Source: an optimization exercise on an open RTL-to-GDS flow (aim: small area). Production flows keep margins and buffers that such runs may drop.
RTL that was checked went through simulation tests only; none was proved equivalent to the original.
Some runs may be left out. An edit can pass the tests and still lose a function that they never use.
Only the layout flow was run in run 12; the RTL was not checked for function there.
In runs 3 to 11 the design's own scripts or RTL, not TritonCTS, make the clock network.
The clock input has no modelled driver; a real chip could not lean on it and would need a root buffer or a full tree.
Power is estimated from default activity; no workload was simulated.

**Run 1: where the registers sit**

Drawn at 6 px/µm. Other sequential cells in the stronger grey, the rest of the logic in the fainter grey.
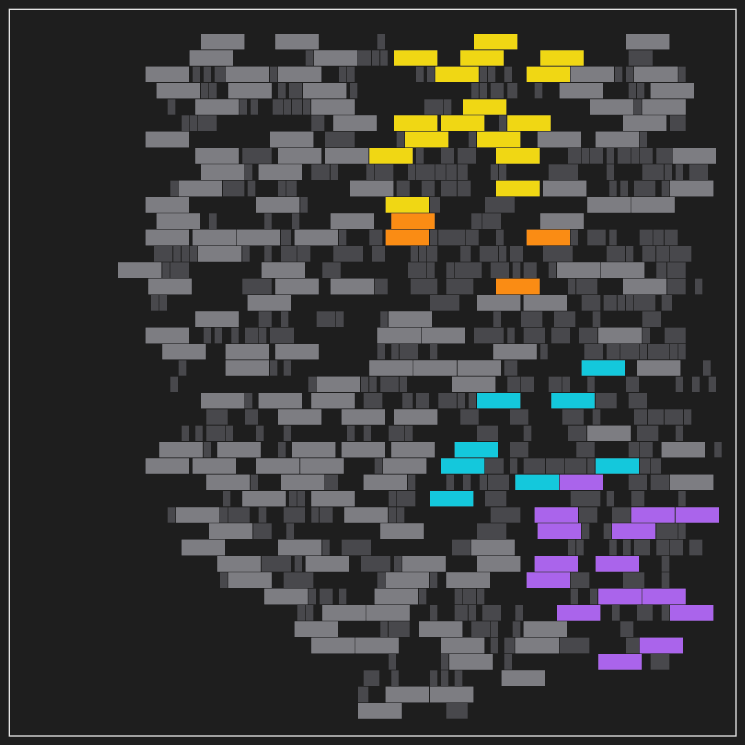
**Run 1: the metal 2 layer**

Drawn at 4 px/µm.
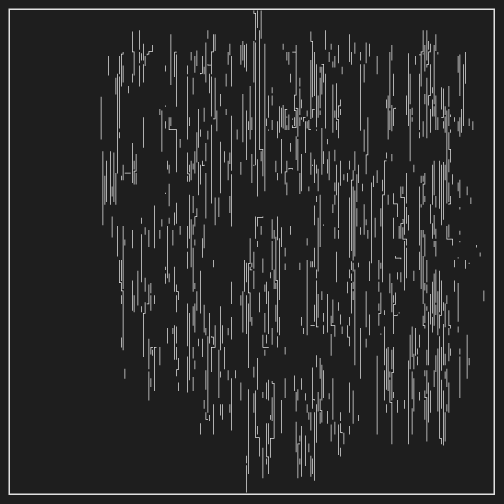
**Run 1: the worst timing path**

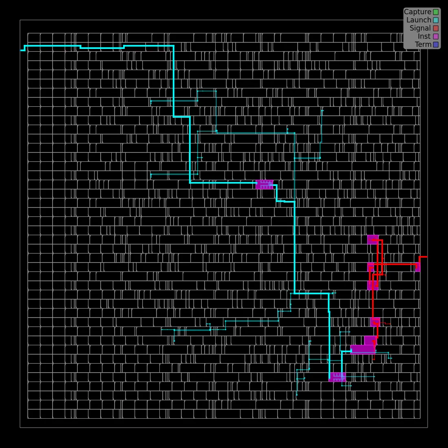
**Run 1: pin placement**

Drawn at 3 px/µm. Pins as bars across the die edge, other pins in grey.
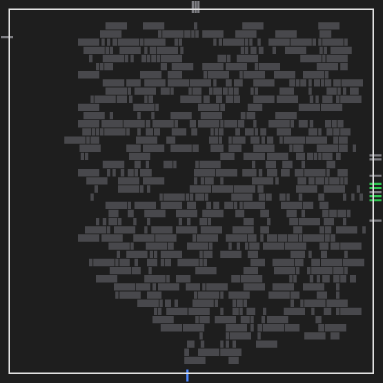
## design/flow/flow/run.sh

```bash
#!/bin/bash
# Standard ORFS layout (standard.sh, standard synthesis unchanged) with two changes:
# clock tree synthesis without dummy loads, and buf_1 cells as the port buffers.
set -o pipefail
export CTS_ARGS="-sink_clustering_enable -repair_clock_nets -dont_use_dummy_load -buf_list sky130_fd_sc_hd__clkbuf_8"
export BUFFER_PORTS_ARGS="-buffer_cell sky130_fd_sc_hd__buf_1"
bash standard.sh > standard_run.log 2>&1
```

## design/flow/constraint.sdc

```tcl
create_clock -name core_clock -period 20.0 [get_ports {clk}]
set_input_delay 4.0000 -clock core_clock [delete_from_list [all_inputs] [get_ports {clk}]]
set_output_delay 4.0000 -clock core_clock [all_outputs]
set_load 0.01 [all_outputs]
```

## design/flow/design.v

```verilog
module playFromFile(clk, rst, gpioBank1, gpioBank2, gpioBank3);
  input clk, rst;
  output[3:0] gpioBank1, gpioBank2, gpioBank3;
  reg [15:0] c_g4;
  wire end_g4 = c_g4[0] & c_g4[1] & c_g4[2] & c_g4[3] & c_g4[4] & ~c_g4[5] & c_g4[6] & c_g4[7] & ~c_g4[9] & ~c_g4[10] & ~c_g4[11] & c_g4[12] & ~c_g4[13] & c_g4[14] & ~c_g4[15];
  always @(posedge clk)
    if (rst | end_g4) c_g4 <= 16'd0;
    else c_g4 <= {~c_g4[14:0], c_g4[8] ^ c_g4[14] ^ c_g4[15]};
  reg [14:0] c_a;
  wire end_a = c_a[0] & ~c_a[1] & ~c_a[2] & c_a[3] & ~c_a[5] & ~c_a[6] & c_a[7] & ~c_a[8] & c_a[9] & c_a[10] & c_a[11] & ~c_a[12] & ~c_a[13] & c_a[14];
  wire win_a = ~c_a[1] & c_a[2] & ~c_a[3] & c_a[4] & ~c_a[5] & c_a[6] & ~c_a[7] & c_a[8] & ~c_a[9] & c_a[10] & ~c_a[11] & c_a[12] & ~c_a[13];    
  wire one_a = win_a & ~c_a[0];
  always @(posedge clk)
    if (rst | end_a) c_a <= 15'd21845;
    else c_a <= {~c_a[13:0], c_a[0] ^ c_a[14]};
  reg [15:0] c_b4;
  wire end_b4 = c_b4[1] & ~c_b4[2] & c_b4[3] & c_b4[4] & c_b4[5] & ~c_b4[7] & c_b4[8] & c_b4[9] & ~c_b4[10] & c_b4[11] & ~c_b4[12] & ~c_b4[13] & c_b4[14] & ~c_b4[15];
  always @(posedge clk)
    if (rst | end_b4) c_b4 <= 16'd0;
    else c_b4 <= {~c_b4[14:0], c_b4[6] ^ c_b4[15]};
  reg [15:0] c_c5;
  wire end_c5 = ~c_c5[0] & c_c5[1] & ~c_c5[3] & ~c_c5[4] & ~c_c5[5] & c_c5[6] & c_c5[7] & c_c5[8] & ~c_c5[9] & ~c_c5[10] & ~c_c5[11] & ~c_c5[13] & c_c5[14] & ~c_c5[15];
  always @(posedge clk)
    if (rst | end_c5) c_c5 <= 16'd0;
    else c_c5 <= {~c_c5[14:0], ~(c_c5[2] ^ c_c5[15])};
  reg [15:0] c_d5;
  wire end_d5 = c_d5[0] & ~c_d5[1] & c_d5[3] & ~c_d5[5] & ~c_d5[6] & c_d5[7] & ~c_d5[8] & c_d5[9] & ~c_d5[10] & c_d5[11] & ~c_d5[12] & c_d5[13] & c_d5[14] & ~c_d5[15];
  always @(posedge clk)
    if (rst | end_d5) c_d5 <= 16'd0;
    else c_d5 <= {~c_d5[14:0], c_d5[2] ^ c_d5[15]};
  reg [14:0] c_e;
  wire end_e = c_e[0] & ~c_e[2] & ~c_e[3] & c_e[4] & ~c_e[5] & c_e[6] & ~c_e[8] & ~c_e[9] & ~c_e[10] & c_e[12] & c_e[13] & c_e[14];
  wire win_e = ~c_e[1] & c_e[2] & ~c_e[3] & c_e[4] & ~c_e[5] & c_e[6] & ~c_e[7] & c_e[8] & ~c_e[9] & c_e[10] & ~c_e[11] & c_e[12] & ~c_e[13];    
  wire one_e = win_e & ~c_e[0];
  always @(posedge clk)
    if (rst | end_e) c_e <= 15'd21845;
    else c_e <= {~c_e[13:0], c_e[0] ^ c_e[14]};
  reg [15:0] c_fs5;
  wire end_fs5 = c_fs5[0] & c_fs5[2] & c_fs5[3] & c_fs5[5] & ~c_fs5[7] & ~c_fs5[8] & ~c_fs5[9] & c_fs5[10] & ~c_fs5[11] & ~c_fs5[12] & c_fs5[13] & c_fs5[14] & c_fs5[15];
  always @(posedge clk)
    if (rst | end_fs5) c_fs5 <= 16'd0;
    else c_fs5 <= {~c_fs5[14:0], c_fs5[2] ^ c_fs5[15]};
  reg [14:0] c_g5;
  wire end_g5 = ~c_g5[0] & c_g5[1] & c_g5[3] & c_g5[4] & ~c_g5[5] & c_g5[6] & ~c_g5[7] & ~c_g5[8] & ~c_g5[9] & ~c_g5[10] & ~c_g5[11] & c_g5[12] & ~c_g5[13] & c_g5[14];
  always @(posedge clk)
    if (rst | end_g5) c_g5 <= 15'd0;
    else c_g5 <= {~c_g5[13:0], c_g5[3] ^ c_g5[14]};
  reg [15:0] c_t;
  wire end_t = c_t[0] & c_t[2] & ~c_t[3] & c_t[4] & c_t[5] & ~c_t[6] & ~c_t[7] & c_t[8] & c_t[9] & ~c_t[10] & c_t[11] & c_t[12] & ~c_t[13] & c_t[14] & ~c_t[15];
  wire win_t = c_t[1] & ~c_t[2] & c_t[3] & ~c_t[4] & c_t[5] & ~c_t[6] & c_t[7] & ~c_t[8] & c_t[9] & ~c_t[10] & c_t[11] & ~c_t[12] & c_t[13] & ~c_t[14] & c_t[15];    
  wire one_t = win_t & c_t[0];
  always @(posedge clk)
    if (rst | end_t) c_t <= 16'd43690;
    else c_t <= {~c_t[14:0], c_t[8] ^ c_t[15]};
  reg w_g4;
  always @(posedge clk) if (rst) w_g4 <= 1'b0; else if (end_g4) w_g4 <= ~w_g4;
  reg w_b4;
  always @(posedge clk) if (rst) w_b4 <= 1'b0; else if (end_b4) w_b4 <= ~w_b4;
  reg w_c5;
  always @(posedge clk) if (rst) w_c5 <= 1'b0; else if (end_c5) w_c5 <= ~w_c5;
  reg w_d5;
  always @(posedge clk) if (rst) w_d5 <= 1'b0; else if (end_d5) w_d5 <= ~w_d5;
  reg w_fs5;
  always @(posedge clk) if (rst) w_fs5 <= 1'b0; else if (end_fs5) w_fs5 <= ~w_fs5;
  reg w_g5;
  always @(posedge clk) if (rst) w_g5 <= 1'b0; else if (end_g5) w_g5 <= ~w_g5;
  reg w_n880;
  always @(posedge clk) if (rst) w_n880 <= 1'b0; else if (end_a) w_n880 <= ~w_n880;
  reg w_n1318;
  always @(posedge clk) if (rst) w_n1318 <= 1'b0; else if (end_e) w_n1318 <= ~w_n1318;
  reg w_met;
  always @(posedge clk) if (rst) w_met <= 1'b0; else if (end_t) w_met <= ~w_met;
  reg w_a4, w_e5;    
  always @(posedge clk) if (rst) w_a4 <= 1'b0; else if (end_a & w_n880) w_a4 <= ~w_a4;
  always @(posedge clk) if (rst) w_e5 <= 1'b0; else if (end_e & w_n1318) w_e5 <= ~w_e5;
  wire st_n440 = one_a & ~w_n880 & w_a4;
  wire st_n659 = one_e & ~w_n1318 & w_e5;
  reg [7:0] q_n440;
  always @(posedge clk) if (rst) q_n440 <= 8'd1; else if (st_n440) q_n440 <= {q_n440[6:0], q_n440[7] ^ q_n440[5] ^ q_n440[4] ^ q_n440[3]};
  reg [7:0] q_n659;
  always @(posedge clk) if (rst) q_n659 <= 8'd1; else if (st_n659) q_n659 <= {q_n659[6:0], q_n659[7] ^ q_n659[5] ^ q_n659[4] ^ q_n659[3]};
  reg q0_n880;
  always @* case ({w_a4, w_n880, win_a})
    3'b000, 3'b001, 3'b011, 3'b110: q0_n880 = q_n440[0] ^ q_n440[2] ^ q_n440[3] ^ q_n440[4];
    3'b010, 3'b101: q0_n880 = q_n440[2];
    default: q0_n880 = q_n440[3];
  endcase
  reg q0_n1318;
  always @* case ({w_e5, w_n1318, win_e})
    3'b000, 3'b001, 3'b011, 3'b110: q0_n1318 = q_n659[0] ^ q_n659[2] ^ q_n659[3] ^ q_n659[4];
    3'b010, 3'b101: q0_n1318 = q_n659[2];
    default: q0_n1318 = q_n659[3];
  endcase
  reg [3:0] Addr;
  wire posMet = one_t & w_met;
  always @(posedge clk)
    if (rst | (Addr == 4'd12)) Addr <= 4'd0;
    else if (posMet) Addr <= Addr + 4'd1;
  assign gpioBank1[0] = w_g4 & (Addr == 4'd0);
  assign gpioBank1[1] = w_a4 & (Addr == 4'd1);
  assign gpioBank1[2] = w_b4 & (Addr == 4'd2);
  assign gpioBank1[3] = w_c5 & (Addr == 4'd3);
  assign gpioBank2[0] = w_d5 & (Addr == 4'd4);
  assign gpioBank2[1] = w_e5 & (Addr == 4'd5);
  assign gpioBank2[2] = w_fs5 & (Addr == 4'd6);
  assign gpioBank2[3] = w_g5 & (Addr == 4'd7);
  assign gpioBank3[0] = q_n440[0] & (Addr == 4'd8);
  assign gpioBank3[1] = q_n659[0] & (Addr == 4'd9);
  assign gpioBank3[2] = q0_n880 & (Addr == 4'd10);
  assign gpioBank3[3] = q0_n1318 & (Addr == 4'd11);
endmodule
```

## design/flow/config.mk

```make
export PLATFORM = sky130hd
export DESIGN_NAME = playFromFile
export DESIGN_NICKNAME = playFromFile
export VERILOG_FILES = /design/flow/design.v
export SDC_FILE = /design/flow/constraint.sdc
export NUM_CORES = 4
export LEC_CHECK = 0
export CAP_MARGIN = 20
export CORE_MARGIN = 2
export CORE_UTILIZATION = 40
export SLEW_MARGIN = 20
```

## design/flow/standard.sh

```bash
#!/bin/bash
# synth_recipe.tcl (not shown) runs the flow's synth.tcl, then flattens the netlist and writes it again
# the make line also repeats each setting of config.mk as NAME=value (left out here)
make -C /OpenROAD-flow-scripts/flow DESIGN_CONFIG=/design/flow/config.mk WORK_HOME=/design/flow/orfs CLKGATE_MAP_FILE= SYNTH_SCRIPT=/design/flow/synth_recipe.tcl "${@:-finish}"
```

==> impl_metrics.csv, run 1 <==
group,metric,value,unit
pwr,p_sw,0.116,mW
layout,bufAreaShareNonClock,0.978,%
timing,fmax,154,MHz
layout,drive_gt1_share,5.30,%
logic_synthesis,synth_top_cell_area_share,63.0,%
drt,drt_iter0_drc,191,
setup_path,worstSetupPathType,"flip-flop to output port",
setup_path,start_kind,"flip-flop",
hold_path,hold_class,"flip-flop to flip-flop",
setup_path,critPathRequiredTime,16000,ps
pwr,combPwrFrac,3.4,%
clocking,cts_sinks,172,
layout,multi_input_area_share,32.6,%
setup_path,worstSetupEndpointType,"output port",
logic_synthesis,synth.area.mux_share,2.93,%
pwr,seq_power_share,65.7,%
logic_synthesis,synth-compound-area-share,1.56,%
layout,final_common_cell,"dfxtp_1",
layout,largestClassByArea,"sequential cells",
timing,worstMarginPinSlew,807,ps
grt,grt_max_degree,82,
logic_synthesis,synth_cell_types,41,
setup_path,path_cells,"or4b_1 -> or4_1 -> xor2_1 -> a32oi_1 -> a21oi_1 -> buf_1",
setup_path,critPathBufInv,1,
layout,nNonClkBuffers,14,
setup_path,crit_path_end,"gpioBank3[2]",
grt,grt_usage,12.9,%
drt,topRoutingLayerUsed,"met4",
logic_synthesis,synthXorXnorAreaFrac,5.77,%
logic_synthesis,ys_ff_latch,172,
setup_path,rrSetupSlack,17490,ps
clocking,cts_made_buffers,17,
grt,grt_most_used_layer,"met2",
logic_synthesis,ys.flop_type,"dfxtp_1",
clocking,hold_buffers,0,
drt,m1WireLength,4290,µm
timing,whs,371,ps
clocking,htree_num_levels,4,
setup_path,cp-startpoint,"c_a[5]",
layout,nonClockInverterCount,2,
hold_path,min_from,"c_c5[12]",
floorplanning,initial_utilization,41.1,%
pwr,clkPwrFrac,30.9,%
drt,drtAntennaViolNets,0,
drt,wl_met3,287,µm
clocking,postCtsResizedCells,0,
setup_path,r2r-end,"q_n659[0]",
setup_path,path_depth,6,
logic_synthesis,synth_edf_count,0,
logic_synthesis,synth_nets,543,
placed_design,pre_cts_ws,13920,ps
drt,avgViaCountPerCell,4.78,
pwr,power_leakage,2.44,nW
placed_design,placed_area,5650,µm²
grt,antenna_found_initial,0,
logic_synthesis,synth.area.top_cells,"dfxtp_1, nor2_1, xnor2_1, mux2i_1, xor2_1",
drt,wl_met2,4010,µm
setup_path,path_delay_family,"simple AND/OR/NAND/NOR gates",
floorplanning,io_pins,14,
grt,grt_pass1_wl,15100,µm
timing,period_needed,6510,ps
flow_run,max-cap-violations,0,
logic_synthesis,synth_fa_ha_area_share,0.916,%
grt,grt_pass1_vias,3398,
placed_design,dpl.hpwl,5960,µm
pwr,ir_worst_vdd,0.0387,mV
grt,use_met3,4.09,%
logic_synthesis,yosysTopAreaCell,"dfxtp_1",
layout,clk_share,3.98,%
setup_path,crit_fanout,5,
clocking,post-cts-setup-buffer-count,0,
floorplanning,core_area,13300,µm²
pwr,p_total,0.558,mW
layout,final_nets,555,
clocking,cts_tree,"yes",
pwr,power_density,94.8,nW/µm²
clocking,cts_root_buf,"clkbuf_8",
pwr,pg_comb,0.0191,mW
layout,mostFrequentLayoutCells,"dfxtp_1, nor2_1, nand2_1, xnor2_1, clkbuf_8",
logic_synthesis,synth_top_family_by_area,"simple AND/OR/NAND/NOR gates",
grt,met1_usage,16.2,%
hold_path,hold_end,"c_c5[13]",
layout,multi_input_gates,342,
logic_synthesis,avgSynthCellArea,10.2,µm²
logic_synthesis,yosysMostFrequentCell,"dfxtp_1",
placed_design,gp_congestion,0.733,
clocking,clockBufferDepth,2,
outcome,status,"timing/DRC/antenna clean",
layout,fin_area,5880,µm²
logic_synthesis,syn_inst,537,
pwr,power.group.top,"sequential cells",
timing,finalHoldViolations,0,
pwr,clk-power,0.172,mW
pwr,power.internal,0.442,mW
-- 'where the registers sit' (at the start) --
Key: c_a = purple [sequential cells 15, where bottom right]; c_t = yellow [sequential cells 16]; q_n440 = cyan [sequential cells 8]; Addr = orange [sequential cells 4]
P_seq: 0.366 mW
register area: 3440 µm²
Seq area share: 58.5%

-- 'the metal 2 layer' (at the start) --
The wires run mostly vertical. 477 nets have wire on it. The layer carries 4010 µm of wire. The longest straight run is 36.7 µm. The layer holds 46% of the routed length.
detailed-route via count: 3454
met2 Resource Use GR: 20.8%
final wirelength: 8660 µm

-- 'the worst timing path' (at the start) --
Setup WS post-layout: 13490 ps
Non-Filler Instances: 723
final core occ: 44.3%
setup TNS: 0 ps

-- 'pin placement' (at the start) --
Key: gpioBank1 = green [pins 4, direction output, edge right]; rst = blue [pins 1, direction input, edge bottom]
All pins by edge: 9 right, 3 top, 1 left, 1 bottom.
Die Y: 121 µm
PortBufs: 13
Die X: 121 µm

--- run 2 (diff from run 1) ---
==> design/flow/flow/run.sh (replaced) <==
#!/bin/bash
# Standard ORFS layout (standard.sh, standard synthesis unchanged) with two changes:
# clock tree synthesis without dummy loads, and buf_1 cells as the port buffers.
set -o pipefail
export CTS_ARGS="-sink_clustering_enable -repair_clock_nets -dont_use_dummy_load -buf_list sky130_fd_sc_hd__clkbuf_8 -sink_clustering_size 25 -sink_clustering_max_diameter 120"
export BUFFER_PORTS_ARGS="-buffer_cell sky130_fd_sc_hd__buf_1"
bash standard.sh > standard_run.log 2>&1
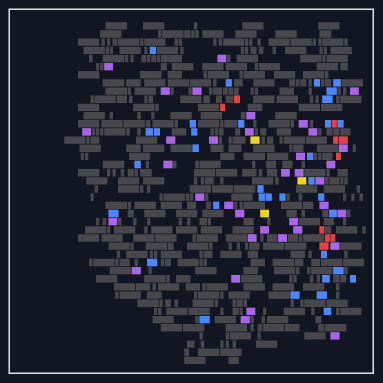
**Above:** run 2 (gate families picked out).
Drawn at 3 px/µm.
Key: AND-OR and OR-AND gates = yellow [cells 3]; XOR/XNOR gates = purple [cells 36]; AND and OR gates = blue [cells 34]; inverting AOI/OAI gates = red [cells 10]
most common cell after layout, fill and taps aside: dfxtp_1
proportion of cell area occupied by multi-input gates: 32.6%

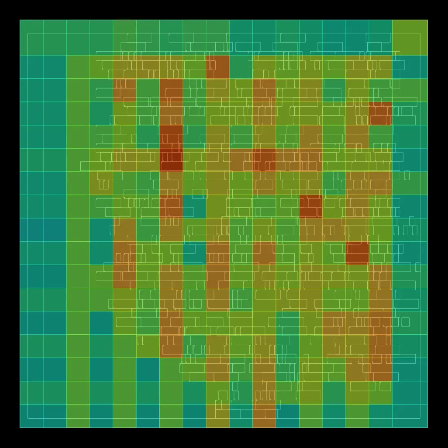
**Above:** run 2 (track usage over the die).
gr busiest metal: met2
met1 usage: 16.2%

==> run 2 against run 1 <==
  * Still clean on timing, DRC and antenna
  * Setup slack unchanged
  * Synthesized cell count unchanged
  * Non-clock buffer count unchanged
  * Sequential power about the same
  * Final cell count unchanged
  * Die area unchanged
  * Global-route usage unchanged
  * Count of clock-buffer cells in the layout unchanged
  * Clock power about the same
  * Combinational power about the same
  * Utilization unchanged
  * Maximum frequency unchanged
  * Largest cell class unchanged
==> impl_metrics.csv, run 2 <==
group,metric,value,unit
floorplanning,io_pins,14,
setup_path,crit_fanout,5,
placed_design,dpl.hpwl,5960,µm
layout,nNonClkBuffers,14,
pwr,pg_comb,0.0191,mW
placed_design,gp_congestion,0.733,
drt,wl_per_cell,12.0,µm
layout,largestClassByArea,"sequential cells",
logic_synthesis,synth_top_family_by_area,"simple AND/OR/NAND/NOR gates",
hold_path,hold_class,"flip-flop to flip-flop",
logic_synthesis,synth.area.top_cells,"dfxtp_1, nor2_1, xnor2_1, mux2i_1, xor2_1",
logic_synthesis,synth_fa_ha_area_share,0.916,%
drt,drtAntennaViolNets,0,
grt,grt_max_degree,82,
flow_run,max-cap-violations,0,
setup_path,r2r-end,"q_n659[0]",
pwr,combPwrFrac,3.4,%
pwr,switching_share,20.9,%
drt,wl_met2,4010,µm
drt,avgViaCountPerCell,4.78,
grt,grt_usage,12.9,%
timing,rsz0062_at_grt,"no",
hold_path,hold_end,"c_c5[13]",
layout,bufAreaShareNonClock,0.978,%
setup_path,worstSetupEndpointType,"output port",
layout,multi_input_gates,342,
grt,antenna_found_initial,0,
placed_design,placed_area,5650,µm²
setup_path,crit_path_end,"gpioBank3[2]",
clocking,htree_num_levels,4,
layout,seq-cell-share,58.5,%
logic_synthesis,synth.area.mux_share,2.93,%
outcome,status,"timing/DRC/antenna clean",
timing,whs,371,ps
clocking,clockBufferDepth,2,
logic_synthesis,synth_top_cell_area_share,63.0,%
logic_synthesis,ys_ff_latch,172,
clocking,cts_root_buf,"clkbuf_8",
layout,fin_area,5880,µm²
pwr,power_density,94.8,nW/µm²
layout,final_nets,555,
clocking,postCtsResizedCells,0,
timing,fmax,154,MHz
setup_path,path_cells,"or4b_1 -> or4_1 -> xor2_1 -> a32oi_1 -> a21oi_1 -> buf_1",
layout,drive_gt1_share,5.30,%
grt,use_met3,4.09,%
layout,mostFrequentLayoutCells,"dfxtp_1, nor2_1, nand2_1, xnor2_1, clkbuf_8",
placed_design,pre_cts_ws,13920,ps
clocking,post-cts-setup-buffer-count,0,
pwr,clk-power,0.172,mW
drt,first_pass_iters,4,
logic_synthesis,syn_inst,537,
setup_path,rrSetupSlack,17490,ps
drt,wl_met3,287,µm
timing,tns,0,ps
pwr,p_total,0.558,mW
logic_synthesis,synth-compound-area-share,1.56,%
logic_synthesis,synthXorXnorAreaFrac,5.77,%
logic_synthesis,syn_area,5460,µm²
setup_path,cpMaxStageDelayCell,"or4_1",
drt,drt-total-wl,8660,µm
grt,grt_use_met2,20.8,%
layout,register_area,3440,µm²
drt,m1WireLength,4290,µm
drt,topRoutingLayerUsed,"met4",
logic_synthesis,ys.flop_type,"dfxtp_1",
clocking,cts_sinks,172,
pwr,ir_worst_vdd,0.0387,mV
clocking,hold_buffers,0,
pwr,seq_power_share,65.7,%
layout,antennaDiodeCount,0,
setup_path,path_delay_family,"simple AND/OR/NAND/NOR gates",
layout,nonClockInverterCount,2,
placed_design,dp.cells,706,
setup_path,cp-startpoint,"c_a[5]",
timing,period_needed,6510,ps
floorplanning,die_h,121,µm
layout,clk_share,3.98,%
logic_synthesis,synth_nets,543,
timing,fin_ws,13490,ps
logic_synthesis,synth_edf_count,0,
setup_path,path_depth,6,
pwr,seq-power,0.366,mW
pwr,power.internal,0.442,mW
pwr,p_sw,0.116,mW
setup_path,start_kind,"flip-flop",
setup_path,critPathRequiredTime,16000,ps
grt,grt_pass1_vias,3398,
setup_path,worstSetupPathType,"flip-flop to output port",
drt,drt_iter0_drc,191,
pwr,clkPwrFrac,30.9,%
logic_synthesis,yosysTopAreaCell,"dfxtp_1",
pwr,power.group.top,"sequential cells",
floorplanning,core_area,13300,µm²
logic_synthesis,yosysMostFrequentCell,"dfxtp_1",
layout,post-route-util,44.3,%
hold_path,min_from,"c_c5[12]",
logic_synthesis,avgSynthCellArea,10.2,µm²
clocking,cts_tree,"yes",
timing,finalHoldViolations,0,
floorplanning,die_x,121,µm
drt,vias,3454,
--- run 3 (diff from run 2) ---
--- a/design/flow/design.v
+++ b/design/flow/design.v
@@ -94,18 +94,34 @@
   reg [3:0] Addr;
   wire posMet = one_t & w_met;
+  reg fb;
+  always @* case (Addr)
+    4'd0: fb = 1'b1;
+    4'd1: fb = 1'b0;
+    4'd2: fb = 1'b1;
+    4'd5: fb = 1'b1;
+    4'd11: fb = 1'b0;
+    4'd6: fb = 1'b1;
+    4'd13: fb = 1'b0;
+    4'd10: fb = 1'b0;
+    4'd4: fb = 1'b1;
+    4'd9: fb = 1'b1;
+    4'd3: fb = 1'b1;
+    4'd7: fb = 1'b0;
+    default: fb = 1'bx;
+  endcase
   always @(posedge clk)
-    if (rst | (Addr == 4'd12)) Addr <= 4'd0;
-    else if (posMet) Addr <= Addr + 4'd1;
+    if (rst | (Addr == 4'd14)) Addr <= 4'd0;
+    else if (posMet) Addr <= {Addr[2:0], fb};
   assign gpioBank1[0] = w_g4 & (Addr == 4'd0);
   assign gpioBank1[1] = w_a4 & (Addr == 4'd1);
   assign gpioBank1[2] = w_b4 & (Addr == 4'd2);
-  assign gpioBank1[3] = w_c5 & (Addr == 4'd3);
-  assign gpioBank2[0] = w_d5 & (Addr == 4'd4);
-  assign gpioBank2[1] = w_e5 & (Addr == 4'd5);
-  assign gpioBank2[2] = w_fs5 & (Addr == 4'd6);
-  assign gpioBank2[3] = w_g5 & (Addr == 4'd7);
-  assign gpioBank3[0] = q_n440[0] & (Addr == 4'd8);
+  assign gpioBank1[3] = w_c5 & (Addr == 4'd5);
+  assign gpioBank2[0] = w_d5 & (Addr == 4'd11);
+  assign gpioBank2[1] = w_e5 & (Addr == 4'd6);
+  assign gpioBank2[2] = w_fs5 & (Addr == 4'd13);
+  assign gpioBank2[3] = w_g5 & (Addr == 4'd10);
+  assign gpioBank3[0] = q_n440[0] & (Addr == 4'd4);
   assign gpioBank3[1] = q_n659[0] & (Addr == 4'd9);
-  assign gpioBank3[2] = q0_n880 & (Addr == 4'd10);
-  assign gpioBank3[3] = q0_n1318 & (Addr == 4'd11);
+  assign gpioBank3[2] = q0_n880 & (Addr == 4'd3);
+  assign gpioBank3[3] = q0_n1318 & (Addr == 4'd7);
 endmodule
==> design/flow/flow/run.sh (replaced) <==
#!/bin/bash
# Standard ORFS layout (standard.sh, standard synthesis unchanged) with two changes:
# a two-level clock tree built by flow/mycts.tcl in place of TritonCTS, and buf_1 cells
# as the port buffers.
set -o pipefail
export PRE_CTS_TCL=$PWD/flow/cts_hook.tcl
export MYCTS_NET=clk MYCTS_MAX=29 MYCTS_LEAF=sky130_fd_sc_hd__clkbuf_8 MYCTS_ROOT=sky130_fd_sc_hd__clkbuf_8
export BUFFER_PORTS_ARGS="-buffer_cell sky130_fd_sc_hd__buf_1"
bash standard.sh > standard_run.log 2>&1
==> design/flow/flow/cts_hook.tcl (new file) <==
# Sourced by ORFS cts.tcl before clock tree synthesis (PRE_CTS_TCL): replace TritonCTS's
# H-tree with the two-level tree of mycts.tcl; the rest of cts.tcl (placement legalisation,
# timing repair) runs unchanged.
source [file join [file dirname [info script]] mycts.tcl]
rename clock_tree_synthesis orig_clock_tree_synthesis
proc clock_tree_synthesis {args} {
  mycts
  set_propagated_clock [all_clocks]
}
==> design/flow/flow/mycts.tcl (new file) <==
# Clock tree built by hand: the register clock pins are split by recursive median
# bisection into clusters of at most $::env(MYCTS_MAX) sinks; each cluster gets one leaf
# buffer at its centroid, and one root buffer at the centroid of the leaves drives them.
proc mycts_split {items maxn} {
  if {[llength $items] <= $maxn} { return [list $items] }
  set xs {}; set ys {}
  foreach it $items { lappend xs [lindex $it 1]; lappend ys [lindex $it 2] }
  set dx [expr {[tcl::mathfunc::max {*}$xs] - [tcl::mathfunc::min {*}$xs]}]
  set dy [expr {[tcl::mathfunc::max {*}$ys] - [tcl::mathfunc::min {*}$ys]}]
  set k [expr {$dx >= $dy ? 1 : 2}]
  set s [lsort -real -index $k $items]
  set h [expr {[llength $s] / 2}]
  return [concat [mycts_split [lrange $s 0 [expr {$h-1}]] $maxn] [mycts_split [lrange $s $h end] $maxn]]
}
proc mycts {} {
  set db [ord::get_db]
  set block [ord::get_db_block]
  set clk [$block findNet $::env(MYCTS_NET)]
  set leafm [$db findMaster $::env(MYCTS_LEAF)]
  set rootm [$db findMaster $::env(MYCTS_ROOT)]
  set items {}
  foreach it [$clk getITerms] {
    set inst [$it getInst]
    set bb [$inst getBBox]
    lappend items [list $it [expr {([$bb xMin]+[$bb xMax])/2}] [expr {([$bb yMin]+[$bb yMax])/2}]]
  }
  set clusters [mycts_split $items $::env(MYCTS_MAX)]
  set rootnet [odb::dbNet_create $block "clknet_root"]
  $rootnet setSigType CLOCK
  set root [odb::dbInst_create $block $rootm "clkbuf_root"]
  set i 0; set sx 0; set sy 0
  foreach c $clusters {
    set net [odb::dbNet_create $block "clknet_leaf_$i"]
    $net setSigType CLOCK
    set buf [odb::dbInst_create $block $leafm "clkbuf_leaf_$i"]
    set x 0; set y 0
    foreach it $c {
      set x [expr {$x + [lindex $it 1]}]; set y [expr {$y + [lindex $it 2]}]
      set iterm [lindex $it 0]
      $iterm disconnect
      $iterm connect $net
    }
    set x [expr {int($x / [llength $c])}]; set y [expr {int($y / [llength $c])}]
    $buf setLocation $x $y
    $buf setPlacementStatus PLACED
    [$buf findITerm A] connect $rootnet
    [$buf findITerm X] connect $net
    set sx [expr {$sx + $x}]; set sy [expr {$sy + $y}]
    puts "mycts: leaf $i [llength $c] sinks at $x $y"
    incr i
  }
  $root setLocation [expr {int($sx / $i)}] [expr {int($sy / $i)}]
  $root setPlacementStatus PLACED
  [$root findITerm A] connect $clk
  [$root findITerm X] connect $rootnet
}
--- a/design/flow/config.mk
+++ b/design/flow/config.mk
@@ -8,4 +8,4 @@
 export CAP_MARGIN = 20
 export CORE_MARGIN = 2
-export CORE_UTILIZATION = 40
+export CORE_UTILIZATION = 60
 export SLEW_MARGIN = 20
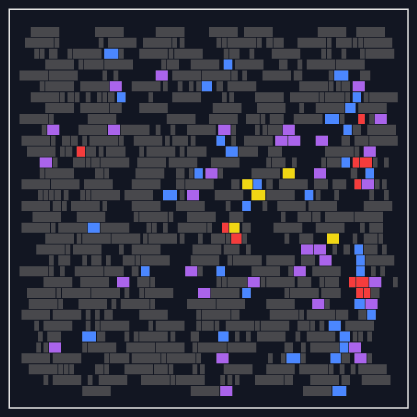
**Above:** run 3 (gate families picked out).
Drawn at 4 px/µm.
Key: AND-OR and OR-AND gates = yellow [cells 5]; XOR/XNOR gates = purple [cells 33]; AND and OR gates = blue [cells 35]; inverting AOI/OAI gates = red [cells 11, where right middle]
Non-Filler Instances: 644
proportion of cell area occupied by multi-input gates: 33.6%

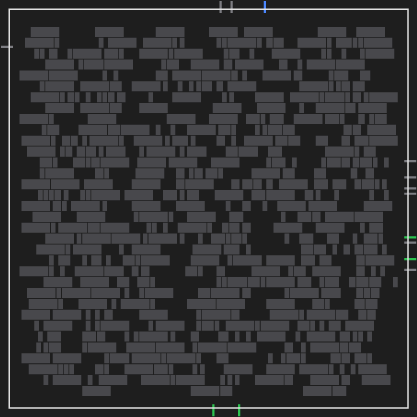
**Above:** run 3 (pin placement).
Drawn at 4 px/µm. Pins as bars across the die edge, other pins in grey.
Key: rst = blue [pins 1, direction input, edge top]; gpioBank1 = green [pins 4, direction output, edge 2 right, 2 bottom]
Die X: 99.3 µm
Die Y: 99.3 µm

==> run 3 against run 2 <==
  * Clock power is 23% lower
  * Largest cell class unchanged
  * Largest power group unchanged
  * Utilization up 21 points
  * Final area fell by 3.5%
  * Critical endpoint unchanged
  * Synthesized cell count shrank 0.37%
  * Total power fell by 7.2%
  * Still clean
  * Clock skew down 17 ps
  * Routed wire length is 2.7% lower
  * Area after synthesis decreased by 0.23%
==> impl_metrics.csv, run 3 <==
group,metric,value,unit
layout,post-route-util,64.8,%
floorplanning,initial_utilization,62.2,%
layout,fin_area,5680,µm²
layout,seq-cell-share,60.7,%
logic_synthesis,synthXorXnorAreaFrac,5.30,%
clocking,postCtsResizedCells,0,
clocking,hold_buffers,0,
setup_path,r2r-end,"q_n440[0]",
setup_path,rrSetupSlack,17480,ps
setup_path,cp-startpoint,"c_a[5]",
logic_synthesis,ys_ff_latch,172,
timing,finalSetupViolations,0,
timing,period_needed,6500,ps
pwr,clkPwrFrac,25.6,%
drt,drt_iter0_drc,105,
grt,grt_most_used_layer,"met2",
floorplanning,die-area,9860,µm²
layout,mostFrequentLayoutCells,"dfxtp_1, nor2_1, nand2_1, xnor2_1, mux2i_1",
setup_path,cpMaxStageDelayCell,"or4_1",
logic_synthesis,yosysMostFrequentCell,"dfxtp_1",
floorplanning,io_pins,14,
setup_path,path_cells,"or4b_1 -> or4_1 -> xor2_1 -> a32oi_1 -> a21oi_1 -> buf_1",
layout,syn2layout_area_growth,4.11,%
grt,met1_usage,23.8,%
timing,fin_ws,13500,ps
pwr,power_leakage,2.34,nW
logic_synthesis,ys.flop_type,"dfxtp_1",
grt,grt_pass1_wl,14300,µm
placed_design,placed_area,5550,µm²
setup_path,crit_fanout,5,
timing,whs,389,ps
grt,antenna_found_initial,0,
pwr,power.group.top,"sequential cells",
timing,relSlewSlack,56.9,%
drt,wl_met2,3810,µm
outcome,status,"timing/DRC/antenna clean",
clocking,post-cts-setup-buffer-count,0,
hold_path,hold_path_depth,1,
logic_synthesis,synth_nets,537,
pwr,seq_power_share,70.8,%
logic_synthesis,synth_fa_ha_area_share,0,%
setup_path,worstSetupPathType,"flip-flop to output port",
drt,drc,0,
pwr,pg_comb,0.0190,mW
grt,grt_overflow_total,0,
timing,worstMarginPinSlew,644,ps
logic_synthesis,synth_cell_types,46,
layout,seq_cells,172,
pwr,clk-power,0.132,mW
setup_path,worstSetupEndpointType,"output port",
hold_path,hold_class,"flip-flop to flip-flop",
drt,drt-total-wl,8430,µm
drt,drtAntennaViolNets,0,
logic_synthesis,seq_area_frac_synth,63.2,%
grt,grt_pass1_vias,3233,
logic_synthesis,synth_edf_count,0,
logic_synthesis,synth.area.mux_share,3.51,%
pwr,p_total,0.518,mW
layout,final_common_cell,"dfxtp_1",
flow_run,max-cap-violations,0,
layout,antennaDiodeCount,0,
timing,fmax,154,MHz
hold_path,min_from,"c_a[3]",
setup_path,crit_path_end,"gpioBank3[2]",
placed_design,dp.cells,635,
drt,wl_met3,188,µm
logic_synthesis,ys_top_cells_by_count,"dfxtp_1, nor2_1, nand2_1",
placed_design,numPortBuffers,13,
placed_design,dpl.hpwl,5840,µm
setup_path,path_delay_family,"simple AND/OR/NAND/NOR gates",
floorplanning,row_count,34,
logic_synthesis,synth_top_cell_area_share,63.2,%
setup_path,start_kind,"flip-flop",
timing,fin_worst_skew,12.4,ps
drt,m1WireLength,4280,µm
drt,avgViaCountPerCell,5.23,
setup_path,critPathBufInv,1,
layout,drive_gt1_share,4.66,%
layout,nonClockInverterCount,1,
setup_path,reg2regPathDepth,4,
layout,multiInputGateArea,1900,µm²
clocking,clkLatencyLatePin,390,ps
setup_path,path_depth,6,
setup_path,r2r-start,"c_a[5]",
placed_design,gp_congestion,0.794,
layout,fillers,754,
timing,finalHoldViolations,0,
pwr,power_density,91.3,nW/µm²
timing,post-route-period-util,32.5,%
logic_synthesis,syn_inst,535,
placed_design,pre_cts_ws,13950,ps
logic_synthesis,synthSimpleGateAreaFrac,24.1,%
logic_synthesis,async_flop_share,0,%
drt,first_pass_iters,4,
timing,tns,0,ps
setup_path,critPathRequiredTime,16000,ps
pwr,ir_worst_vdd,0.0590,mV
drt,vias,3367,
setup_path,cp.arrival,2500,ps
pwr,switching_share,21.3,%
pwr,seq-power,0.367,mW
clocking,clkTransAtPathRegs,130,ps
logic_synthesis,avgSynthCellArea,10.2,µm²
logic_synthesis,synth_warnings,1,
floorplanning,core_area,8760,µm²
pwr,p_sw,0.110,mW
layout,register_area,3440,µm²
logic_synthesis,synth_top_family_by_area,"simple AND/OR/NAND/NOR gates",
layout,largestClassByArea,"sequential cells",
setup_path,cpPeakStageDelay,600,ps
timing,finalMaxSlewViolations,0,
hold_path,hold_end,"c_a[4]",
pwr,power.internal,0.408,mW
logic_synthesis,synth.area.top_cells,"dfxtp_1, nor2_1, xnor2_1, mux2i_1, nand2_1",
grt,grt_max_degree,45,
layout,multi_input_gates,339,
logic_synthesis,synth-compound-area-share,2.00,%
timing,rsz0062_at_grt,"no",
layout,final_nets,540,
drt,topRoutingLayerUsed,"met4",
floorplanning,taps,108,
logic_synthesis,syn_area,5450,µm²
logic_synthesis,yosysTopAreaCell,"dfxtp_1",
pwr,combPwrFrac,3.7,%
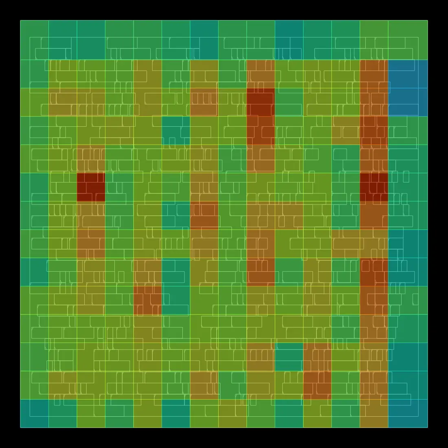
**Above:** run 3 (track usage over the die).
wire per inst: 13.1 µm
GRT met3 Usage: 1.34%
gr usage total: 16.8%
met2 Resource Use GR: 29.0%

**Run 3: the worst timing path**

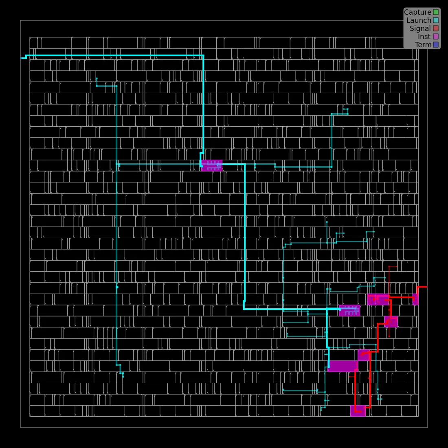

--- run 4 (diff from run 3) ---
--- a/design/flow/flow/run.sh
+++ b/design/flow/flow/run.sh
@@ -5,5 +5,5 @@
 set -o pipefail
 export PRE_CTS_TCL=$PWD/flow/cts_hook.tcl
-export MYCTS_NET=clk MYCTS_MAX=29 MYCTS_LEAF=sky130_fd_sc_hd__clkbuf_8 MYCTS_ROOT=sky130_fd_sc_hd__clkbuf_8
+export MYCTS_NET=clk MYCTS_MAX=15 MYCTS_LEAF=sky130_fd_sc_hd__clkbuf_8 MYCTS_ROOT=sky130_fd_sc_hd__clkbuf_8
 export BUFFER_PORTS_ARGS="-buffer_cell sky130_fd_sc_hd__buf_1"
 bash standard.sh > standard_run.log 2>&1
--- a/design/flow/flow/mycts.tcl
+++ b/design/flow/flow/mycts.tcl
@@ -1,15 +1,16 @@
-# Clock tree built by hand: the register clock pins are split by recursive median
-# bisection into clusters of at most $::env(MYCTS_MAX) sinks; each cluster gets one leaf
+# Clock tree built by hand: the register clock pins are split by recursive
+# bisection into ceil(sinks / $::env(MYCTS_MAX)) clusters of near-equal size; each cluster gets one leaf
 # buffer at its centroid, and one root buffer at the centroid of the leaves drives them.
-proc mycts_split {items maxn} {
-  if {[llength $items] <= $maxn} { return [list $items] }
+proc mycts_split {items k} {
+  if {$k <= 1} { return [list $items] }
   set xs {}; set ys {}
   foreach it $items { lappend xs [lindex $it 1]; lappend ys [lindex $it 2] }
   set dx [expr {[tcl::mathfunc::max {*}$xs] - [tcl::mathfunc::min {*}$xs]}]
   set dy [expr {[tcl::mathfunc::max {*}$ys] - [tcl::mathfunc::min {*}$ys]}]
-  set k [expr {$dx >= $dy ? 1 : 2}]
-  set s [lsort -real -index $k $items]
-  set h [expr {[llength $s] / 2}]
-  return [concat [mycts_split [lrange $s 0 [expr {$h-1}]] $maxn] [mycts_split [lrange $s $h end] $maxn]]
+  set ix [expr {$dx >= $dy ? 1 : 2}]
+  set s [lsort -real -index $ix $items]
+  set k1 [expr {$k / 2}]
+  set h [expr {([llength $s] * $k1 + $k / 2) / $k}]
+  return [concat [mycts_split [lrange $s 0 [expr {$h-1}]] $k1] [mycts_split [lrange $s $h end] [expr {$k - $k1}]]]
 }
 proc mycts {} {
@@ -25,5 +26,5 @@
     lappend items [list $it [expr {([$bb xMin]+[$bb xMax])/2}] [expr {([$bb yMin]+[$bb yMax])/2}]]
   }
-  set clusters [mycts_split $items $::env(MYCTS_MAX)]
+  set clusters [mycts_split $items [expr {int(ceil([llength $items] / double($::env(MYCTS_MAX))))}]]
   set rootnet [odb::dbNet_create $block "clknet_root"]
   $rootnet setSigType CLOCK
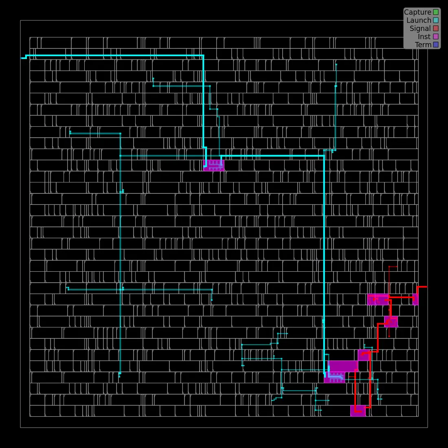
**Above:** run 4 (the worst timing path).
Setup WS post-layout: 13500 ps
Final min period: 6500 ps
Non-Filler Instances: 648
final core occ: 65.4%

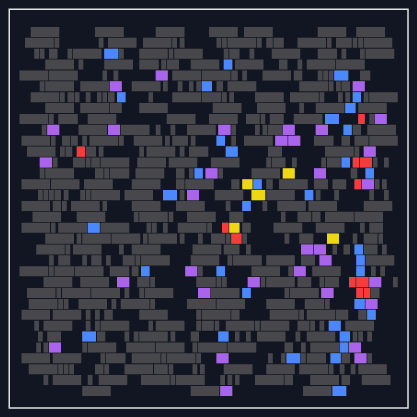
**Above:** run 4 (gate families picked out).
Drawn at 4 px/µm.
Key: AND and OR gates = blue [cells 35]; AND-OR and OR-AND gates = yellow [cells 5]; XOR/XNOR gates = purple [cells 33]; inverting AOI/OAI gates = red [cells 11, where right middle]
proportion of cell area occupied by multi-input gates: 33.2%

==> run 4 against run 3 <==
  * Still clean on timing, DRC and antenna
  * Maximum frequency barely moved
  * Sequential power about the same
  * Final area rose by 0.97%
  * First-iteration DRC count up 10%
  * Via count grew 0.86%
  * Routed wire length about the same
  * Synthesized cell count unchanged
  * Global-route usage is 0.34 points higher
==> impl_metrics.csv, run 4 <==
group,metric,value,unit
setup_path,path_delay_family,"simple AND/OR/NAND/NOR gates",
layout,largestClassByArea,"sequential cells",
logic_synthesis,avgSynthCellArea,10.2,µm²
timing,finalSetupViolations,0,
timing,finalMaxSlewViolations,0,
setup_path,cpPeakStageDelay,600,ps
pwr,seq-power,0.366,mW
flow_run,max-cap-violations,0,
setup_path,path_depth,6,
floorplanning,die-area,9860,µm²
timing,finalHoldViolations,0,
logic_synthesis,syn_inst,535,
drt,drc,0,
layout,drive_gt1_share,5.37,%
pwr,seq_power_share,68.1,%
floorplanning,row_count,34,
pwr,clk-power,0.152,mW
logic_synthesis,synth-compound-area-share,2.00,%
pwr,power.internal,0.424,mW
floorplanning,taps,108,
logic_synthesis,ys_top_cells_by_count,"dfxtp_1, nor2_1, nand2_1",
outcome,status,"timing/DRC/antenna clean",
layout,syn2layout_area_growth,5.12,%
setup_path,critPathRequiredTime,16000,ps
grt,antenna_found_initial,0,
setup_path,cpMaxStageDelayCell,"or4_1",
placed_design,dpl.hpwl,5840,µm
clocking,clkTransAtPathRegs,90,ps
grt,grt_max_degree,45,
layout,seq_cells,172,
layout,fillers,750,
setup_path,start_kind,"flip-flop",
setup_path,path_cells,"or4b_1 -> or4_1 -> xor2_1 -> a32oi_1 -> a21oi_1 -> buf_1",
floorplanning,die_x,99.3,µm
logic_synthesis,synth_warnings,1,
pwr,power.group.top,"sequential cells",
floorplanning,core_area,8760,µm²
layout,multiInputGateArea,1900,µm²
timing,fin_worst_skew,12.4,ps
grt,grt_pass1_wl,14500,µm
timing,fmax,154,MHz
layout,multi_input_gates,339,
logic_synthesis,synthXorXnorAreaFrac,5.30,%
logic_synthesis,synth_cell_types,46,
layout,final_nets,544,
layout,final_common_cell,"dfxtp_1",
logic_synthesis,ys_ff_latch,172,
placed_design,pre_cts_ws,13950,ps
pwr,ir_worst_vdd,0.0795,mV
timing,whs,380,ps
logic_synthesis,synthSimpleGateAreaFrac,24.1,%
clocking,post-cts-setup-buffer-count,0,
logic_synthesis,synth.area.mux_share,3.51,%
logic_synthesis,yosysMostFrequentCell,"dfxtp_1",
logic_synthesis,synth_top_cell_area_share,63.2,%
logic_synthesis,synth.area.top_cells,"dfxtp_1, nor2_1, xnor2_1, mux2i_1, nand2_1",
pwr,combPwrFrac,3.5,%
pwr,power_density,93.8,nW/µm²
clocking,hold_buffers,0,
logic_synthesis,ys.flop_type,"dfxtp_1",
drt,wl_met3,211,µm
drt,first_pass_iters,4,
floorplanning,io_pins,14,
setup_path,rrSetupSlack,17480,ps
grt,met1_usage,24.7,%
hold_path,hold_path_depth,1,
timing,post-route-period-util,32.5,%
drt,topRoutingLayerUsed,"met4",
logic_synthesis,synth_top_family_by_area,"simple AND/OR/NAND/NOR gates",
grt,grt_overflow_total,0,
pwr,clkPwrFrac,28.4,%
drt,drtAntennaViolNets,0,
logic_synthesis,async_flop_share,0,%
logic_synthesis,syn_area,5450,µm²
setup_path,critPathBufInv,1,
setup_path,cp.arrival,2500,ps
hold_path,hold_class,"flip-flop to flip-flop",
floorplanning,die_h,99.3,µm
drt,wl_per_cell,13.0,µm
pwr,p_sw,0.113,mW
pwr,p_total,0.538,mW
setup_path,worstSetupPathType,"flip-flop to output port",
timing,relSlewSlack,56.6,%
clocking,postCtsResizedCells,0,
logic_synthesis,synth_fa_ha_area_share,0,%
grt,grt_usage,17.1,%
pwr,pg_comb,0.0190,mW
layout,nonClockInverterCount,1,
timing,tns,0,ps
timing,rsz0062_at_grt,"no",
hold_path,hold_end,"c_e[6]",
hold_path,min_from,"c_e[5]",
drt,drt_iter0_drc,116,
layout,register_area,3440,µm²
layout,mostFrequentLayoutCells,"dfxtp_1, nor2_1, nand2_1, xnor2_1, mux2i_1",
logic_synthesis,synth_nets,537,
timing,worstMarginPinSlew,647,ps
setup_path,crit_path_end,"gpioBank3[2]",
drt,m1WireLength,4200,µm
placed_design,gp_congestion,0.794,
setup_path,r2r-start,"c_a[5]",
grt,use_met3,1.62,%
placed_design,placed_area,5550,µm²
layout,seq-cell-share,60.1,%
setup_path,reg2regPathDepth,4,
logic_synthesis,synth_edf_count,0,
setup_path,r2r-end,"q_n440[0]",
grt,grt_most_used_layer,"met2",
layout,antennaDiodeCount,0,
pwr,power_leakage,2.37,nW
setup_path,crit_fanout,5,
clocking,clkLatencyLatePin,410,ps
floorplanning,initial_utilization,62.2,%
logic_synthesis,seq_area_frac_synth,63.2,%
drt,wl_met2,3870,µm
setup_path,worstSetupEndpointType,"output port",
logic_synthesis,yosysTopAreaCell,"dfxtp_1",
pwr,switching_share,21.1,%
placed_design,dp.cells,635,
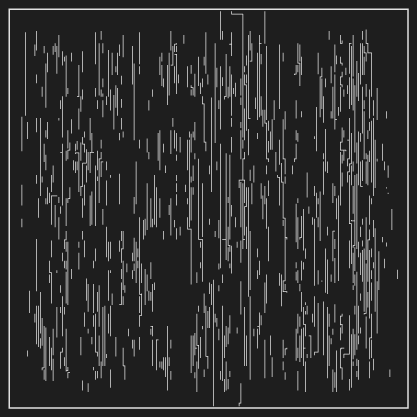
**Above:** run 4 (the metal 2 layer).
Drawn at 4 px/µm.
The layer holds 46% of the routed length. 463 nets have wire on it. The layer carries 3870 µm of wire. The longest straight run is 31.4 µm.
detailed-route via count: 3396
met2 Resource Use GR: 28.8%
final wirelength: 8430 µm

**Run 4: pin placement**

Drawn at 4 px/µm. Pins as bars across the die edge, other pins in grey.
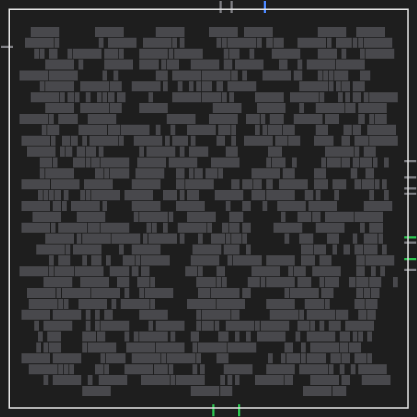

--- run 5 (diff from run 4) ---
==> design/flow/flow/run.sh (replaced) <==
#!/bin/bash
# Standard ORFS layout (standard.sh) with three changes:
#  - after the standard synthesis, its combinational logic is re-mapped for area by
#    flow/remap.tcl (registers untouched);
#  - a two-level clock tree built by flow/mycts.tcl in place of TritonCTS;
#  - buf_1 cells as the port buffers.
set -o pipefail
export PRE_CTS_TCL=$PWD/flow/cts_hook.tcl
export MYCTS_NET=clk MYCTS_MAX=15 MYCTS_LEAF=sky130_fd_sc_hd__clkbuf_8 MYCTS_ROOT=sky130_fd_sc_hd__clkbuf_8
export BUFFER_PORTS_ARGS="-buffer_cell sky130_fd_sc_hd__buf_1"
bash standard.sh synth > standard_synth.log 2>&1 || exit 1
R=$PWD/orfs/results/$FLOW_PLATFORM/playFromFile/base
cp $R/1_2_yosys.v $PWD/standard_1_2_yosys.v
export REMAP_IN=$PWD/standard_1_2_yosys.v REMAP_OUT=$R/1_2_yosys.v
export REMAP_LIB=$FLOW_HOME/platforms/$FLOW_PLATFORM/lib/sky130_fd_sc_hd__tt_025C_1v80.lib
export REMAP_SCRIPT=$PWD/flow/remap_abc.script
export REMAP_DONT_USE="$(sed -n '/DONT_USE_CELLS *+=/,/^$/p' $FLOW_HOME/platforms/$FLOW_PLATFORM/config.mk | grep -oE 'sky130_fd_sc_hd__[a-z0-9_]+' | tr '\n' ' ')"
YOSYS=$(command -v yosys || echo $FLOW_HOME/../tools/install/yosys/bin/yosys)
$YOSYS -c flow/remap.tcl > remap_yosys.log 2>&1 || exit 1
rm -f $R/1_synth.odb $R/1_synth.sdc
bash standard.sh > standard_run.log 2>&1
==> design/flow/flow/remap.tcl (new file) <==
# Re-map the combinational logic of the standard synthesis netlist for area, keeping every
# register cell (instance name, cell type, connections) as the standard synthesis left it.
# Run by flow/run.sh as: yosys -c flow/remap.tcl (env: REMAP_IN, REMAP_OUT, REMAP_LIB,
# REMAP_DONT_USE, REMAP_SCRIPT).
yosys read_liberty -ignore_miss_func $::env(REMAP_LIB)
# sequential cells stay black boxes, so flatten below only dissolves the logic cells
yosys blackbox sky130_fd_sc_hd__df* sky130_fd_sc_hd__edf* sky130_fd_sc_hd__sdf* sky130_fd_sc_hd__sedf* sky130_fd_sc_hd__dl* sky130_fd_sc_hd__sdl*
yosys read_verilog $::env(REMAP_IN)
yosys hierarchy -top $::env(FLOW_TOP)
yosys stat -liberty $::env(REMAP_LIB)
yosys flatten
yosys rename -hide w:*.*
yosys rename -hide c:*.*
yosys opt -purge
set du {}
foreach c $::env(REMAP_DONT_USE) { lappend du -dont_use $c }
yosys abc -liberty $::env(REMAP_LIB) {*}$du -script $::env(REMAP_SCRIPT)
yosys opt_clean -purge
yosys stat -liberty $::env(REMAP_LIB)
yosys read_liberty -lib -overwrite $::env(REMAP_LIB)
yosys check -assert -mapped
yosys write_verilog -noattr -nohex -nodec $::env(REMAP_OUT)
==> design/flow/flow/remap_abc.script (new file) <==
strash
dch -f
amap
topo
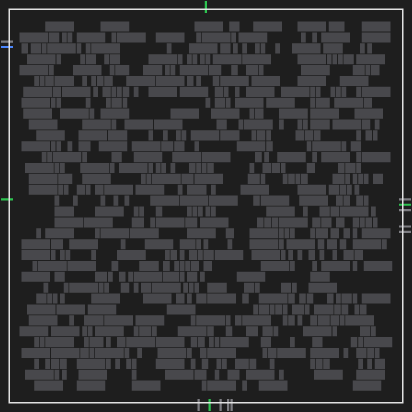
**Above:** run 5 (pin placement).
Drawn at 4 px/µm. Pins as bars across the die edge, other pins in grey.
Key: gpioBank1 = green [pins 4, direction output, edge 1 top, 1 right, 1 bottom, 1 left]; rst = blue [pins 1, direction input, edge left]
All pins by edge: 5 right, 5 bottom, 3 left, 1 top.
Die X: 98.0 µm
Die Y: 98.0 µm

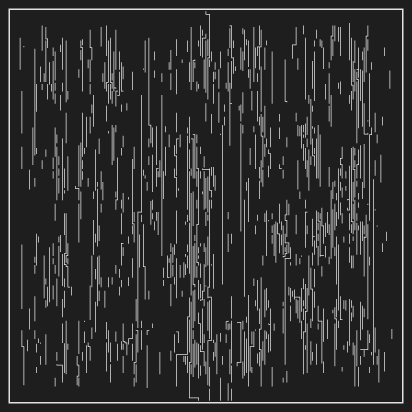
**Above:** run 5 (the metal 2 layer).
Drawn at 4 px/µm.
The wires run mostly vertical. The layer carries 4080 µm of wire. 504 nets have wire on it.
met2 Resource Use GR: 30.2%
detailed-route via count: 3721
final wirelength: 9160 µm

==> run 5 against run 4 <==
  * Global-route usage up 2.0 points
  * Final cell count up 5.9%
  * Sequential power about the same
  * Total power up 0.23%
  * Combinational power down 5%
  * Hold slack better by 5.0 ps
  * Synthesized cell count up 3.0%
  * Setup slack worse by 410 ps
  * Sequential share of layout area up 0.62 points
  * Maximum frequency down 6.0%
==> impl_metrics.csv, run 5 <==
group,metric,value,unit
outcome,status,"timing/DRC/antenna clean",
pwr,combPwrFrac,3.3,%
floorplanning,core_area,8640,µm²
timing,finalSetupViolations,0,
pwr,pg_comb,0.0180,mW
timing,whs,385,ps
timing,post-route-period-util,34.6,%
placed_design,numPortBuffers,13,
setup_path,path_cells,"nor4b_1 -> nand3_1 -> nor4b_1 -> clkinv_1 -> a21oi_1 -> o21a_1 -> nor2_1 -> nor3_1 -> a21oi_1 -> nor3_1 -> buf_1",
floorplanning,initial_utilization,61.4,%
setup_path,reg2regPathDepth,8,
floorplanning,io_pins,14,
timing,period_needed,6910,ps
layout,seq-cell-share,60.7,%
layout,drive_gt1_share,2.60,%
timing,fin_ws,13090,ps
grt,grt_pass1_vias,3469,
logic_synthesis,syn_area,5300,µm²
pwr,p_total,0.539,mW
layout,largestClassByArea,"sequential cells",
logic_synthesis,synth_warnings,1,
pwr,power_density,95.0,nW/µm²
pwr,power.group.top,"sequential cells",
hold_path,min_from,"c_g5[2]",
floorplanning,row_count,34,
drt,drt_iter0_drc,160,
layout,final_nets,582,
drt,first_pass_iters,4,
pwr,ir_worst_vdd,0.0607,mV
setup_path,cpMaxStageDelayCell,"nor4b_1",
logic_synthesis,avgSynthCellArea,9.62,µm²
layout,multiInputGateArea,1740,µm²
placed_design,dpl.hpwl,6260,µm
setup_path,path_depth,11,
setup_path,critPathBufInv,2,
setup_path,cpPeakStageDelay,460,ps
floorplanning,die-area,9600,µm²
setup_path,cp-startpoint,"c_e[3]",
hold_path,hold_path_depth,1,
placed_design,pre_cts_ws,13590,ps
timing,fmax,145,MHz
setup_path,critPathRequiredTime,16000,ps
pwr,p_sw,0.116,mW
pwr,clkPwrFrac,28.8,%
layout,syn2layout_area_growth,7.01,%
flow_run,max-cap-violations,0,
drt,wl_per_cell,13.4,µm
clocking,post-cts-setup-buffer-count,0,
layout,multi_input_gates,348,
layout,nonClockInverterCount,31,
layout,antennaDiodeCount,0,
setup_path,crit_fanout,3,
grt,grt_overflow_total,0,
clocking,postCtsResizedCells,0,
timing,worstMarginPinSlew,1010,ps
pwr,power_leakage,2.12,nW
logic_synthesis,syn_inst,551,
grt,grt_usage,19.1,%
layout,mostFrequentLayoutCells,"dfxtp_1, nor2_1, nand2_1, clkinv_1, nor3_1",
drt,avgViaCountPerCell,5.42,
grt,met1_usage,28.1,%
grt,use_met3,3.15,%
timing,finalHoldViolations,0,
hold_path,hold_end,"c_g5[3]",
clocking,clkTransAtPathRegs,90,ps
logic_synthesis,synth_nets,553,
setup_path,path_delay_family,"simple AND/OR/NAND/NOR gates",
hold_path,hold_class,"flip-flop to flip-flop",
placed_design,placed_area,5490,µm²
timing,relSlewSlack,32.8,%
setup_path,r2r-end,"q_n440[6]",
setup_path,start_kind,"flip-flop",
layout,fillers,724,
pwr,switching_share,21.6,%
timing,fin_worst_skew,11.1,ps
floorplanning,taps,108,
layout,seq_cells,172,
setup_path,r2r-start,"c_a[1]",
layout,fin_area,5670,µm²
drt,drc,0,
timing,tns,0,ps
placed_design,dp.cells,673,
layout,post-route-util,65.7,%
pwr,seq_power_share,67.8,%
drt,m1WireLength,4530,µm
placed_design,gp_congestion,0.834,
grt,antenna_found_initial,0,
drt,wl_met2,4080,µm
layout,final_common_cell,"dfxtp_1",
grt,grt_most_used_layer,"met2",
pwr,power.internal,0.423,mW
timing,finalMaxSlewViolations,0,
grt,grt_pass1_wl,15900,µm
layout,register_area,3440,µm²
setup_path,worstSetupPathType,"flip-flop to output port",
setup_path,crit_path_end,"gpioBank3[3]",
timing,rsz0062_at_grt,"no",
setup_path,rrSetupSlack,16960,ps
drt,wl_met3,391,µm
setup_path,cp.arrival,2910,ps
drt,drtAntennaViolNets,0,
clocking,hold_buffers,0,
pwr,seq-power,0.366,mW
pwr,clk-power,0.155,mW
clocking,clkLatencyLatePin,420,ps
setup_path,worstSetupEndpointType,"output port",
drt,topRoutingLayerUsed,"met4",
grt,grt_max_degree,66,
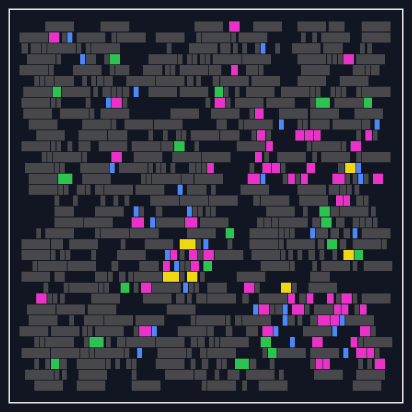
**Above:** run 5 (gate families picked out).
Drawn at 4 px/µm.
Key: inverters = blue [cells 31, where widely spread]; AND and OR gates = green [cells 19, where widely spread]; inverting AOI/OAI gates = magenta [cells 58]; AND-OR and OR-AND gates = yellow [cells 6]
Non-Filler Instances: 686
proportion of cell area occupied by multi-input gates: 30.7%

**Run 5: where the registers sit**

Drawn at 6 px/µm. Other sequential cells in the stronger grey, the rest of the logic in the fainter grey.
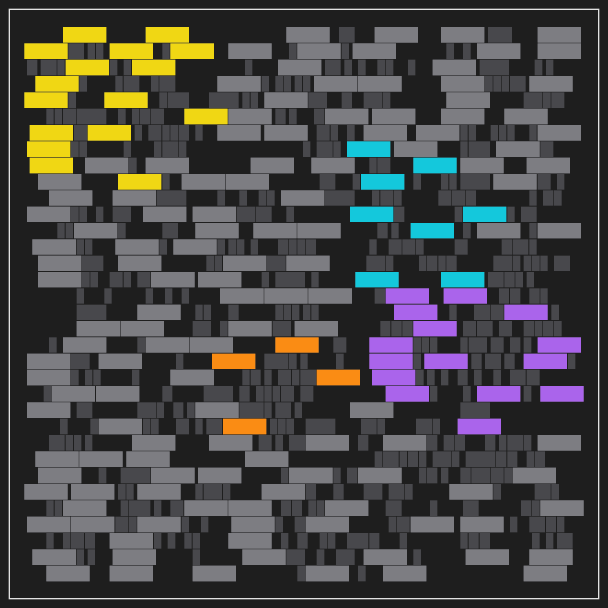

--- run 6 (diff from run 5) ---
==> design/flow/flow/remap_abc.script (replaced) <==
&get -n
&st
&deepsyn -T 30
&dch -f
&nf -R 1000
&dch -f
&nf -R 1000
&put
topo
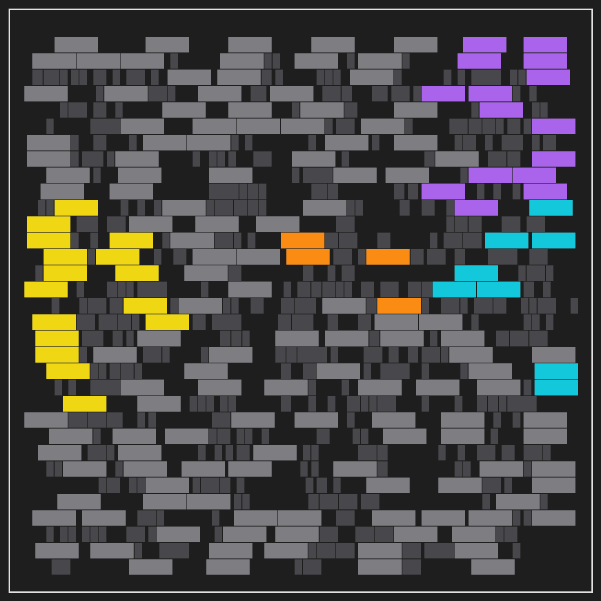
**Above:** run 6 (where the registers sit).
Drawn at 6 px/µm. Other sequential cells in the stronger grey, the rest of the logic in the fainter grey.
Key: c_t = yellow [sequential cells 16, where left middle]; c_a = purple [sequential cells 15, where top right]; Addr = orange [sequential cells 4, where middle]; q_n440 = cyan [sequential cells 8, where right middle]
final core occ: 66.8%
Seq area share: 62.1%

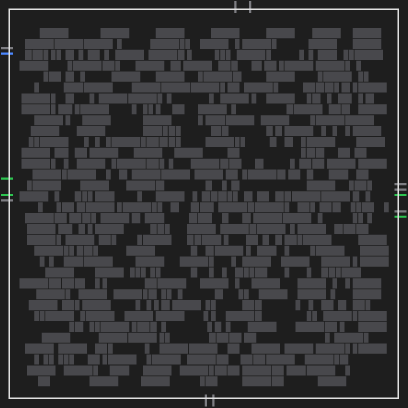
**Above:** run 6 (pin placement).
Drawn at 4 px/µm. Pins as bars across the die edge, other pins in grey.
Key: rst = blue [pins 1, direction input, edge left]; gpioBank1 = green [pins 4, direction output, edge 2 left, 2 right]
All pins by edge: 5 left, 5 right, 2 top, 2 bottom.
Die X: 96.9 µm
Die Y: 96.9 µm

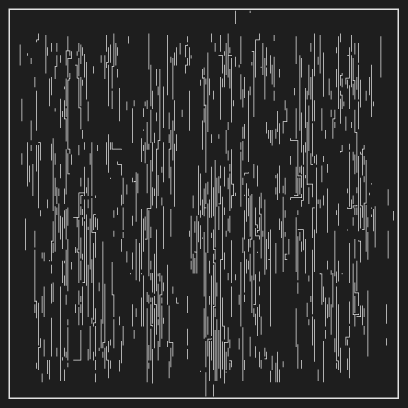
**Above:** run 6 (the metal 2 layer).
Drawn at 4 px/µm.
The wires run mostly vertical. The layer holds 45% of the routed length.
detailed-route via count: 3448
met2 Resource Use GR: 31.3%
final wirelength: 8830 µm

==> run 6 against run 5 <==
  * Largest power group unchanged
  * Total power decreased by 0.26%
  * Global-route usage fell by 0.60 points
  * Die area is 2.2% lower
  * Via count down 7.3%
  * Critical path depth down 2
  * First-iteration DRC count shrank 16%
  * Utilization grew 1.2 points
  * Synthesized cell count decreased by 8.9%
  * Clock power about the same
  * Sequential share of layout area grew 1.4 points
==> impl_metrics.csv, run 6 <==
group,metric,value,unit
outcome,status,"timing/DRC/antenna clean",
setup_path,worstSetupPathType,"flip-flop to output port",
setup_path,r2r-end,"q_n440[7]",
setup_path,critPathBufInv,1,
clocking,clkLatencyLatePin,420,ps
layout,multi_input_gates,325,
timing,period_needed,6140,ps
timing,whs,388,ps
timing,finalMaxSlewViolations,0,
timing,fin_ws,13860,ps
layout,fillers,698,
pwr,power_leakage,2.22,nW
setup_path,crit_path_end,"gpioBank3[3]",
layout,nonClockInverterCount,5,
layout,fin_area,5550,µm²
floorplanning,row_count,33,
setup_path,path_depth,9,
timing,fin_worst_skew,10.8,ps
setup_path,critPathRequiredTime,16000,ps
setup_path,r2r-start,"c_a[13]",
logic_synthesis,syn_inst,502,
pwr,pg_comb,0.0180,mW
placed_design,dpl.hpwl,6040,µm
layout,multi_input_area_share,30.9,%
pwr,p_sw,0.114,mW
layout,mostFrequentLayoutCells,"dfxtp_1, nor2_1, nand2_1, a22o_1",
setup_path,path_cells,"nand4b_1 -> nor3_1 -> nand2_1 -> nand2_1 -> nor2_1 -> nor2_1 -> nor3_1 -> a2111oi_0 -> buf_1",
clocking,post-cts-setup-buffer-count,0,
grt,grt_pass1_wl,15200,µm
timing,relSlewSlack,36.8,%
grt,grt_pass1_vias,3382,
setup_path,cp.arrival,2140,ps
grt,grt_usage,18.5,%
pwr,clkPwrFrac,28.5,%
drt,avgViaCountPerCell,5.44,
drt,first_pass_iters,4,
setup_path,worstSetupEndpointType,"output port",
placed_design,placed_area,5370,µm²
setup_path,reg2regPathDepth,6,
logic_synthesis,avgSynthCellArea,10.3,µm²
clocking,hold_buffers,0,
layout,largestClassByArea,"sequential cells",
layout,drive_gt1_share,2.84,%
pwr,ir_worst_vdd,0.0593,mV
clocking,clkTransAtPathRegs,90,ps
floorplanning,core_area,8300,µm²
floorplanning,die-area,9390,µm²
pwr,switching_share,21.3,%
grt,grt_most_used_layer,"met2",
drt,drc,0,
placed_design,gp_congestion,0.829,
timing,post-route-period-util,30.7,%
layout,multiInputGateArea,1720,µm²
pwr,p_total,0.537,mW
timing,rsz0062_at_grt,"no",
pwr,power_density,96.9,nW/µm²
layout,syn2layout_area_growth,7.10,%
layout,antennaDiodeCount,0,
timing,finalHoldViolations,0,
layout,final_nets,533,
pwr,power.internal,0.423,mW
drt,m1WireLength,4330,µm
hold_path,hold_path_depth,1,
timing,fmax,163,MHz
setup_path,rrSetupSlack,17940,ps
grt,grt_max_degree,67,
placed_design,pre_cts_ws,13980,ps
pwr,seq_power_share,68.2,%
grt,use_met3,2.82,%
setup_path,cpPeakStageDelay,350,ps
floorplanning,taps,105,
clocking,postCtsResizedCells,0,
grt,grt_overflow_total,0,
floorplanning,io_pins,14,
setup_path,path_delay_family,"simple AND/OR/NAND/NOR gates",
grt,met1_usage,25.0,%
**Run 6: track usage over the die**

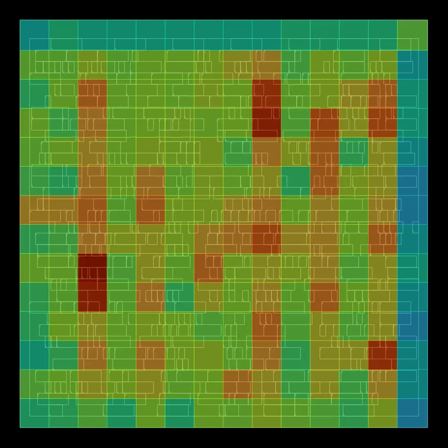

--- run 7 (diff from run 6) ---
--- a/design/flow/flow/run.sh
+++ b/design/flow/flow/run.sh
@@ -7,5 +7,5 @@
 set -o pipefail
 export PRE_CTS_TCL=$PWD/flow/cts_hook.tcl
-export MYCTS_NET=clk MYCTS_MAX=15 MYCTS_LEAF=sky130_fd_sc_hd__clkbuf_8 MYCTS_ROOT=sky130_fd_sc_hd__clkbuf_8
+export MYCTS_NET=clk MYCTS_MAX=16 MYCTS_LEAF=sky130_fd_sc_hd__clkbuf_8 MYCTS_ROOT=sky130_fd_sc_hd__clkbuf_2
 export BUFFER_PORTS_ARGS="-buffer_cell sky130_fd_sc_hd__buf_1"
 bash standard.sh synth > standard_synth.log 2>&1 || exit 1
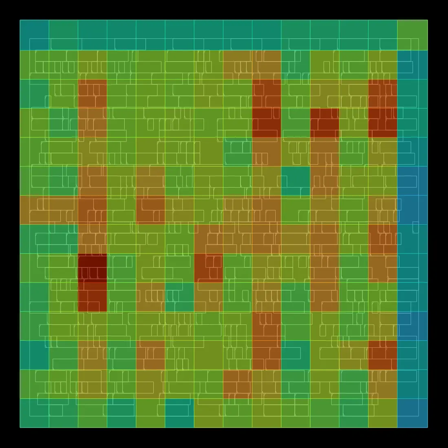
**Above:** run 7 (track usage over the die).
wire per inst: 13.8 µm
GRT met3 Usage: 2.24%
met2 Resource Use GR: 31.2%
final core occ: 66.6%
gr usage total: 18.5%

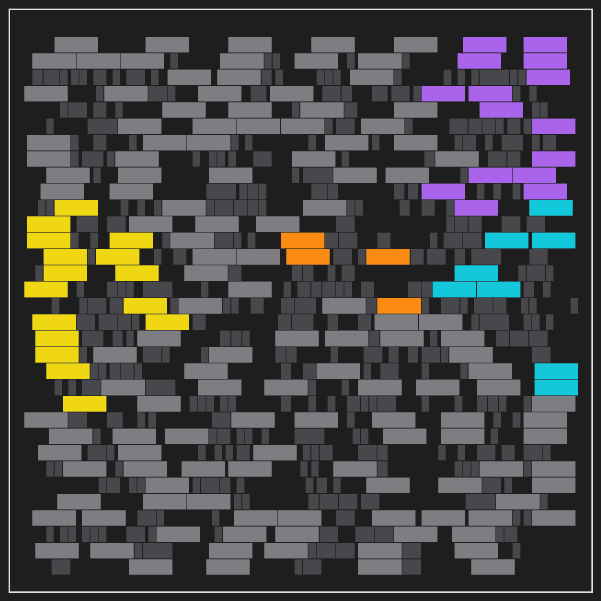
**Above:** run 7 (where the registers sit).
Drawn at 6 px/µm. Other sequential cells in the stronger grey, the rest of the logic in the fainter grey.
Key: Addr = orange [sequential cells 4, where middle]; c_t = yellow [sequential cells 16, where left middle]; c_a = purple [sequential cells 15, where top right]; q_n440 = cyan [sequential cells 8, where right middle]
P_seq: 0.367 mW
Seq area share: 62.3%

==> run 7 against run 6 <==
  * Critical path type unchanged
  * Critical path depth fell by 2
  * Sequential power about the same
  * Setup slack got worse by 260 ps
  * Largest cell class unchanged
  * Utilization decreased by 0.27 points
  * Via count shrank 0.73%
  * Clock power down 6%
  * Critical endpoint is now gpioBank3[2]
  * Still clean
  * Global-route usage barely moved
  * Routed wire length decreased by 1.2%
  * Final area down 0.41%
==> impl_metrics.csv, run 7 <==
group,metric,value,unit
floorplanning,die_x,96.9,µm
pwr,switching_share,21.6,%
grt,grt_most_used_layer,"met2",
timing,rsz0062_at_grt,"no",
setup_path,cp-startpoint,"c_a[13]",
setup_path,start_kind,"flip-flop",
grt,grt_pass1_vias,3377,
timing,fin_worst_skew,11.8,ps
pwr,combPwrFrac,3.4,%
setup_path,worstSetupPathType,"flip-flop to output port",
placed_design,gp_congestion,0.829,
layout,final_nets,532,
layout,final_cells,633,
timing,post-route-period-util,32.0,%
timing,whs,388,ps
layout,multiInputGateArea,1720,µm²
placed_design,dpl.hpwl,6040,µm
logic_synthesis,synth_nets,504,
logic_synthesis,avgSynthCellArea,10.3,µm²
setup_path,crit_path_end,"gpioBank3[2]",
drt,m1WireLength,4230,µm
clocking,postCtsResizedCells,0,
grt,grt_overflow_total,0,
drt,vias,3423,
timing,tns,0,ps
setup_path,path_cells,"nor4b_1 -> nand4_1 -> nor2_1 -> a211o_1 -> nand4_1 -> a21oi_1 -> buf_1",
placed_design,pre_cts_ws,13980,ps
clocking,clkTransAtPathRegs,100,ps
drt,wl_met2,3850,µm
logic_synthesis,syn_area,5180,µm²
logic_synthesis,syn_inst,502,
setup_path,r2r-start,"c_a[13]",
layout,multi_input_gates,325,
grt,met1_usage,25.5,%
drt,avgViaCountPerCell,5.41,
clocking,hold_buffers,0,
layout,fin_area,5520,µm²
hold_path,min_from,"c_e[9]",
layout,drive_gt1_share,2.65,%
hold_path,hold_end,"c_e[10]",
timing,finalMaxSlewViolations,0,
setup_path,critPathBufInv,1,
floorplanning,row_count,33,
pwr,pg_comb,0.0180,mW
setup_path,cp.arrival,2400,ps
layout,largestClassByArea,"sequential cells",
pwr,power_density,95.8,nW/µm²
setup_path,critPathMostFrequentCell,"nand4_1",
pwr,power_leakage,2.21,nW
layout,mostFrequentLayoutCells,"dfxtp_1, nor2_1, nand2_1, a22o_1, and3_1",
floorplanning,die-area,9390,µm²
floorplanning,die_h,96.9,µm
setup_path,cpMaxStageDelayCell,"nor4b_1",
setup_path,worstSetupEndpointType,"output port",
layout,register_area,3440,µm²
setup_path,reg2regPathDepth,6,
drt,drt-total-wl,8730,µm
drt,drtAntennaViolNets,0,
floorplanning,io_pins,14,
layout,syn2layout_area_growth,6.67,%
clocking,post-cts-setup-buffer-count,0,
grt,antenna_found_initial,0,
pwr,p_total,0.529,mW
pwr,clk-power,0.144,mW
layout,antennaDiodeCount,0,
setup_path,critPathRequiredTime,16000,ps
floorplanning,taps,105,
pwr,clkPwrFrac,27.3,%
layout,fillers,693,
setup_path,path_depth,7,
setup_path,cpPeakStageDelay,400,ps
logic_synthesis,synth_warnings,1,
placed_design,dp.cells,621,
setup_path,rrSetupSlack,17960,ps
timing,worstMarginPinSlew,928,ps
pwr,p_sw,0.114,mW
floorplanning,core_area,8300,µm²
timing,finalHoldViolations,0,
layout,seq_cells,172,
pwr,power.internal,0.415,mW
outcome,status,"timing/DRC/antenna clean",
setup_path,crit_fanout,3,
timing,finalSetupViolations,0,
setup_path,r2r-end,"q_n440[6]",
flow_run,max-cap-violations,0,
timing,relSlewSlack,37.5,%
layout,nonClockInverterCount,5,
drt,first_pass_iters,4,
layout,final_common_cell,"dfxtp_1",
placed_design,placed_area,5370,µm²
setup_path,path_delay_family,"simple AND/OR/NAND/NOR gates",
clocking,clkLatencyLatePin,680,ps
hold_path,hold_path_depth,1,
pwr,power.group.top,"sequential cells",
layout,multi_input_area_share,31.1,%
pwr,ir_worst_vdd,0.0603,mV
placed_design,numPortBuffers,13,
floorplanning,initial_utilization,62.4,%
grt,grt_max_degree,67,
timing,fmax,156,MHz
drt,drt_iter0_drc,128,
hold_path,hold_class,"flip-flop to flip-flop",
drt,drc,0,
pwr,seq_power_share,69.3,%
grt,grt_pass1_wl,15200,µm
drt,topRoutingLayerUsed,"met4",
drt,wl_met3,379,µm
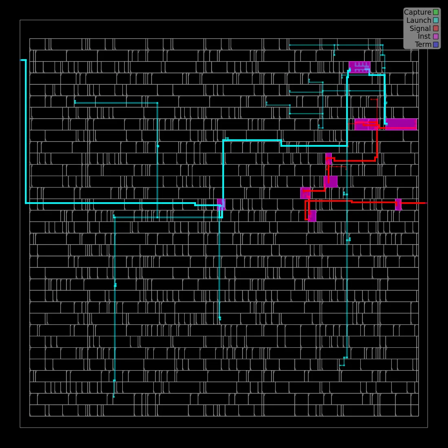
**Above:** run 7 (the worst timing path).
Final min period: 6400 ps
Setup WS post-layout: 13600 ps

**Run 7: pin placement**

Drawn at 4 px/µm. Pins as bars across the die edge, other pins in grey.
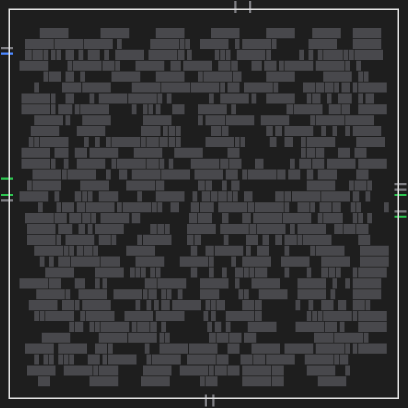

--- run 8 (diff from run 7) ---
--- a/design/flow/config.mk
+++ b/design/flow/config.mk
@@ -8,4 +8,4 @@
 export CAP_MARGIN = 20
 export CORE_MARGIN = 2
-export CORE_UTILIZATION = 60
+export CORE_UTILIZATION = 80
 export SLEW_MARGIN = 20
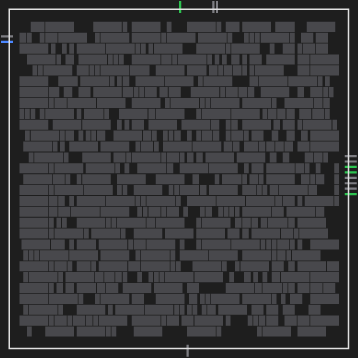
**Above:** run 8 (pin placement).
Drawn at 4 px/µm. Pins as bars across the die edge, other pins in grey.
Key: rst = blue [pins 1, direction input, edge left]; gpioBank1 = green [pins 4, direction output, edge 3 right, 1 top]
Die Y: 84.5 µm
Die X: 84.5 µm

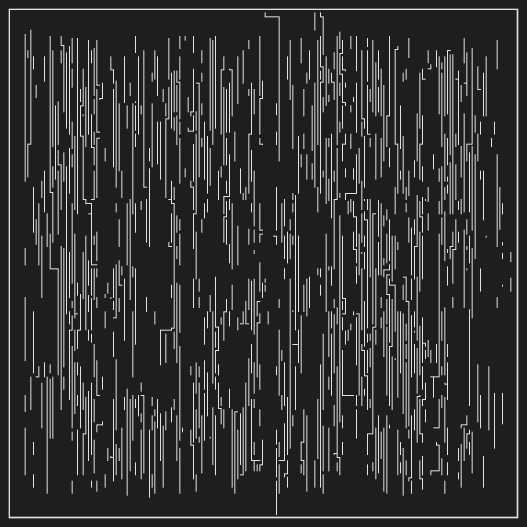
**Above:** run 8 (the metal 2 layer).
Drawn at 6 px/µm.
469 nets have wire on it. The layer holds 49% of the routed length.
met2 Resource Use GR: 45.5%
detailed-route via count: 3489

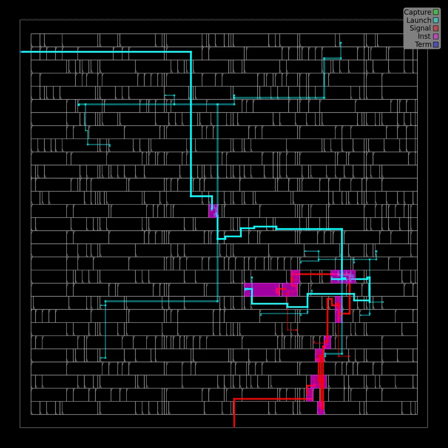
**Above:** run 8 (the worst timing path).
final core occ: 86.9%
Non-Filler Instances: 605
Setup WS post-layout: 13550 ps
Final min period: 6450 ps

==> run 8 against run 7 <==
  * Largest cell class unchanged
  * Final area down 0.63%
  * Synthesized cell count unchanged
  * Routed wire length up 5.0%
  * Critical endpoint is now gpioBank3[3]
  * Die area down 24%
  * Critical path depth up 2
  * Combinational power about the same
==> impl_metrics.csv, run 8 <==
group,metric,value,unit
outcome,status,"timing/DRC/antenna clean",
logic_synthesis,syn_area,5180,µm²
clocking,post-cts-setup-buffer-count,0,
drt,drc,0,
setup_path,critPathRequiredTime,16000,ps
drt,topRoutingLayerUsed,"met4",
grt,grt_most_used_layer,"met2",
placed_design,pre_cts_ws,14100,ps
setup_path,crit_path_end,"gpioBank3[3]",
hold_path,min_from,"c_t[10]",
timing,finalMaxSlewViolations,0,
setup_path,rrSetupSlack,17810,ps
drt,wl_met3,286,µm
grt,grt_overflow_total,0,
timing,whs,382,ps
timing,relSlewSlack,37.8,%
hold_path,hold_class,"flip-flop to flip-flop",
floorplanning,row_count,29,
floorplanning,die-area,7130,µm²
grt,grt_pass1_wl,15400,µm
setup_path,worstSetupEndpointType,"output port",
layout,fin_area,5490,µm²
logic_synthesis,synth_warnings,1,
grt,grt_pass1_vias,3442,
pwr,seq_power_share,69.5,%
grt,use_met3,2.46,%
timing,fmax,155,MHz
pwr,power.internal,0.415,mW
floorplanning,core_area,6310,µm²
setup_path,r2r-end,"Addr[1]",
setup_path,reg2regPathDepth,6,
layout,nonClockInverterCount,5,
setup_path,cpPeakStageDelay,360,ps
timing,tns,0,ps
placed_design,dpl.hpwl,6430,µm
setup_path,r2r-start,"c_t[5]",
pwr,pg_comb,0.0181,mW
layout,final_common_cell,"dfxtp_1",
pwr,clkPwrFrac,27.0,%
layout,antennaDiodeCount,0,
clocking,clkTransAtPathRegs,100,ps
placed_design,gp_congestion,0.858,
layout,seq_cells,172,
pwr,seq-power,0.368,mW
pwr,p_sw,0.114,mW
layout,drive_gt1_share,2.65,%
layout,register_area,3440,µm²
hold_path,hold_end,"c_t[11]",
clocking,clkLatencyLatePin,650,ps
layout,fillers,321,
drt,drt-total-wl,9160,µm
setup_path,path_cells,"nand4b_1 -> nor3_1 -> nand2_1 -> nand2_1 -> nor2_1 -> nor2_1 -> nor3_1 -> a2111oi_0 -> buf_1",
layout,mostFrequentLayoutCells,"dfxtp_1, nor2_1, nand2_1, a22o_1, and3_1",
timing,fin_worst_skew,14.6,ps
clocking,hold_buffers,0,
layout,multi_input_gates,325,
pwr,combPwrFrac,3.4,%
pwr,power_density,96.3,nW/µm²
drt,avgViaCountPerCell,5.77,
pwr,power.group.top,"sequential cells",
layout,seq-cell-share,62.7,%
setup_path,crit_fanout,2,
drt,wl_per_cell,15.1,µm
pwr,ir_worst_vdd,0.0908,mV
floorplanning,io_pins,14,
layout,syn2layout_area_growth,5.99,%
layout,final_nets,532,
drt,drtAntennaViolNets,0,
logic_synthesis,synth_nets,504,
setup_path,worstSetupPathType,"flip-flop to output port",
floorplanning,initial_utilization,82.0,%
drt,wl_met2,4520,µm
timing,post-route-period-util,32.3,%
timing,worstMarginPinSlew,924,ps
grt,antenna_found_initial,0,
layout,multiInputGateArea,1720,µm²
hold_path,hold_path_depth,1,
logic_synthesis,syn_inst,502,
clocking,postCtsResizedCells,0,
pwr,power_leakage,2.21,nW
setup_path,cp.arrival,2450,ps
setup_path,start_kind,"flip-flop",
setup_path,cp-startpoint,"c_e[9]",
layout,multi_input_area_share,31.3,%
drt,m1WireLength,4200,µm
setup_path,path_delay_family,"simple AND/OR/NAND/NOR gates",
drt,first_pass_iters,4,
timing,finalSetupViolations,0,
floorplanning,taps,77,
pwr,p_total,0.529,mW
pwr,switching_share,21.5,%
setup_path,critPathBufInv,1,
timing,rsz0062_at_grt,"no",
placed_design,numPortBuffers,13,
grt,grt_usage,25.5,%
pwr,clk-power,0.143,mW
layout,largestClassByArea,"sequential cells",
grt,met1_usage,34.9,%
flow_run,max-cap-violations,0,
setup_path,cpMaxStageDelayCell,"a2111oi_0",
grt,grt_max_degree,67,
timing,finalHoldViolations,0,
setup_path,path_depth,9,
placed_design,placed_area,5330,µm²
placed_design,dp.cells,593,
logic_synthesis,avgSynthCellArea,10.3,µm²
drt,drt_iter0_drc,139,
**Run 8: gate families picked out**

Drawn at 4 px/µm.
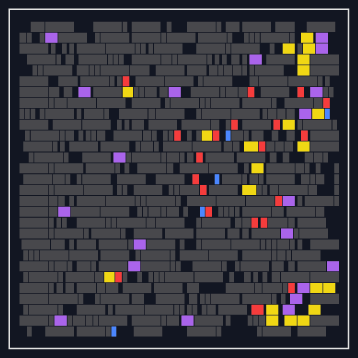

--- run 9 (diff from run 8) ---
==> design/flow/flow/run.sh (replaced) <==
#!/bin/bash
# Standard ORFS layout (standard.sh) with three changes:
#  - after the standard synthesis, its combinational logic is re-mapped for area by
#    flow/remap.tcl (registers untouched); four ABC runs with different seeds, the
#    smallest netlist is kept;
#  - a two-level clock tree built by flow/mycts.tcl in place of TritonCTS;
#  - buf_1 cells as the port buffers.
set -o pipefail
export PRE_CTS_TCL=$PWD/flow/cts_hook.tcl
export MYCTS_NET=clk MYCTS_MAX=16 MYCTS_LEAF=sky130_fd_sc_hd__clkbuf_8 MYCTS_ROOT=sky130_fd_sc_hd__clkbuf_2
export BUFFER_PORTS_ARGS="-buffer_cell sky130_fd_sc_hd__buf_1"
bash standard.sh synth > standard_synth.log 2>&1 || exit 1
R=$PWD/orfs/results/$FLOW_PLATFORM/playFromFile/base
cp $R/1_2_yosys.v $PWD/standard_1_2_yosys.v
export REMAP_IN=$PWD/standard_1_2_yosys.v
export REMAP_LIB=$FLOW_HOME/platforms/$FLOW_PLATFORM/lib/sky130_fd_sc_hd__tt_025C_1v80.lib
export REMAP_DONT_USE="$(sed -n '/DONT_USE_CELLS *+=/,/^$/p' $FLOW_HOME/platforms/$FLOW_PLATFORM/config.mk | grep -oE 'sky130_fd_sc_hd__[a-z0-9_]+' | tr '\n' ' ')"
YOSYS=$(command -v yosys || echo $FLOW_HOME/../tools/install/yosys/bin/yosys)
for s in 1 2 3 4; do
  sed "s/&deepsyn -T 30/&deepsyn -T 30 -S $s/" flow/remap_abc.script > remap_abc_$s.script
  REMAP_SCRIPT=$PWD/remap_abc_$s.script REMAP_OUT=$PWD/remap_$s.v $YOSYS -c flow/remap.tcl > remap_yosys_$s.log 2>&1 &
done
wait
best=""; besta=""
for s in 1 2 3 4; do
  a=$(grep "Chip area for module" remap_yosys_$s.log | tail -1 | awk '{print $NF}')
  [ -s remap_$s.v ] && grep -q "Found and reported 0 problems" remap_yosys_$s.log || continue
  if [ -z "$besta" ] || awk "BEGIN{exit !($a < $besta)}"; then best=$s; besta=$a; fi
done
echo "remap areas: $(grep -h 'Chip area for module' remap_yosys_*.log | awk '{print $NF}' | tr '\n' ' ') kept $best ($besta)" > remap_choice.log
[ -n "$best" ] || exit 1
cp remap_$best.v $R/1_2_yosys.v
rm -f $R/1_synth.odb $R/1_synth.sdc
bash standard.sh > standard_run.log 2>&1
--- a/design/flow/config.mk
+++ b/design/flow/config.mk
@@ -8,4 +8,4 @@
 export CAP_MARGIN = 20
 export CORE_MARGIN = 2
-export CORE_UTILIZATION = 80
+export CORE_UTILIZATION = 60
 export SLEW_MARGIN = 20
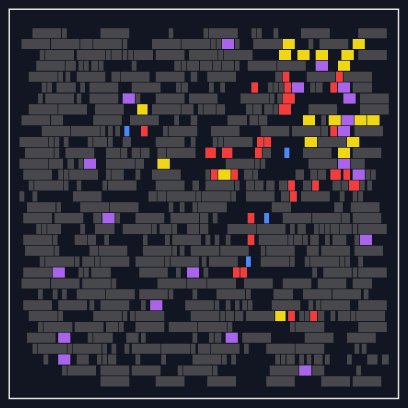
**Above:** run 9 (gate families picked out).
Drawn at 4 px/µm.
Key: AND-OR and OR-AND gates = yellow [cells 18]; XOR/XNOR gates = purple [cells 20, where widely spread]; inverting AOI/OAI gates = red [cells 28]; inverters = blue [cells 4]
proportion of cell area occupied by multi-input gates: 31.2%
Non-Filler Instances: 632

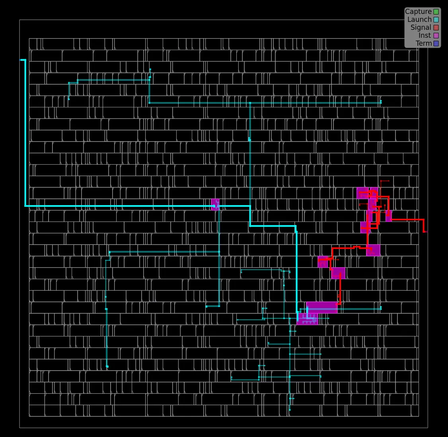
**Above:** run 9 (the worst timing path).
final core occ: 66.6%
Final min period: 6770 ps
Setup WS post-layout: 13230 ps

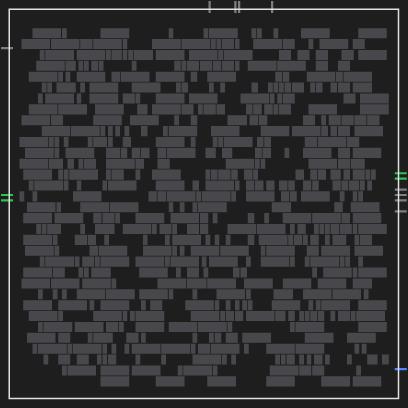
**Above:** run 9 (pin placement).
Drawn at 4 px/µm. Pins as bars across the die edge, other pins in grey.
Key: gpioBank1 = green [pins 4, direction output, edge 2 left, 2 right]; rst = blue [pins 1, direction input, edge right]
All pins by edge: 7 right, 4 top, 3 left.
Die X: 96.9 µm
Die Y: 96.9 µm

==> run 9 against run 8 <==
  * Still clean on timing, DRC and antenna
  * Setup slack got worse by 320 ps
  * Final cell count rose by 4.5%
  * Sequential share of layout area fell by 0.47 points
  * Clock power barely moved
  * Flip-flop and latch count did not move
  * Hold slack improved by 3.6 ps
  * Area after synthesis barely moved
  * First-iteration DRC count fell by 44%
  * Sequential power barely moved
  * Routed wire length fell by 8.0%
  * Critical path type unchanged
  * Largest power group unchanged
==> impl_metrics.csv, run 9 <==
group,metric,value,unit
setup_path,reg2regPathDepth,8,
hold_path,hold_path_depth,1,
floorplanning,taps,105,
setup_path,path_cells,"nor4b_1 -> nand4_1 -> nor4b_1 -> nand2_1 -> or2_0 -> nand3_1 -> o211ai_1 -> a21oi_1 -> buf_1",
pwr,combPwrFrac,3.4,%
setup_path,r2r-start,"c_a[13]",
layout,nonClockInverterCount,4,
logic_synthesis,syn_inst,501,
timing,tns,0,ps
timing,worstMarginPinSlew,949,ps
setup_path,cp-startpoint,"c_a[13]",
setup_path,rrSetupSlack,17380,ps
hold_path,hold_end,"c_e[10]",
setup_path,crit_path_end,"gpioBank3[2]",
setup_path,cpPeakStageDelay,390,ps
pwr,power.group.top,"sequential cells",
timing,finalHoldViolations,0,
placed_design,numPortBuffers,13,
grt,grt_most_used_layer,"met2",
drt,drt_iter0_drc,78,
setup_path,worstSetupPathType,"flip-flop to output port",
floorplanning,row_count,33,
timing,relSlewSlack,36.3,%
hold_path,min_from,"c_e[9]",
timing,post-route-period-util,33.9,%
setup_path,critPathRequiredTime,16000,ps
placed_design,dpl.hpwl,5740,µm
clocking,clkTransAtPathRegs,100,ps
setup_path,critPathBufInv,1,
clocking,post-cts-setup-buffer-count,0,
grt,use_met3,2.60,%
pwr,p_sw,0.112,mW
setup_path,path_depth,9,
drt,wl_per_cell,13.3,µm
timing,rsz0062_at_grt,"no",
outcome,status,"timing/DRC/antenna clean",
placed_design,pre_cts_ws,13940,ps
setup_path,cp.arrival,2770,ps
layout,fillers,693,
setup_path,cpMaxStageDelayCell,"nor4b_1",
layout,drive_gt1_share,2.85,%
setup_path,r2r-end,"q_n440[2]",
setup_path,start_kind,"flip-flop",
layout,seq-cell-share,62.3,%
clocking,postCtsResizedCells,0,
layout,syn2layout_area_growth,6.76,%
layout,register_area,3440,µm²
drt,vias,3432,
layout,largestClassByArea,"sequential cells",
drt,avgViaCountPerCell,5.43,
logic_synthesis,syn_area,5180,µm²
layout,final_nets,531,
placed_design,dp.cells,620,
flow_run,max-cap-violations,0,
grt,grt_pass1_wl,14700,µm
pwr,seq_power_share,69.6,%
pwr,ir_worst_vdd,0.0570,mV
pwr,seq-power,0.367,mW
timing,fmax,148,MHz
layout,fin_area,5530,µm²
logic_synthesis,synth_warnings,1,
placed_design,placed_area,5370,µm²
grt,grt_use_met2,27.9,%
drt,wl_met3,349,µm
floorplanning,io_pins,14,
pwr,pg_comb,0.0179,mW
hold_path,hold_class,"flip-flop to flip-flop",
grt,met1_usage,26.6,%
grt,grt_pass1_vias,3248,
placed_design,gp_congestion,0.842,
layout,final_common_cell,"dfxtp_1",
clocking,clkLatencyLatePin,660,ps
drt,drtAntennaViolNets,0,
pwr,clk-power,0.142,mW
drt,topRoutingLayerUsed,"met4",
grt,grt_max_degree,69,
layout,multiInputGateArea,1730,µm²
timing,fin_worst_skew,11.3,ps
logic_synthesis,synth_nets,503,
timing,finalMaxSlewViolations,0,
drt,drt-total-wl,8420,µm
setup_path,path_delay_family,"simple AND/OR/NAND/NOR gates",
pwr,power_density,95.2,nW/µm²
pwr,power_leakage,2.18,nW
layout,multi_input_gates,325,
floorplanning,core_area,8300,µm²
timing,whs,386,ps
logic_synthesis,avgSynthCellArea,10.3,µm²
setup_path,crit_fanout,2,
layout,mostFrequentLayoutCells,"dfxtp_1, nor2_1, nand2_1, a22o_1",
drt,drc,0,
pwr,p_total,0.527,mW
drt,first_pass_iters,7,
setup_path,worstSetupEndpointType,"output port",
timing,finalSetupViolations,0,
clocking,hold_buffers,0,
**Run 9: track usage over the die**

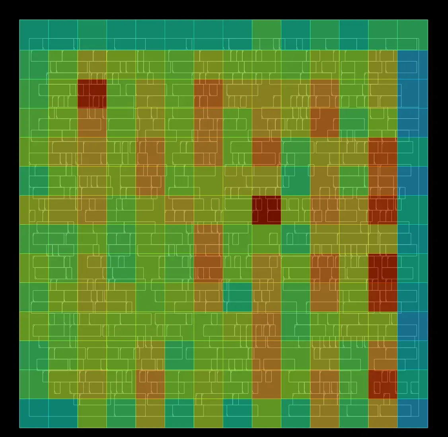

--- run 10 (diff from run 9) ---
--- a/design/flow/design.v
+++ b/design/flow/design.v
@@ -77,18 +77,18 @@
   wire st_n659 = one_e & ~w_n1318 & w_e5;
   reg [7:0] q_n440;
-  always @(posedge clk) if (rst) q_n440 <= 8'd1; else if (st_n440) q_n440 <= {q_n440[6:0], q_n440[7] ^ q_n440[5] ^ q_n440[4] ^ q_n440[3]};
+  always @(posedge clk) if (rst) q_n440 <= 8'd17; else if (st_n440) q_n440 <= {q_n440[6:0], q_n440[7] ^ q_n440[5] ^ q_n440[4] ^ q_n440[3]};
   reg [7:0] q_n659;
-  always @(posedge clk) if (rst) q_n659 <= 8'd1; else if (st_n659) q_n659 <= {q_n659[6:0], q_n659[7] ^ q_n659[5] ^ q_n659[4] ^ q_n659[3]};
+  always @(posedge clk) if (rst) q_n659 <= 8'd17; else if (st_n659) q_n659 <= {q_n659[6:0], q_n659[7] ^ q_n659[5] ^ q_n659[4] ^ q_n659[3]};
   reg q0_n880;
   always @* case ({w_a4, w_n880, win_a})
-    3'b000, 3'b001, 3'b011, 3'b110: q0_n880 = q_n440[0] ^ q_n440[2] ^ q_n440[3] ^ q_n440[4];
-    3'b010, 3'b101: q0_n880 = q_n440[2];
-    default: q0_n880 = q_n440[3];
+    3'b000, 3'b001, 3'b011, 3'b110: q0_n880 = q_n440[0] ^ q_n440[5] ^ q_n440[7];
+    3'b010, 3'b101: q0_n880 = q_n440[6];
+    default: q0_n880 = q_n440[7];
   endcase
   reg q0_n1318;
   always @* case ({w_e5, w_n1318, win_e})
-    3'b000, 3'b001, 3'b011, 3'b110: q0_n1318 = q_n659[0] ^ q_n659[2] ^ q_n659[3] ^ q_n659[4];
-    3'b010, 3'b101: q0_n1318 = q_n659[2];
-    default: q0_n1318 = q_n659[3];
+    3'b000, 3'b001, 3'b011, 3'b110: q0_n1318 = q_n659[0] ^ q_n659[5] ^ q_n659[7];
+    3'b010, 3'b101: q0_n1318 = q_n659[6];
+    default: q0_n1318 = q_n659[7];
   endcase
   reg [3:0] Addr;
@@ -121,6 +121,6 @@
   assign gpioBank2[2] = w_fs5 & (Addr == 4'd13);
   assign gpioBank2[3] = w_g5 & (Addr == 4'd10);
-  assign gpioBank3[0] = q_n440[0] & (Addr == 4'd4);
-  assign gpioBank3[1] = q_n659[0] & (Addr == 4'd9);
+  assign gpioBank3[0] = q_n440[4] & (Addr == 4'd4);
+  assign gpioBank3[1] = q_n659[4] & (Addr == 4'd9);
   assign gpioBank3[2] = q0_n880 & (Addr == 4'd3);
   assign gpioBank3[3] = q0_n1318 & (Addr == 4'd7);
==> design/flow/flow/run.sh (replaced) <==
#!/bin/bash
# Standard ORFS layout (standard.sh) with three changes:
#  - after the standard synthesis, its combinational logic is re-mapped for area by
#    flow/remap.tcl (registers untouched);
#  - a two-level clock tree built by flow/mycts.tcl in place of TritonCTS;
#  - buf_1 cells as the port buffers.
set -o pipefail
export PRE_CTS_TCL=$PWD/flow/cts_hook.tcl
export MYCTS_NET=clk MYCTS_MAX=16 MYCTS_LEAF=sky130_fd_sc_hd__clkbuf_8 MYCTS_ROOT=sky130_fd_sc_hd__clkbuf_2
export BUFFER_PORTS_ARGS="-buffer_cell sky130_fd_sc_hd__buf_1"
bash standard.sh synth > standard_synth.log 2>&1 || exit 1
R=$PWD/orfs/results/$FLOW_PLATFORM/playFromFile/base
cp $R/1_2_yosys.v $PWD/standard_1_2_yosys.v
export REMAP_IN=$PWD/standard_1_2_yosys.v REMAP_OUT=$R/1_2_yosys.v
export REMAP_LIB=$FLOW_HOME/platforms/$FLOW_PLATFORM/lib/sky130_fd_sc_hd__tt_025C_1v80.lib
export REMAP_SCRIPT=$PWD/flow/remap_abc.script
export REMAP_DONT_USE="$(sed -n '/DONT_USE_CELLS *+=/,/^$/p' $FLOW_HOME/platforms/$FLOW_PLATFORM/config.mk | grep -oE 'sky130_fd_sc_hd__[a-z0-9_]+' | tr '\n' ' ')"
YOSYS=$(command -v yosys || echo $FLOW_HOME/../tools/install/yosys/bin/yosys)
$YOSYS -c flow/remap.tcl > remap_yosys.log 2>&1 || exit 1
rm -f $R/1_synth.odb $R/1_synth.sdc
bash standard.sh > standard_run.log 2>&1
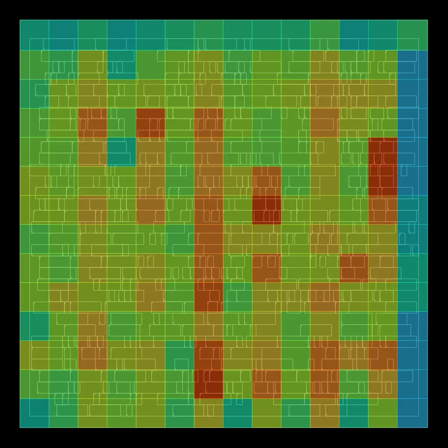
**Above:** run 10 (track usage over the die).
met1 usage: 25.8%
GRT met3 Usage: 2.46%
final core occ: 66.7%
met2 Resource Use GR: 29.2%

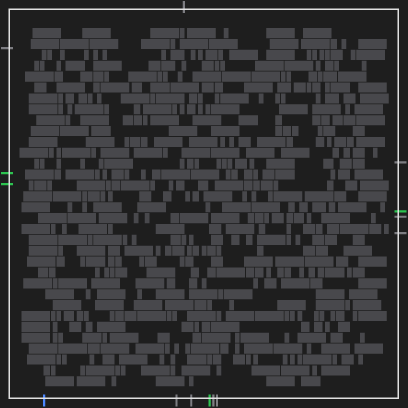
**Above:** run 10 (pin placement).
Drawn at 4 px/µm. Pins as bars across the die edge, other pins in grey.
Key: gpioBank1 = green [pins 4, direction output, edge 2 left, 1 bottom, 1 right]; rst = blue [pins 1, direction input, edge bottom]
All pins by edge: 6 bottom, 4 right, 3 left, 1 top.
Die Y: 96.9 µm
Die X: 96.9 µm

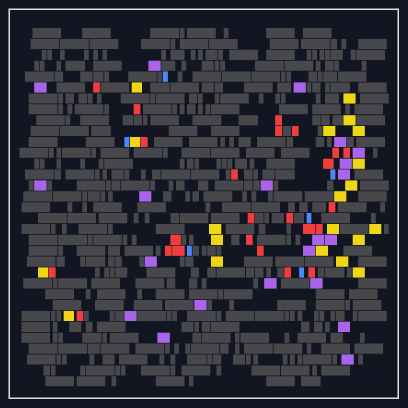
**Above:** run 10 (gate families picked out).
Drawn at 4 px/µm.
Key: inverters = blue [cells 6]; inverting AOI/OAI gates = red [cells 24]; XOR/XNOR gates = purple [cells 21]; AND-OR and OR-AND gates = yellow [cells 20]
proportion of cell area occupied by multi-input gates: 30.9%
Non-Filler Instances: 633

==> run 10 against run 9 <==
  * Maximum frequency increased by 0.60%
  * Utilization increased by 0.11 points
  * Clock power increased by 3%
  * Sequential power about the same
  * Via count decreased by 1.3%
  * Die area about the same
  * Routed wire length increased by 2.9%
  * Hold slack got worse by 1.2 ps
  * Critical endpoint unchanged
==> impl_metrics.csv, run 10 <==
group,metric,value,unit
outcome,status,"timing/DRC/antenna clean",
setup_path,worstSetupEndpointType,"output port",
grt,grt_most_used_layer,"met2",
drt,topRoutingLayerUsed,"met4",
setup_path,reg2regPathDepth,7,
setup_path,critPathRequiredTime,16000,ps
timing,fin_worst_skew,12.3,ps
pwr,pg_comb,0.0177,mW
pwr,p_sw,0.115,mW
timing,fmax,148,MHz
layout,nonClockInverterCount,6,
floorplanning,row_count,33,
hold_path,hold_end,"c_c5[13]",
clocking,postCtsResizedCells,0,
placed_design,placed_area,5380,µm²
layout,fin_area,5540,µm²
setup_path,start_kind,"flip-flop",
placed_design,numPortBuffers,13,
drt,drt-total-wl,8670,µm
pwr,seq-power,0.367,mW
placed_design,dp.cells,621,
pwr,p_total,0.530,mW
drt,avgViaCountPerCell,5.35,
clocking,clkLatencyLatePin,700,ps
grt,grt_pass1_wl,14600,µm
logic_synthesis,synth_warnings,1,
pwr,switching_share,21.7,%
setup_path,rrSetupSlack,17900,ps
pwr,power_leakage,2.23,nW
logic_synthesis,synth_nets,502,
hold_path,min_from,"c_c5[12]",
timing,finalSetupViolations,0,
floorplanning,core_area,8300,µm²
floorplanning,io_pins,14,
drt,m1WireLength,4410,µm
timing,period_needed,6730,ps
setup_path,crit_path_end,"gpioBank3[2]",
placed_design,dpl.hpwl,5880,µm
setup_path,cpMaxStageDelayCell,"or4b_1",
placed_design,pre_cts_ws,14000,ps
setup_path,cpPeakStageDelay,550,ps
drt,first_pass_iters,4,
setup_path,crit_fanout,2,
drt,wl_met3,308,µm
layout,mostFrequentLayoutCells,"dfxtp_1, nor2_1, nand2_1, a22o_1, a21oi_1",
setup_path,r2r-end,"q_n440[2]",
grt,grt_pass1_vias,3173,
layout,drive_gt1_share,3.03,%
drt,wl_per_cell,13.7,µm
setup_path,path_depth,8,
layout,multi_input_gates,322,
pwr,power.group.top,"sequential cells",
grt,grt_max_degree,40,
logic_synthesis,syn_inst,500,
timing,worstMarginPinSlew,753,ps
layout,final_nets,532,
setup_path,r2r-start,"c_a[1]",
layout,fillers,703,
timing,finalMaxSlewViolations,0,
setup_path,path_cells,"or4b_1 -> nor4_1 -> nand2b_1 -> nand2_1 -> mux2i_1 -> xor2_1 -> a21oi_1 -> buf_1",
timing,rsz0062_at_grt,"no",
timing,finalHoldViolations,0,
layout,seq-cell-share,62.2,%
hold_path,hold_class,"flip-flop to flip-flop",
drt,drt_iter0_drc,95,
setup_path,critPathBufInv,1,
setup_path,cp.arrival,2730,ps
layout,final_common_cell,"dfxtp_1",
timing,post-route-period-util,33.7,%
floorplanning,taps,105,
layout,syn2layout_area_growth,6.96,%
placed_design,gp_congestion,0.830,
hold_path,hold_path_depth,1,
setup_path,path_delay_family,"simple AND/OR/NAND/NOR gates",
pwr,seq_power_share,69.2,%
drt,drtAntennaViolNets,0,
timing,fin_ws,13270,ps
drt,vias,3388,
logic_synthesis,avgSynthCellArea,10.4,µm²
drt,drc,0,
pwr,combPwrFrac,3.3,%
setup_path,worstSetupPathType,"flip-flop to output port",
pwr,power.internal,0.415,mW
pwr,clk-power,0.146,mW
logic_synthesis,syn_area,5180,µm²
layout,largestClassByArea,"sequential cells",
clocking,clkTransAtPathRegs,100,ps
flow_run,max-cap-violations,0,
layout,multiInputGateArea,1710,µm²
pwr,ir_worst_vdd,0.0597,mV
timing,relSlewSlack,49.3,%
layout,register_area,3440,µm²
timing,tns,0,ps
pwr,power_density,95.7,nW/µm²
clocking,hold_buffers,0,
setup_path,cp-startpoint,"c_a[1]",
**Run 10: the worst timing path**

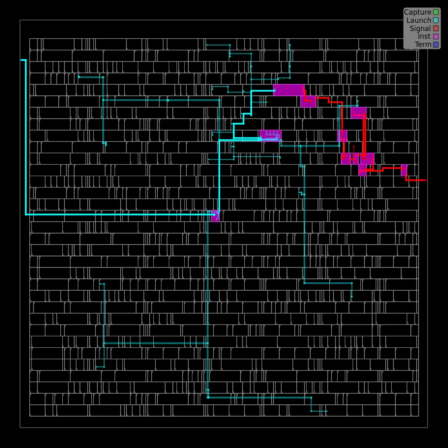

--- run 11 (diff from run 10) ---
--- a/design/flow/design.v
+++ b/design/flow/design.v
@@ -99,17 +99,17 @@
     4'd1: fb = 1'b0;
     4'd2: fb = 1'b1;
-    4'd5: fb = 1'b1;
-    4'd11: fb = 1'b0;
-    4'd6: fb = 1'b1;
-    4'd13: fb = 1'b0;
+    4'd5: fb = 1'b0;
     4'd10: fb = 1'b0;
     4'd4: fb = 1'b1;
     4'd9: fb = 1'b1;
-    4'd3: fb = 1'b1;
-    4'd7: fb = 1'b0;
+    4'd3: fb = 1'b0;
+    4'd6: fb = 1'b1;
+    4'd13: fb = 1'b1;
+    4'd11: fb = 1'b1;
+    4'd7: fb = 1'b1;
     default: fb = 1'bx;
   endcase
   always @(posedge clk)
-    if (rst | (Addr == 4'd14)) Addr <= 4'd0;
+    if (rst | (Addr == 4'd15)) Addr <= 4'd0;
     else if (posMet) Addr <= {Addr[2:0], fb};
   assign gpioBank1[0] = w_g4 & (Addr == 4'd0);
@@ -117,11 +117,11 @@
   assign gpioBank1[2] = w_b4 & (Addr == 4'd2);
   assign gpioBank1[3] = w_c5 & (Addr == 4'd5);
-  assign gpioBank2[0] = w_d5 & (Addr == 4'd11);
-  assign gpioBank2[1] = w_e5 & (Addr == 4'd6);
-  assign gpioBank2[2] = w_fs5 & (Addr == 4'd13);
-  assign gpioBank2[3] = w_g5 & (Addr == 4'd10);
-  assign gpioBank3[0] = q_n440[4] & (Addr == 4'd4);
-  assign gpioBank3[1] = q_n659[4] & (Addr == 4'd9);
-  assign gpioBank3[2] = q0_n880 & (Addr == 4'd3);
+  assign gpioBank2[0] = w_d5 & (Addr == 4'd10);
+  assign gpioBank2[1] = w_e5 & (Addr == 4'd4);
+  assign gpioBank2[2] = w_fs5 & (Addr == 4'd9);
+  assign gpioBank2[3] = w_g5 & (Addr == 4'd3);
+  assign gpioBank3[0] = q_n440[4] & (Addr == 4'd6);
+  assign gpioBank3[1] = q_n659[4] & (Addr == 4'd13);
+  assign gpioBank3[2] = q0_n880 & (Addr == 4'd11);
   assign gpioBank3[3] = q0_n1318 & (Addr == 4'd7);
 endmodule
==> design/flow/flow/run.sh (replaced) <==
#!/bin/bash
# Standard ORFS layout (standard.sh) with three changes:
#  - after the standard synthesis, its combinational logic is re-mapped for area by
#    flow/remap.tcl (registers untouched); four ABC runs with different seeds, the
#    smallest netlist is kept;
#  - a two-level clock tree built by flow/mycts.tcl in place of TritonCTS;
#  - buf_1 cells as the port buffers.
set -o pipefail
export PRE_CTS_TCL=$PWD/flow/cts_hook.tcl
export MYCTS_NET=clk MYCTS_MAX=16 MYCTS_LEAF=sky130_fd_sc_hd__clkbuf_8 MYCTS_ROOT=sky130_fd_sc_hd__clkbuf_2
export BUFFER_PORTS_ARGS="-buffer_cell sky130_fd_sc_hd__buf_1"
bash standard.sh synth > standard_synth.log 2>&1 || exit 1
R=$PWD/orfs/results/$FLOW_PLATFORM/playFromFile/base
cp $R/1_2_yosys.v $PWD/standard_1_2_yosys.v
export REMAP_IN=$PWD/standard_1_2_yosys.v
export REMAP_LIB=$FLOW_HOME/platforms/$FLOW_PLATFORM/lib/sky130_fd_sc_hd__tt_025C_1v80.lib
export REMAP_DONT_USE="$(sed -n '/DONT_USE_CELLS *+=/,/^$/p' $FLOW_HOME/platforms/$FLOW_PLATFORM/config.mk | grep -oE 'sky130_fd_sc_hd__[a-z0-9_]+' | tr '\n' ' ')"
YOSYS=$(command -v yosys || echo $FLOW_HOME/../tools/install/yosys/bin/yosys)
for s in 1 2 3 4; do
  sed "s/&deepsyn -T 30/&deepsyn -T 45 -S $s/" flow/remap_abc.script > remap_abc_$s.script
  REMAP_SCRIPT=$PWD/remap_abc_$s.script REMAP_OUT=$PWD/remap_$s.v $YOSYS -c flow/remap.tcl > remap_yosys_$s.log 2>&1 &
done
wait
best=""; besta=""
for s in 1 2 3 4; do
  a=$(grep "Chip area for module" remap_yosys_$s.log | tail -1 | awk '{print $NF}')
  [ -s remap_$s.v ] && grep -q "Found and reported 0 problems" remap_yosys_$s.log || continue
  if [ -z "$besta" ] || awk "BEGIN{exit !($a < $besta)}"; then best=$s; besta=$a; fi
done
echo "remap areas: $(grep -h 'Chip area for module' remap_yosys_*.log | awk '{print $NF}' | tr '\n' ' ') kept $best ($besta)" > remap_choice.log
[ -n "$best" ] || exit 1
cp remap_$best.v $R/1_2_yosys.v
rm -f $R/1_synth.odb $R/1_synth.sdc
bash standard.sh > standard_run.log 2>&1
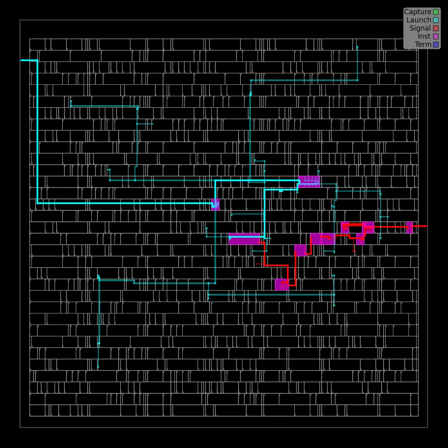
**Above:** run 11 (the worst timing path).
final core occ: 66.8%
Setup WS post-layout: 13080 ps
Non-Filler Instances: 638

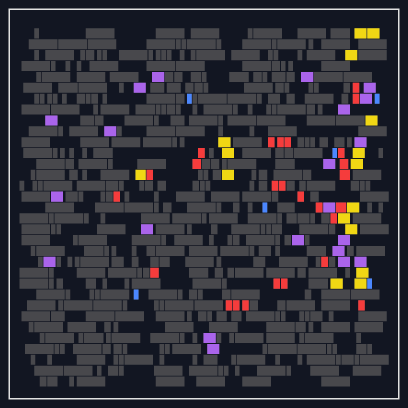
**Above:** run 11 (gate families picked out).
Drawn at 4 px/µm.
Key: inverting AOI/OAI gates = red [cells 26]; AND-OR and OR-AND gates = yellow [cells 16]; inverters = blue [cells 6]; XOR/XNOR gates = purple [cells 21]
proportion of cell area occupied by multi-input gates: 31.1%

==> run 11 against run 10 <==
  * Still clean
  * Final area is 0.11% higher
  * Sequential share of layout area shrank 0.070 points
  * Utilization rose by 0.075 points
  * Clock power decreased by 3%
  * Setup slack got worse by 190 ps
  * Via count about the same
  * Hold slack got worse by 3.5 ps
  * Combinational power is essentially flat
  * Register-to-register slack worse by 1000 ps
  * Global-route usage shrank 0.074 points
  * Critical path type unchanged
  * Largest power group unchanged
==> impl_metrics.csv, run 11 <==
group,metric,value,unit
pwr,power_density,94.9,nW/µm²
pwr,seq-power,0.366,mW
grt,grt_max_degree,64,
layout,syn2layout_area_growth,6.92,%
pwr,ir_worst_vdd,0.0569,mV
layout,seq-cell-share,62.1,%
setup_path,cp-startpoint,"c_e[10]",
grt,met1_usage,25.3,%
drt,drc,0,
timing,finalMaxSlewViolations,0,
drt,first_pass_iters,4,
clocking,hold_buffers,0,
drt,vias,3391,
pwr,power.internal,0.415,mW
grt,grt_most_used_layer,"met2",
setup_path,path_delay_family,"simple AND/OR/NAND/NOR gates",
setup_path,rrSetupSlack,16860,ps
grt,grt_pass1_wl,14600,µm
logic_synthesis,synth_warnings,1,
pwr,seq_power_share,69.6,%
setup_path,critPathBufInv,1,
timing,whs,381,ps
drt,avgViaCountPerCell,5.32,
drt,topRoutingLayerUsed,"met4",
drt,drt_iter0_drc,97,
grt,antenna_found_initial,0,
timing,tns,0,ps
setup_path,cp.arrival,2920,ps
placed_design,dpl.hpwl,5850,µm
logic_synthesis,avgSynthCellArea,10.2,µm²
drt,wl_met2,3740,µm
layout,multi_input_gates,328,
setup_path,crit_path_end,"gpioBank3[3]",
floorplanning,io_pins,14,
pwr,switching_share,21.2,%
clocking,post-cts-setup-buffer-count,0,
layout,antennaDiodeCount,0,
timing,worstMarginPinSlew,1030,ps
floorplanning,die-area,9400,µm²
drt,m1WireLength,4340,µm
setup_path,start_kind,"flip-flop",
grt,grt_usage,17.8,%
floorplanning,row_count,33,
timing,relSlewSlack,30.9,%
layout,drive_gt1_share,3.00,%
drt,drtAntennaViolNets,0,
logic_synthesis,syn_area,5190,µm²
setup_path,r2r-start,"c_e[10]",
setup_path,reg2regPathDepth,7,
timing,finalHoldViolations,0,
timing,post-route-period-util,34.6,%
hold_path,min_from,"c_d5[4]",
layout,fin_area,5550,µm²
timing,fin_worst_skew,8.97,ps
pwr,pg_comb,0.0177,mW
hold_path,hold_end,"c_d5[5]",
grt,grt_pass1_vias,3262,
placed_design,numPortBuffers,13,
clocking,postCtsResizedCells,0,
layout,largestClassByArea,"sequential cells",
layout,mostFrequentLayoutCells,"dfxtp_1, nor2_1, nand2_1, xnor2_1, a22o_1",
setup_path,path_cells,"nand4b_1 -> or4_1 -> or4_1 -> or3b_1 -> o21ai_0 -> a22oi_1 -> a21oi_1 -> buf_1",
setup_path,r2r-end,"q_n659[1]",
timing,finalSetupViolations,0,
timing,period_needed,6920,ps
grt,grt_overflow_total,0,
layout,final_common_cell,"dfxtp_1",
layout,multiInputGateArea,1730,µm²
pwr,power.group.top,"sequential cells",
setup_path,crit_fanout,3,
setup_path,critPathMostFrequentCell,"or4_1",
pwr,clk-power,0.142,mW
pwr,clkPwrFrac,27.0,%
hold_path,hold_path_depth,1,
pwr,combPwrFrac,3.4,%
clocking,clkTransAtPathRegs,100,ps
setup_path,worstSetupEndpointType,"output port",
flow_run,max-cap-violations,0,
layout,register_area,3440,µm²
hold_path,hold_class,"flip-flop to flip-flop",
timing,fmax,144,MHz
floorplanning,taps,105,
setup_path,worstSetupPathType,"flip-flop to output port",
grt,use_met3,2.53,%
pwr,p_sw,0.111,mW
timing,rsz0062_at_grt,"no",
placed_design,gp_congestion,0.840,
outcome,status,"timing/DRC/antenna clean",
placed_design,dp.cells,626,
logic_synthesis,syn_inst,506,
layout,nonClockInverterCount,6,
floorplanning,core_area,8300,µm²
placed_design,pre_cts_ws,13790,ps
grt,grt_use_met2,29.6,%
pwr,power_leakage,2.19,nW
setup_path,critPathRequiredTime,16000,ps
setup_path,cpMaxStageDelayCell,"or4_1",
setup_path,path_depth,8,
drt,wl_per_cell,13.3,µm
clocking,clkLatencyLatePin,660,ps
logic_synthesis,synth_nets,508,
drt,drt-total-wl,8490,µm
pwr,p_total,0.526,mW
layout,seq_cells,172,
placed_design,placed_area,5380,µm²
drt,wl_met3,313,µm
floorplanning,initial_utilization,62.5,%
layout,fillers,688,
setup_path,cpPeakStageDelay,420,ps
layout,final_nets,537,
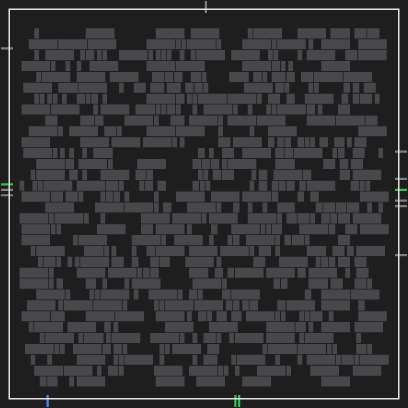
**Above:** run 11 (pin placement).
Drawn at 4 px/µm. Pins as bars across the die edge, other pins in grey.
Key: rst = blue [pins 1, direction input, edge bottom]; gpioBank1 = green [pins 4, direction output, edge 2 bottom, 1 right, 1 left]
Die X: 97.0 µm
Die Y: 97.0 µm

**Run 11: the metal 2 layer**

Drawn at 4 px/µm.
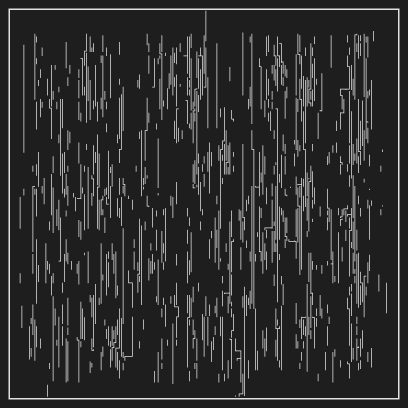

## Run 12: large edit since run 11, in outline
design/flow/design.v: 127 -> 102 lines; modules unchanged: 0
  playFromFile: edited, 127 -> 102 lines
==> design/flow/run.sh (new file) <==
#!/bin/bash
# synth_recipe.tcl (not shown) runs the flow's synth.tcl, then flattens the netlist and writes it again
# the make line also repeats each setting of config.mk as NAME=value (left out here)
make -C /OpenROAD-flow-scripts/flow DESIGN_CONFIG=/design/flow/config.mk WORK_HOME=/design/flow/orfs CLKGATE_MAP_FILE= SYNTH_SCRIPT=/design/flow/synth_recipe.tcl finish
--- a/design/flow/config.mk
+++ b/design/flow/config.mk
@@ -8,4 +8,4 @@
 export CAP_MARGIN = 20
 export CORE_MARGIN = 2
-export CORE_UTILIZATION = 60
+export CORE_UTILIZATION = 40
 export SLEW_MARGIN = 20
removed: design/flow/flow/run.sh
removed: design/flow/flow/cts_hook.tcl
removed: design/flow/flow/mycts.tcl
removed: design/flow/flow/remap.tcl
removed: design/flow/flow/remap_abc.script
removed: design/flow/standard.sh
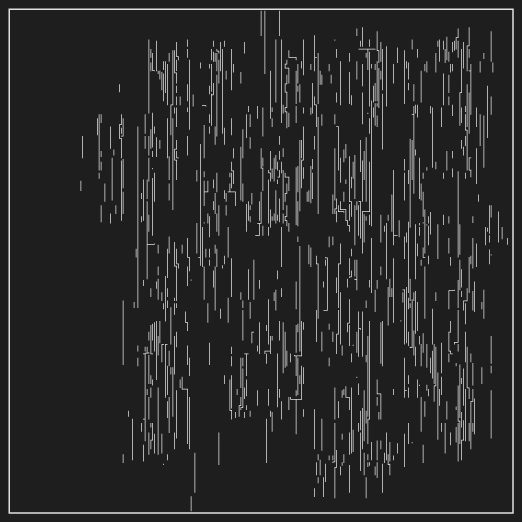
**Above:** run 12 (the metal 2 layer).
Drawn at 4 px/µm.
The wires run mostly vertical. 506 nets have wire on it. The longest straight run is 45.2 µm. The layer holds 44% of the routed length. The layer carries 4210 µm of wire.
final wirelength: 9480 µm
detailed-route via count: 3718
met2 Resource Use GR: 20.0%

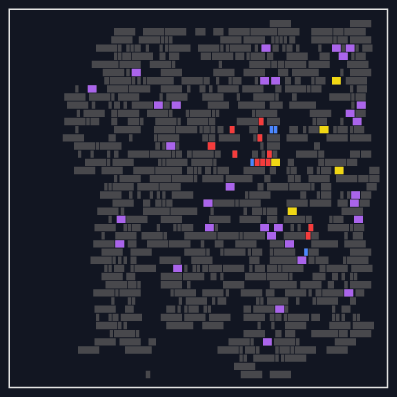
**Above:** run 12 (gate families picked out).
Drawn at 3 px/µm.
Key: AND-OR and OR-AND gates = yellow [cells 5, where right middle]; inverting AOI/OAI gates = red [cells 11]; inverters = blue [cells 4]; XOR/XNOR gates = purple [cells 31]
proportion of cell area occupied by multi-input gates: 30.3%
Non-Filler Instances: 779

==> run 12 against run 11 <==
  * Combinational power increased by 21%
  * Total power increased by 42%
  * First-iteration DRC count increased by 98%
  * Hold slack improved by 1.1 ps
  * Largest power group unchanged
  * Flip-flop and latch count increased by 16
  * Still clean
  * Via count increased by 9.6%
  * Global-route usage decreased by 4.7 points
  * Area after synthesis increased by 14%
  * Routed wire length increased by 12%
  * Final cell count increased by 22%
  * Utilization decreased by 20 points
  * Synthesized cell count increased by 12%
==> impl_metrics.csv, run 12 <==
group,metric,value,unit
outcome,status,"timing/DRC/antenna clean",
setup_path,critPathBufInv,1,
timing,finalMaxSlewViolations,0,
pwr,p_sw,0.163,mW
setup_path,crit_path_end,"gpioBank2[0]",
pwr,power_density,110,nW/µm²
layout,antennaDiodeCount,0,
drt,first_pass_iters,4,
setup_path,cp.arrival,2000,ps
setup_path,cpMaxStageDelayCell,"clkdlybuf4s50_1",
placed_design,placed_area,6200,µm²
pwr,switching_share,21.9,%
flow_run,max-cap-violations,0,
pwr,power_leakage,2.91,nW
timing,rsz0062_at_grt,"no",
layout,mostFrequentLayoutCells,"dfxtp_1, nor2_1, mux2i_1, xnor2_1, and3_1",
layout,multi_input_gates,356,
logic_synthesis,synth_warnings,1,
layout,syn2layout_area_growth,14.5,%
layout,fin_area,6770,µm²
logic_synthesis,syn_area,5910,µm²
placed_design,gp_congestion,0.741,
setup_path,start_kind,"flip-flop",
timing,fin_worst_skew,6.77,ps
layout,final_common_cell,"dfxtp_1",
grt,grt_overflow_total,0,
pwr,seq-power,0.408,mW
pwr,combPwrFrac,2.9,%
clocking,hold_buffers,0,
floorplanning,core_area,14500,µm²
logic_synthesis,synth_nets,574,
timing,post-route-period-util,30.0,%
hold_path,hold_end,"c_fs5[7]",
timing,fmax,167,MHz
drt,m1WireLength,4740,µm
timing,fin_ws,14000,ps
layout,largestClassByArea,"sequential cells",
layout,fillers,1336,
layout,final_nets,588,
layout,multiInputGateArea,2050,µm²
timing,worstMarginPinSlew,727,ps
timing,whs,382,ps
timing,finalHoldViolations,0,
pwr,p_total,0.747,mW
clocking,post-cts-setup-buffer-count,0,
setup_path,crit_fanout,7,
pwr,seq_power_share,54.6,%
placed_design,dpl.hpwl,6350,µm
floorplanning,die_h,126,µm
setup_path,worstSetupEndpointType,"output port",
pwr,pg_comb,0.0214,mW
grt,grt_pass1_vias,3650,
drt,drtAntennaViolNets,0,
drt,drt_iter0_drc,192,
grt,antenna_found_initial,0,
drt,wl_met3,308,µm
grt,grt_max_degree,58,
setup_path,worstSetupPathType,"flip-flop to output port",
grt,grt_most_used_layer,"met2",
setup_path,reg2regPathDepth,4,
pwr,clk-power,0.318,mW
hold_path,min_from,"c_fs5[6]",
setup_path,rrSetupSlack,18220,ps
placed_design,dp.cells,747,
setup_path,r2r-start,"c_d5[8]",
setup_path,cp-startpoint,"Addr[2]",
timing,tns,0,ps
setup_path,path_depth,3,
floorplanning,row_count,44,
clocking,postCtsResizedCells,0,
drt,drc,0,
layout,seq-cell-share,55.6,%
floorplanning,die_x,126,µm
logic_synthesis,avgSynthCellArea,10.4,µm²
drt,avgViaCountPerCell,4.77,
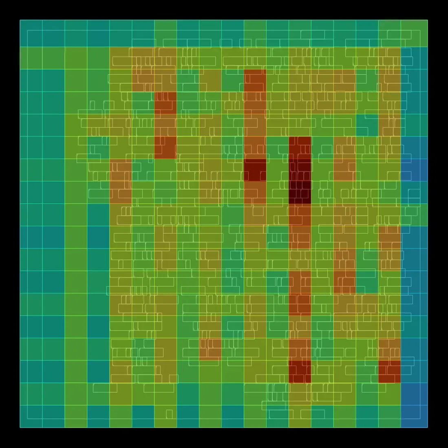
**Above:** run 12 (track usage over the die).
GRT met3 Usage: 4.66%
gr usage total: 13.1%
final core occ: 46.8%
wire per inst: 12.2 µm
met1 usage: 16.6%


==> notes/layouts.md <==
Pictures saved along the way, in no particular order.

Track usage over the die.
panel A
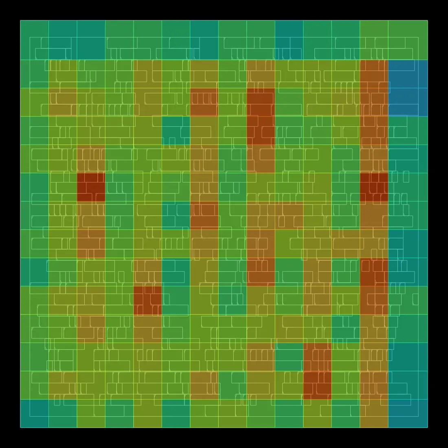
panel B
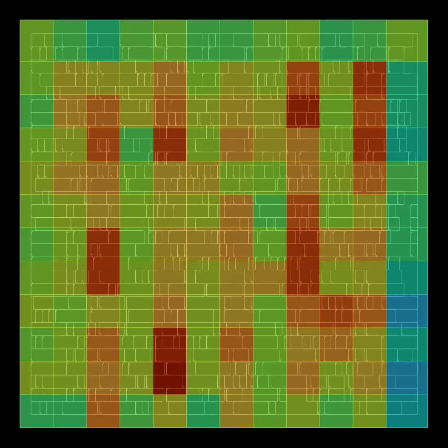
panel C
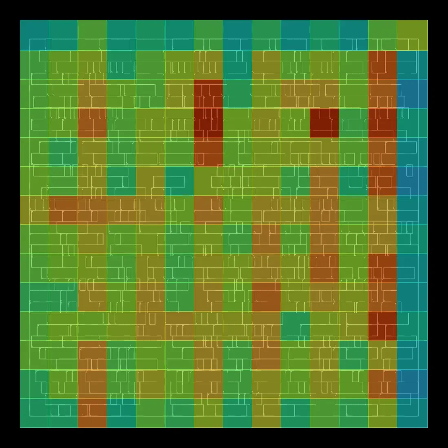
panel D
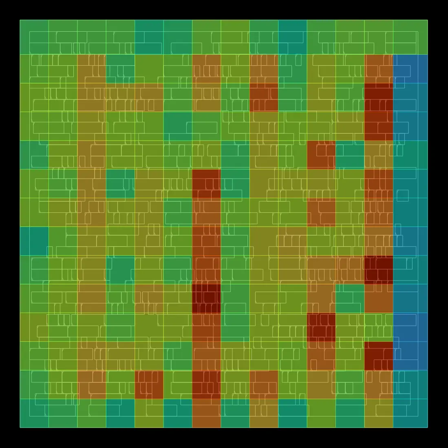
Panel B is run 8.
Panel D is run 5.
Panel A is run 4.
Panel C is run 11.


==> gallery <==
The worst timing path.
Plate I
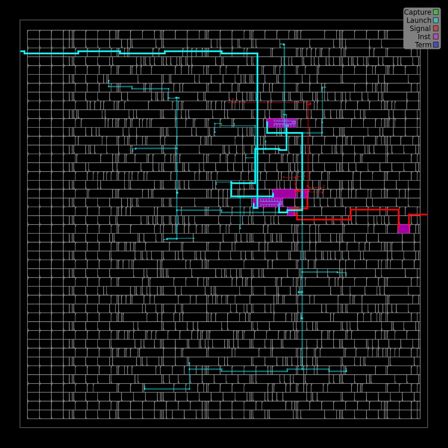
Plate II
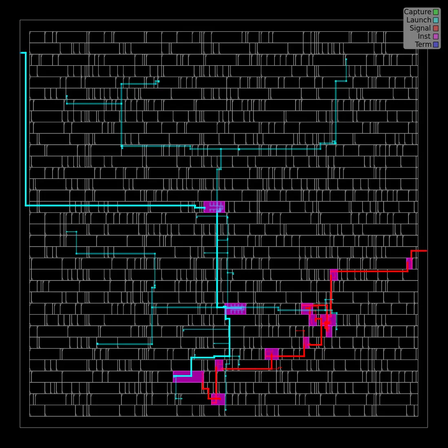
Plate I is run 12.
Plate II is run 5.

## separate check: timing with driven ports
The results above use ideal ports. As a check the final layouts listed here were re-extracted and re-timed, cells and wires unchanged.
Step 1 sets driving cells, clkbuf_16 on the clock port and buf_2 on the other inputs (assumed; they add their load-dependent delay and slew).
Step 2 moves the port delays by t, midway between the first and last clock arrival at a register: inputs arrive t later, outputs are due t later. That takes back most of the time a late clock gives input paths.
Slacks: no drivers / after step 1 / after step 2; pairs: no drivers / after step 1.
| run | t, ns | setup slack, ns | hold WS [ns] | latest minus earliest clock arrival (ns) | worst register clock-pin slew, ns |
|---|---|---|---|---|---|
| run 1 | 0.446 | 13.486 / 13.453 / 13.899 | 0.371 / 0.371 / 0.371 | 0.038 / 0.038 | 0.09 / 0.09 |
| run 2 | 0.446 | 13.486 / 13.453 / 13.899 | 0.371 / 0.371 / 0.371 | 0.038 / 0.038 | 0.09 / 0.09 |
| run 3 | 0.416 | 13.504 / 13.475 / 13.891 | 0.389 / 0.389 / 0.389 | 0.014 / 0.015 | 0.13 / 0.13 |
| run 4 | 0.435 | 13.500 / 13.471 / 13.906 | 0.380 / 0.380 / 0.380 | 0.012 / 0.012 | 0.09 / 0.09 |
| run 5 | 0.442 | 13.087 / 13.058 / 13.500 | 0.385 / 0.385 / 0.385 | 0.014 / 0.014 | 0.10 / 0.10 |
| run 6 | 0.447 | 13.861 / 13.830 / 13.983 | 0.388 / 0.388 / 0.388 | 0.011 / 0.011 | 0.09 / 0.09 |
| run 7 | 0.702 | 13.602 / 13.576 / 13.996 | 0.388 / 0.388 / 0.388 | 0.012 / 0.013 | 0.10 / 0.10 |
| run 8 | 0.673 | 13.549 / 13.521 / 14.077 | 0.382 / 0.382 / 0.382 | 0.017 / 0.017 | 0.10 / 0.10 |
| run 9 | 0.683 | 13.226 / 13.200 / 13.884 | 0.386 / 0.386 / 0.386 | 0.011 / 0.011 | 0.10 / 0.10 |
| run 10 | 0.724 | 13.266 / 13.240 / 13.965 | 0.384 / 0.384 / 0.384 | 0.013 / 0.013 | 0.10 / 0.10 |
| run 11 | 0.684 | 13.078 / 13.047 / 13.732 | 0.381 / 0.381 / 0.381 | 0.011 / 0.011 | 0.10 / 0.10 |
| run 12 | 0.464 | 13.998 / 13.955 / 14.229 | 0.382 / 0.382 / 0.382 | 0.007 / 0.008 | 0.07 / 0.07 |
After both steps setup and hold are still met in every run listed.
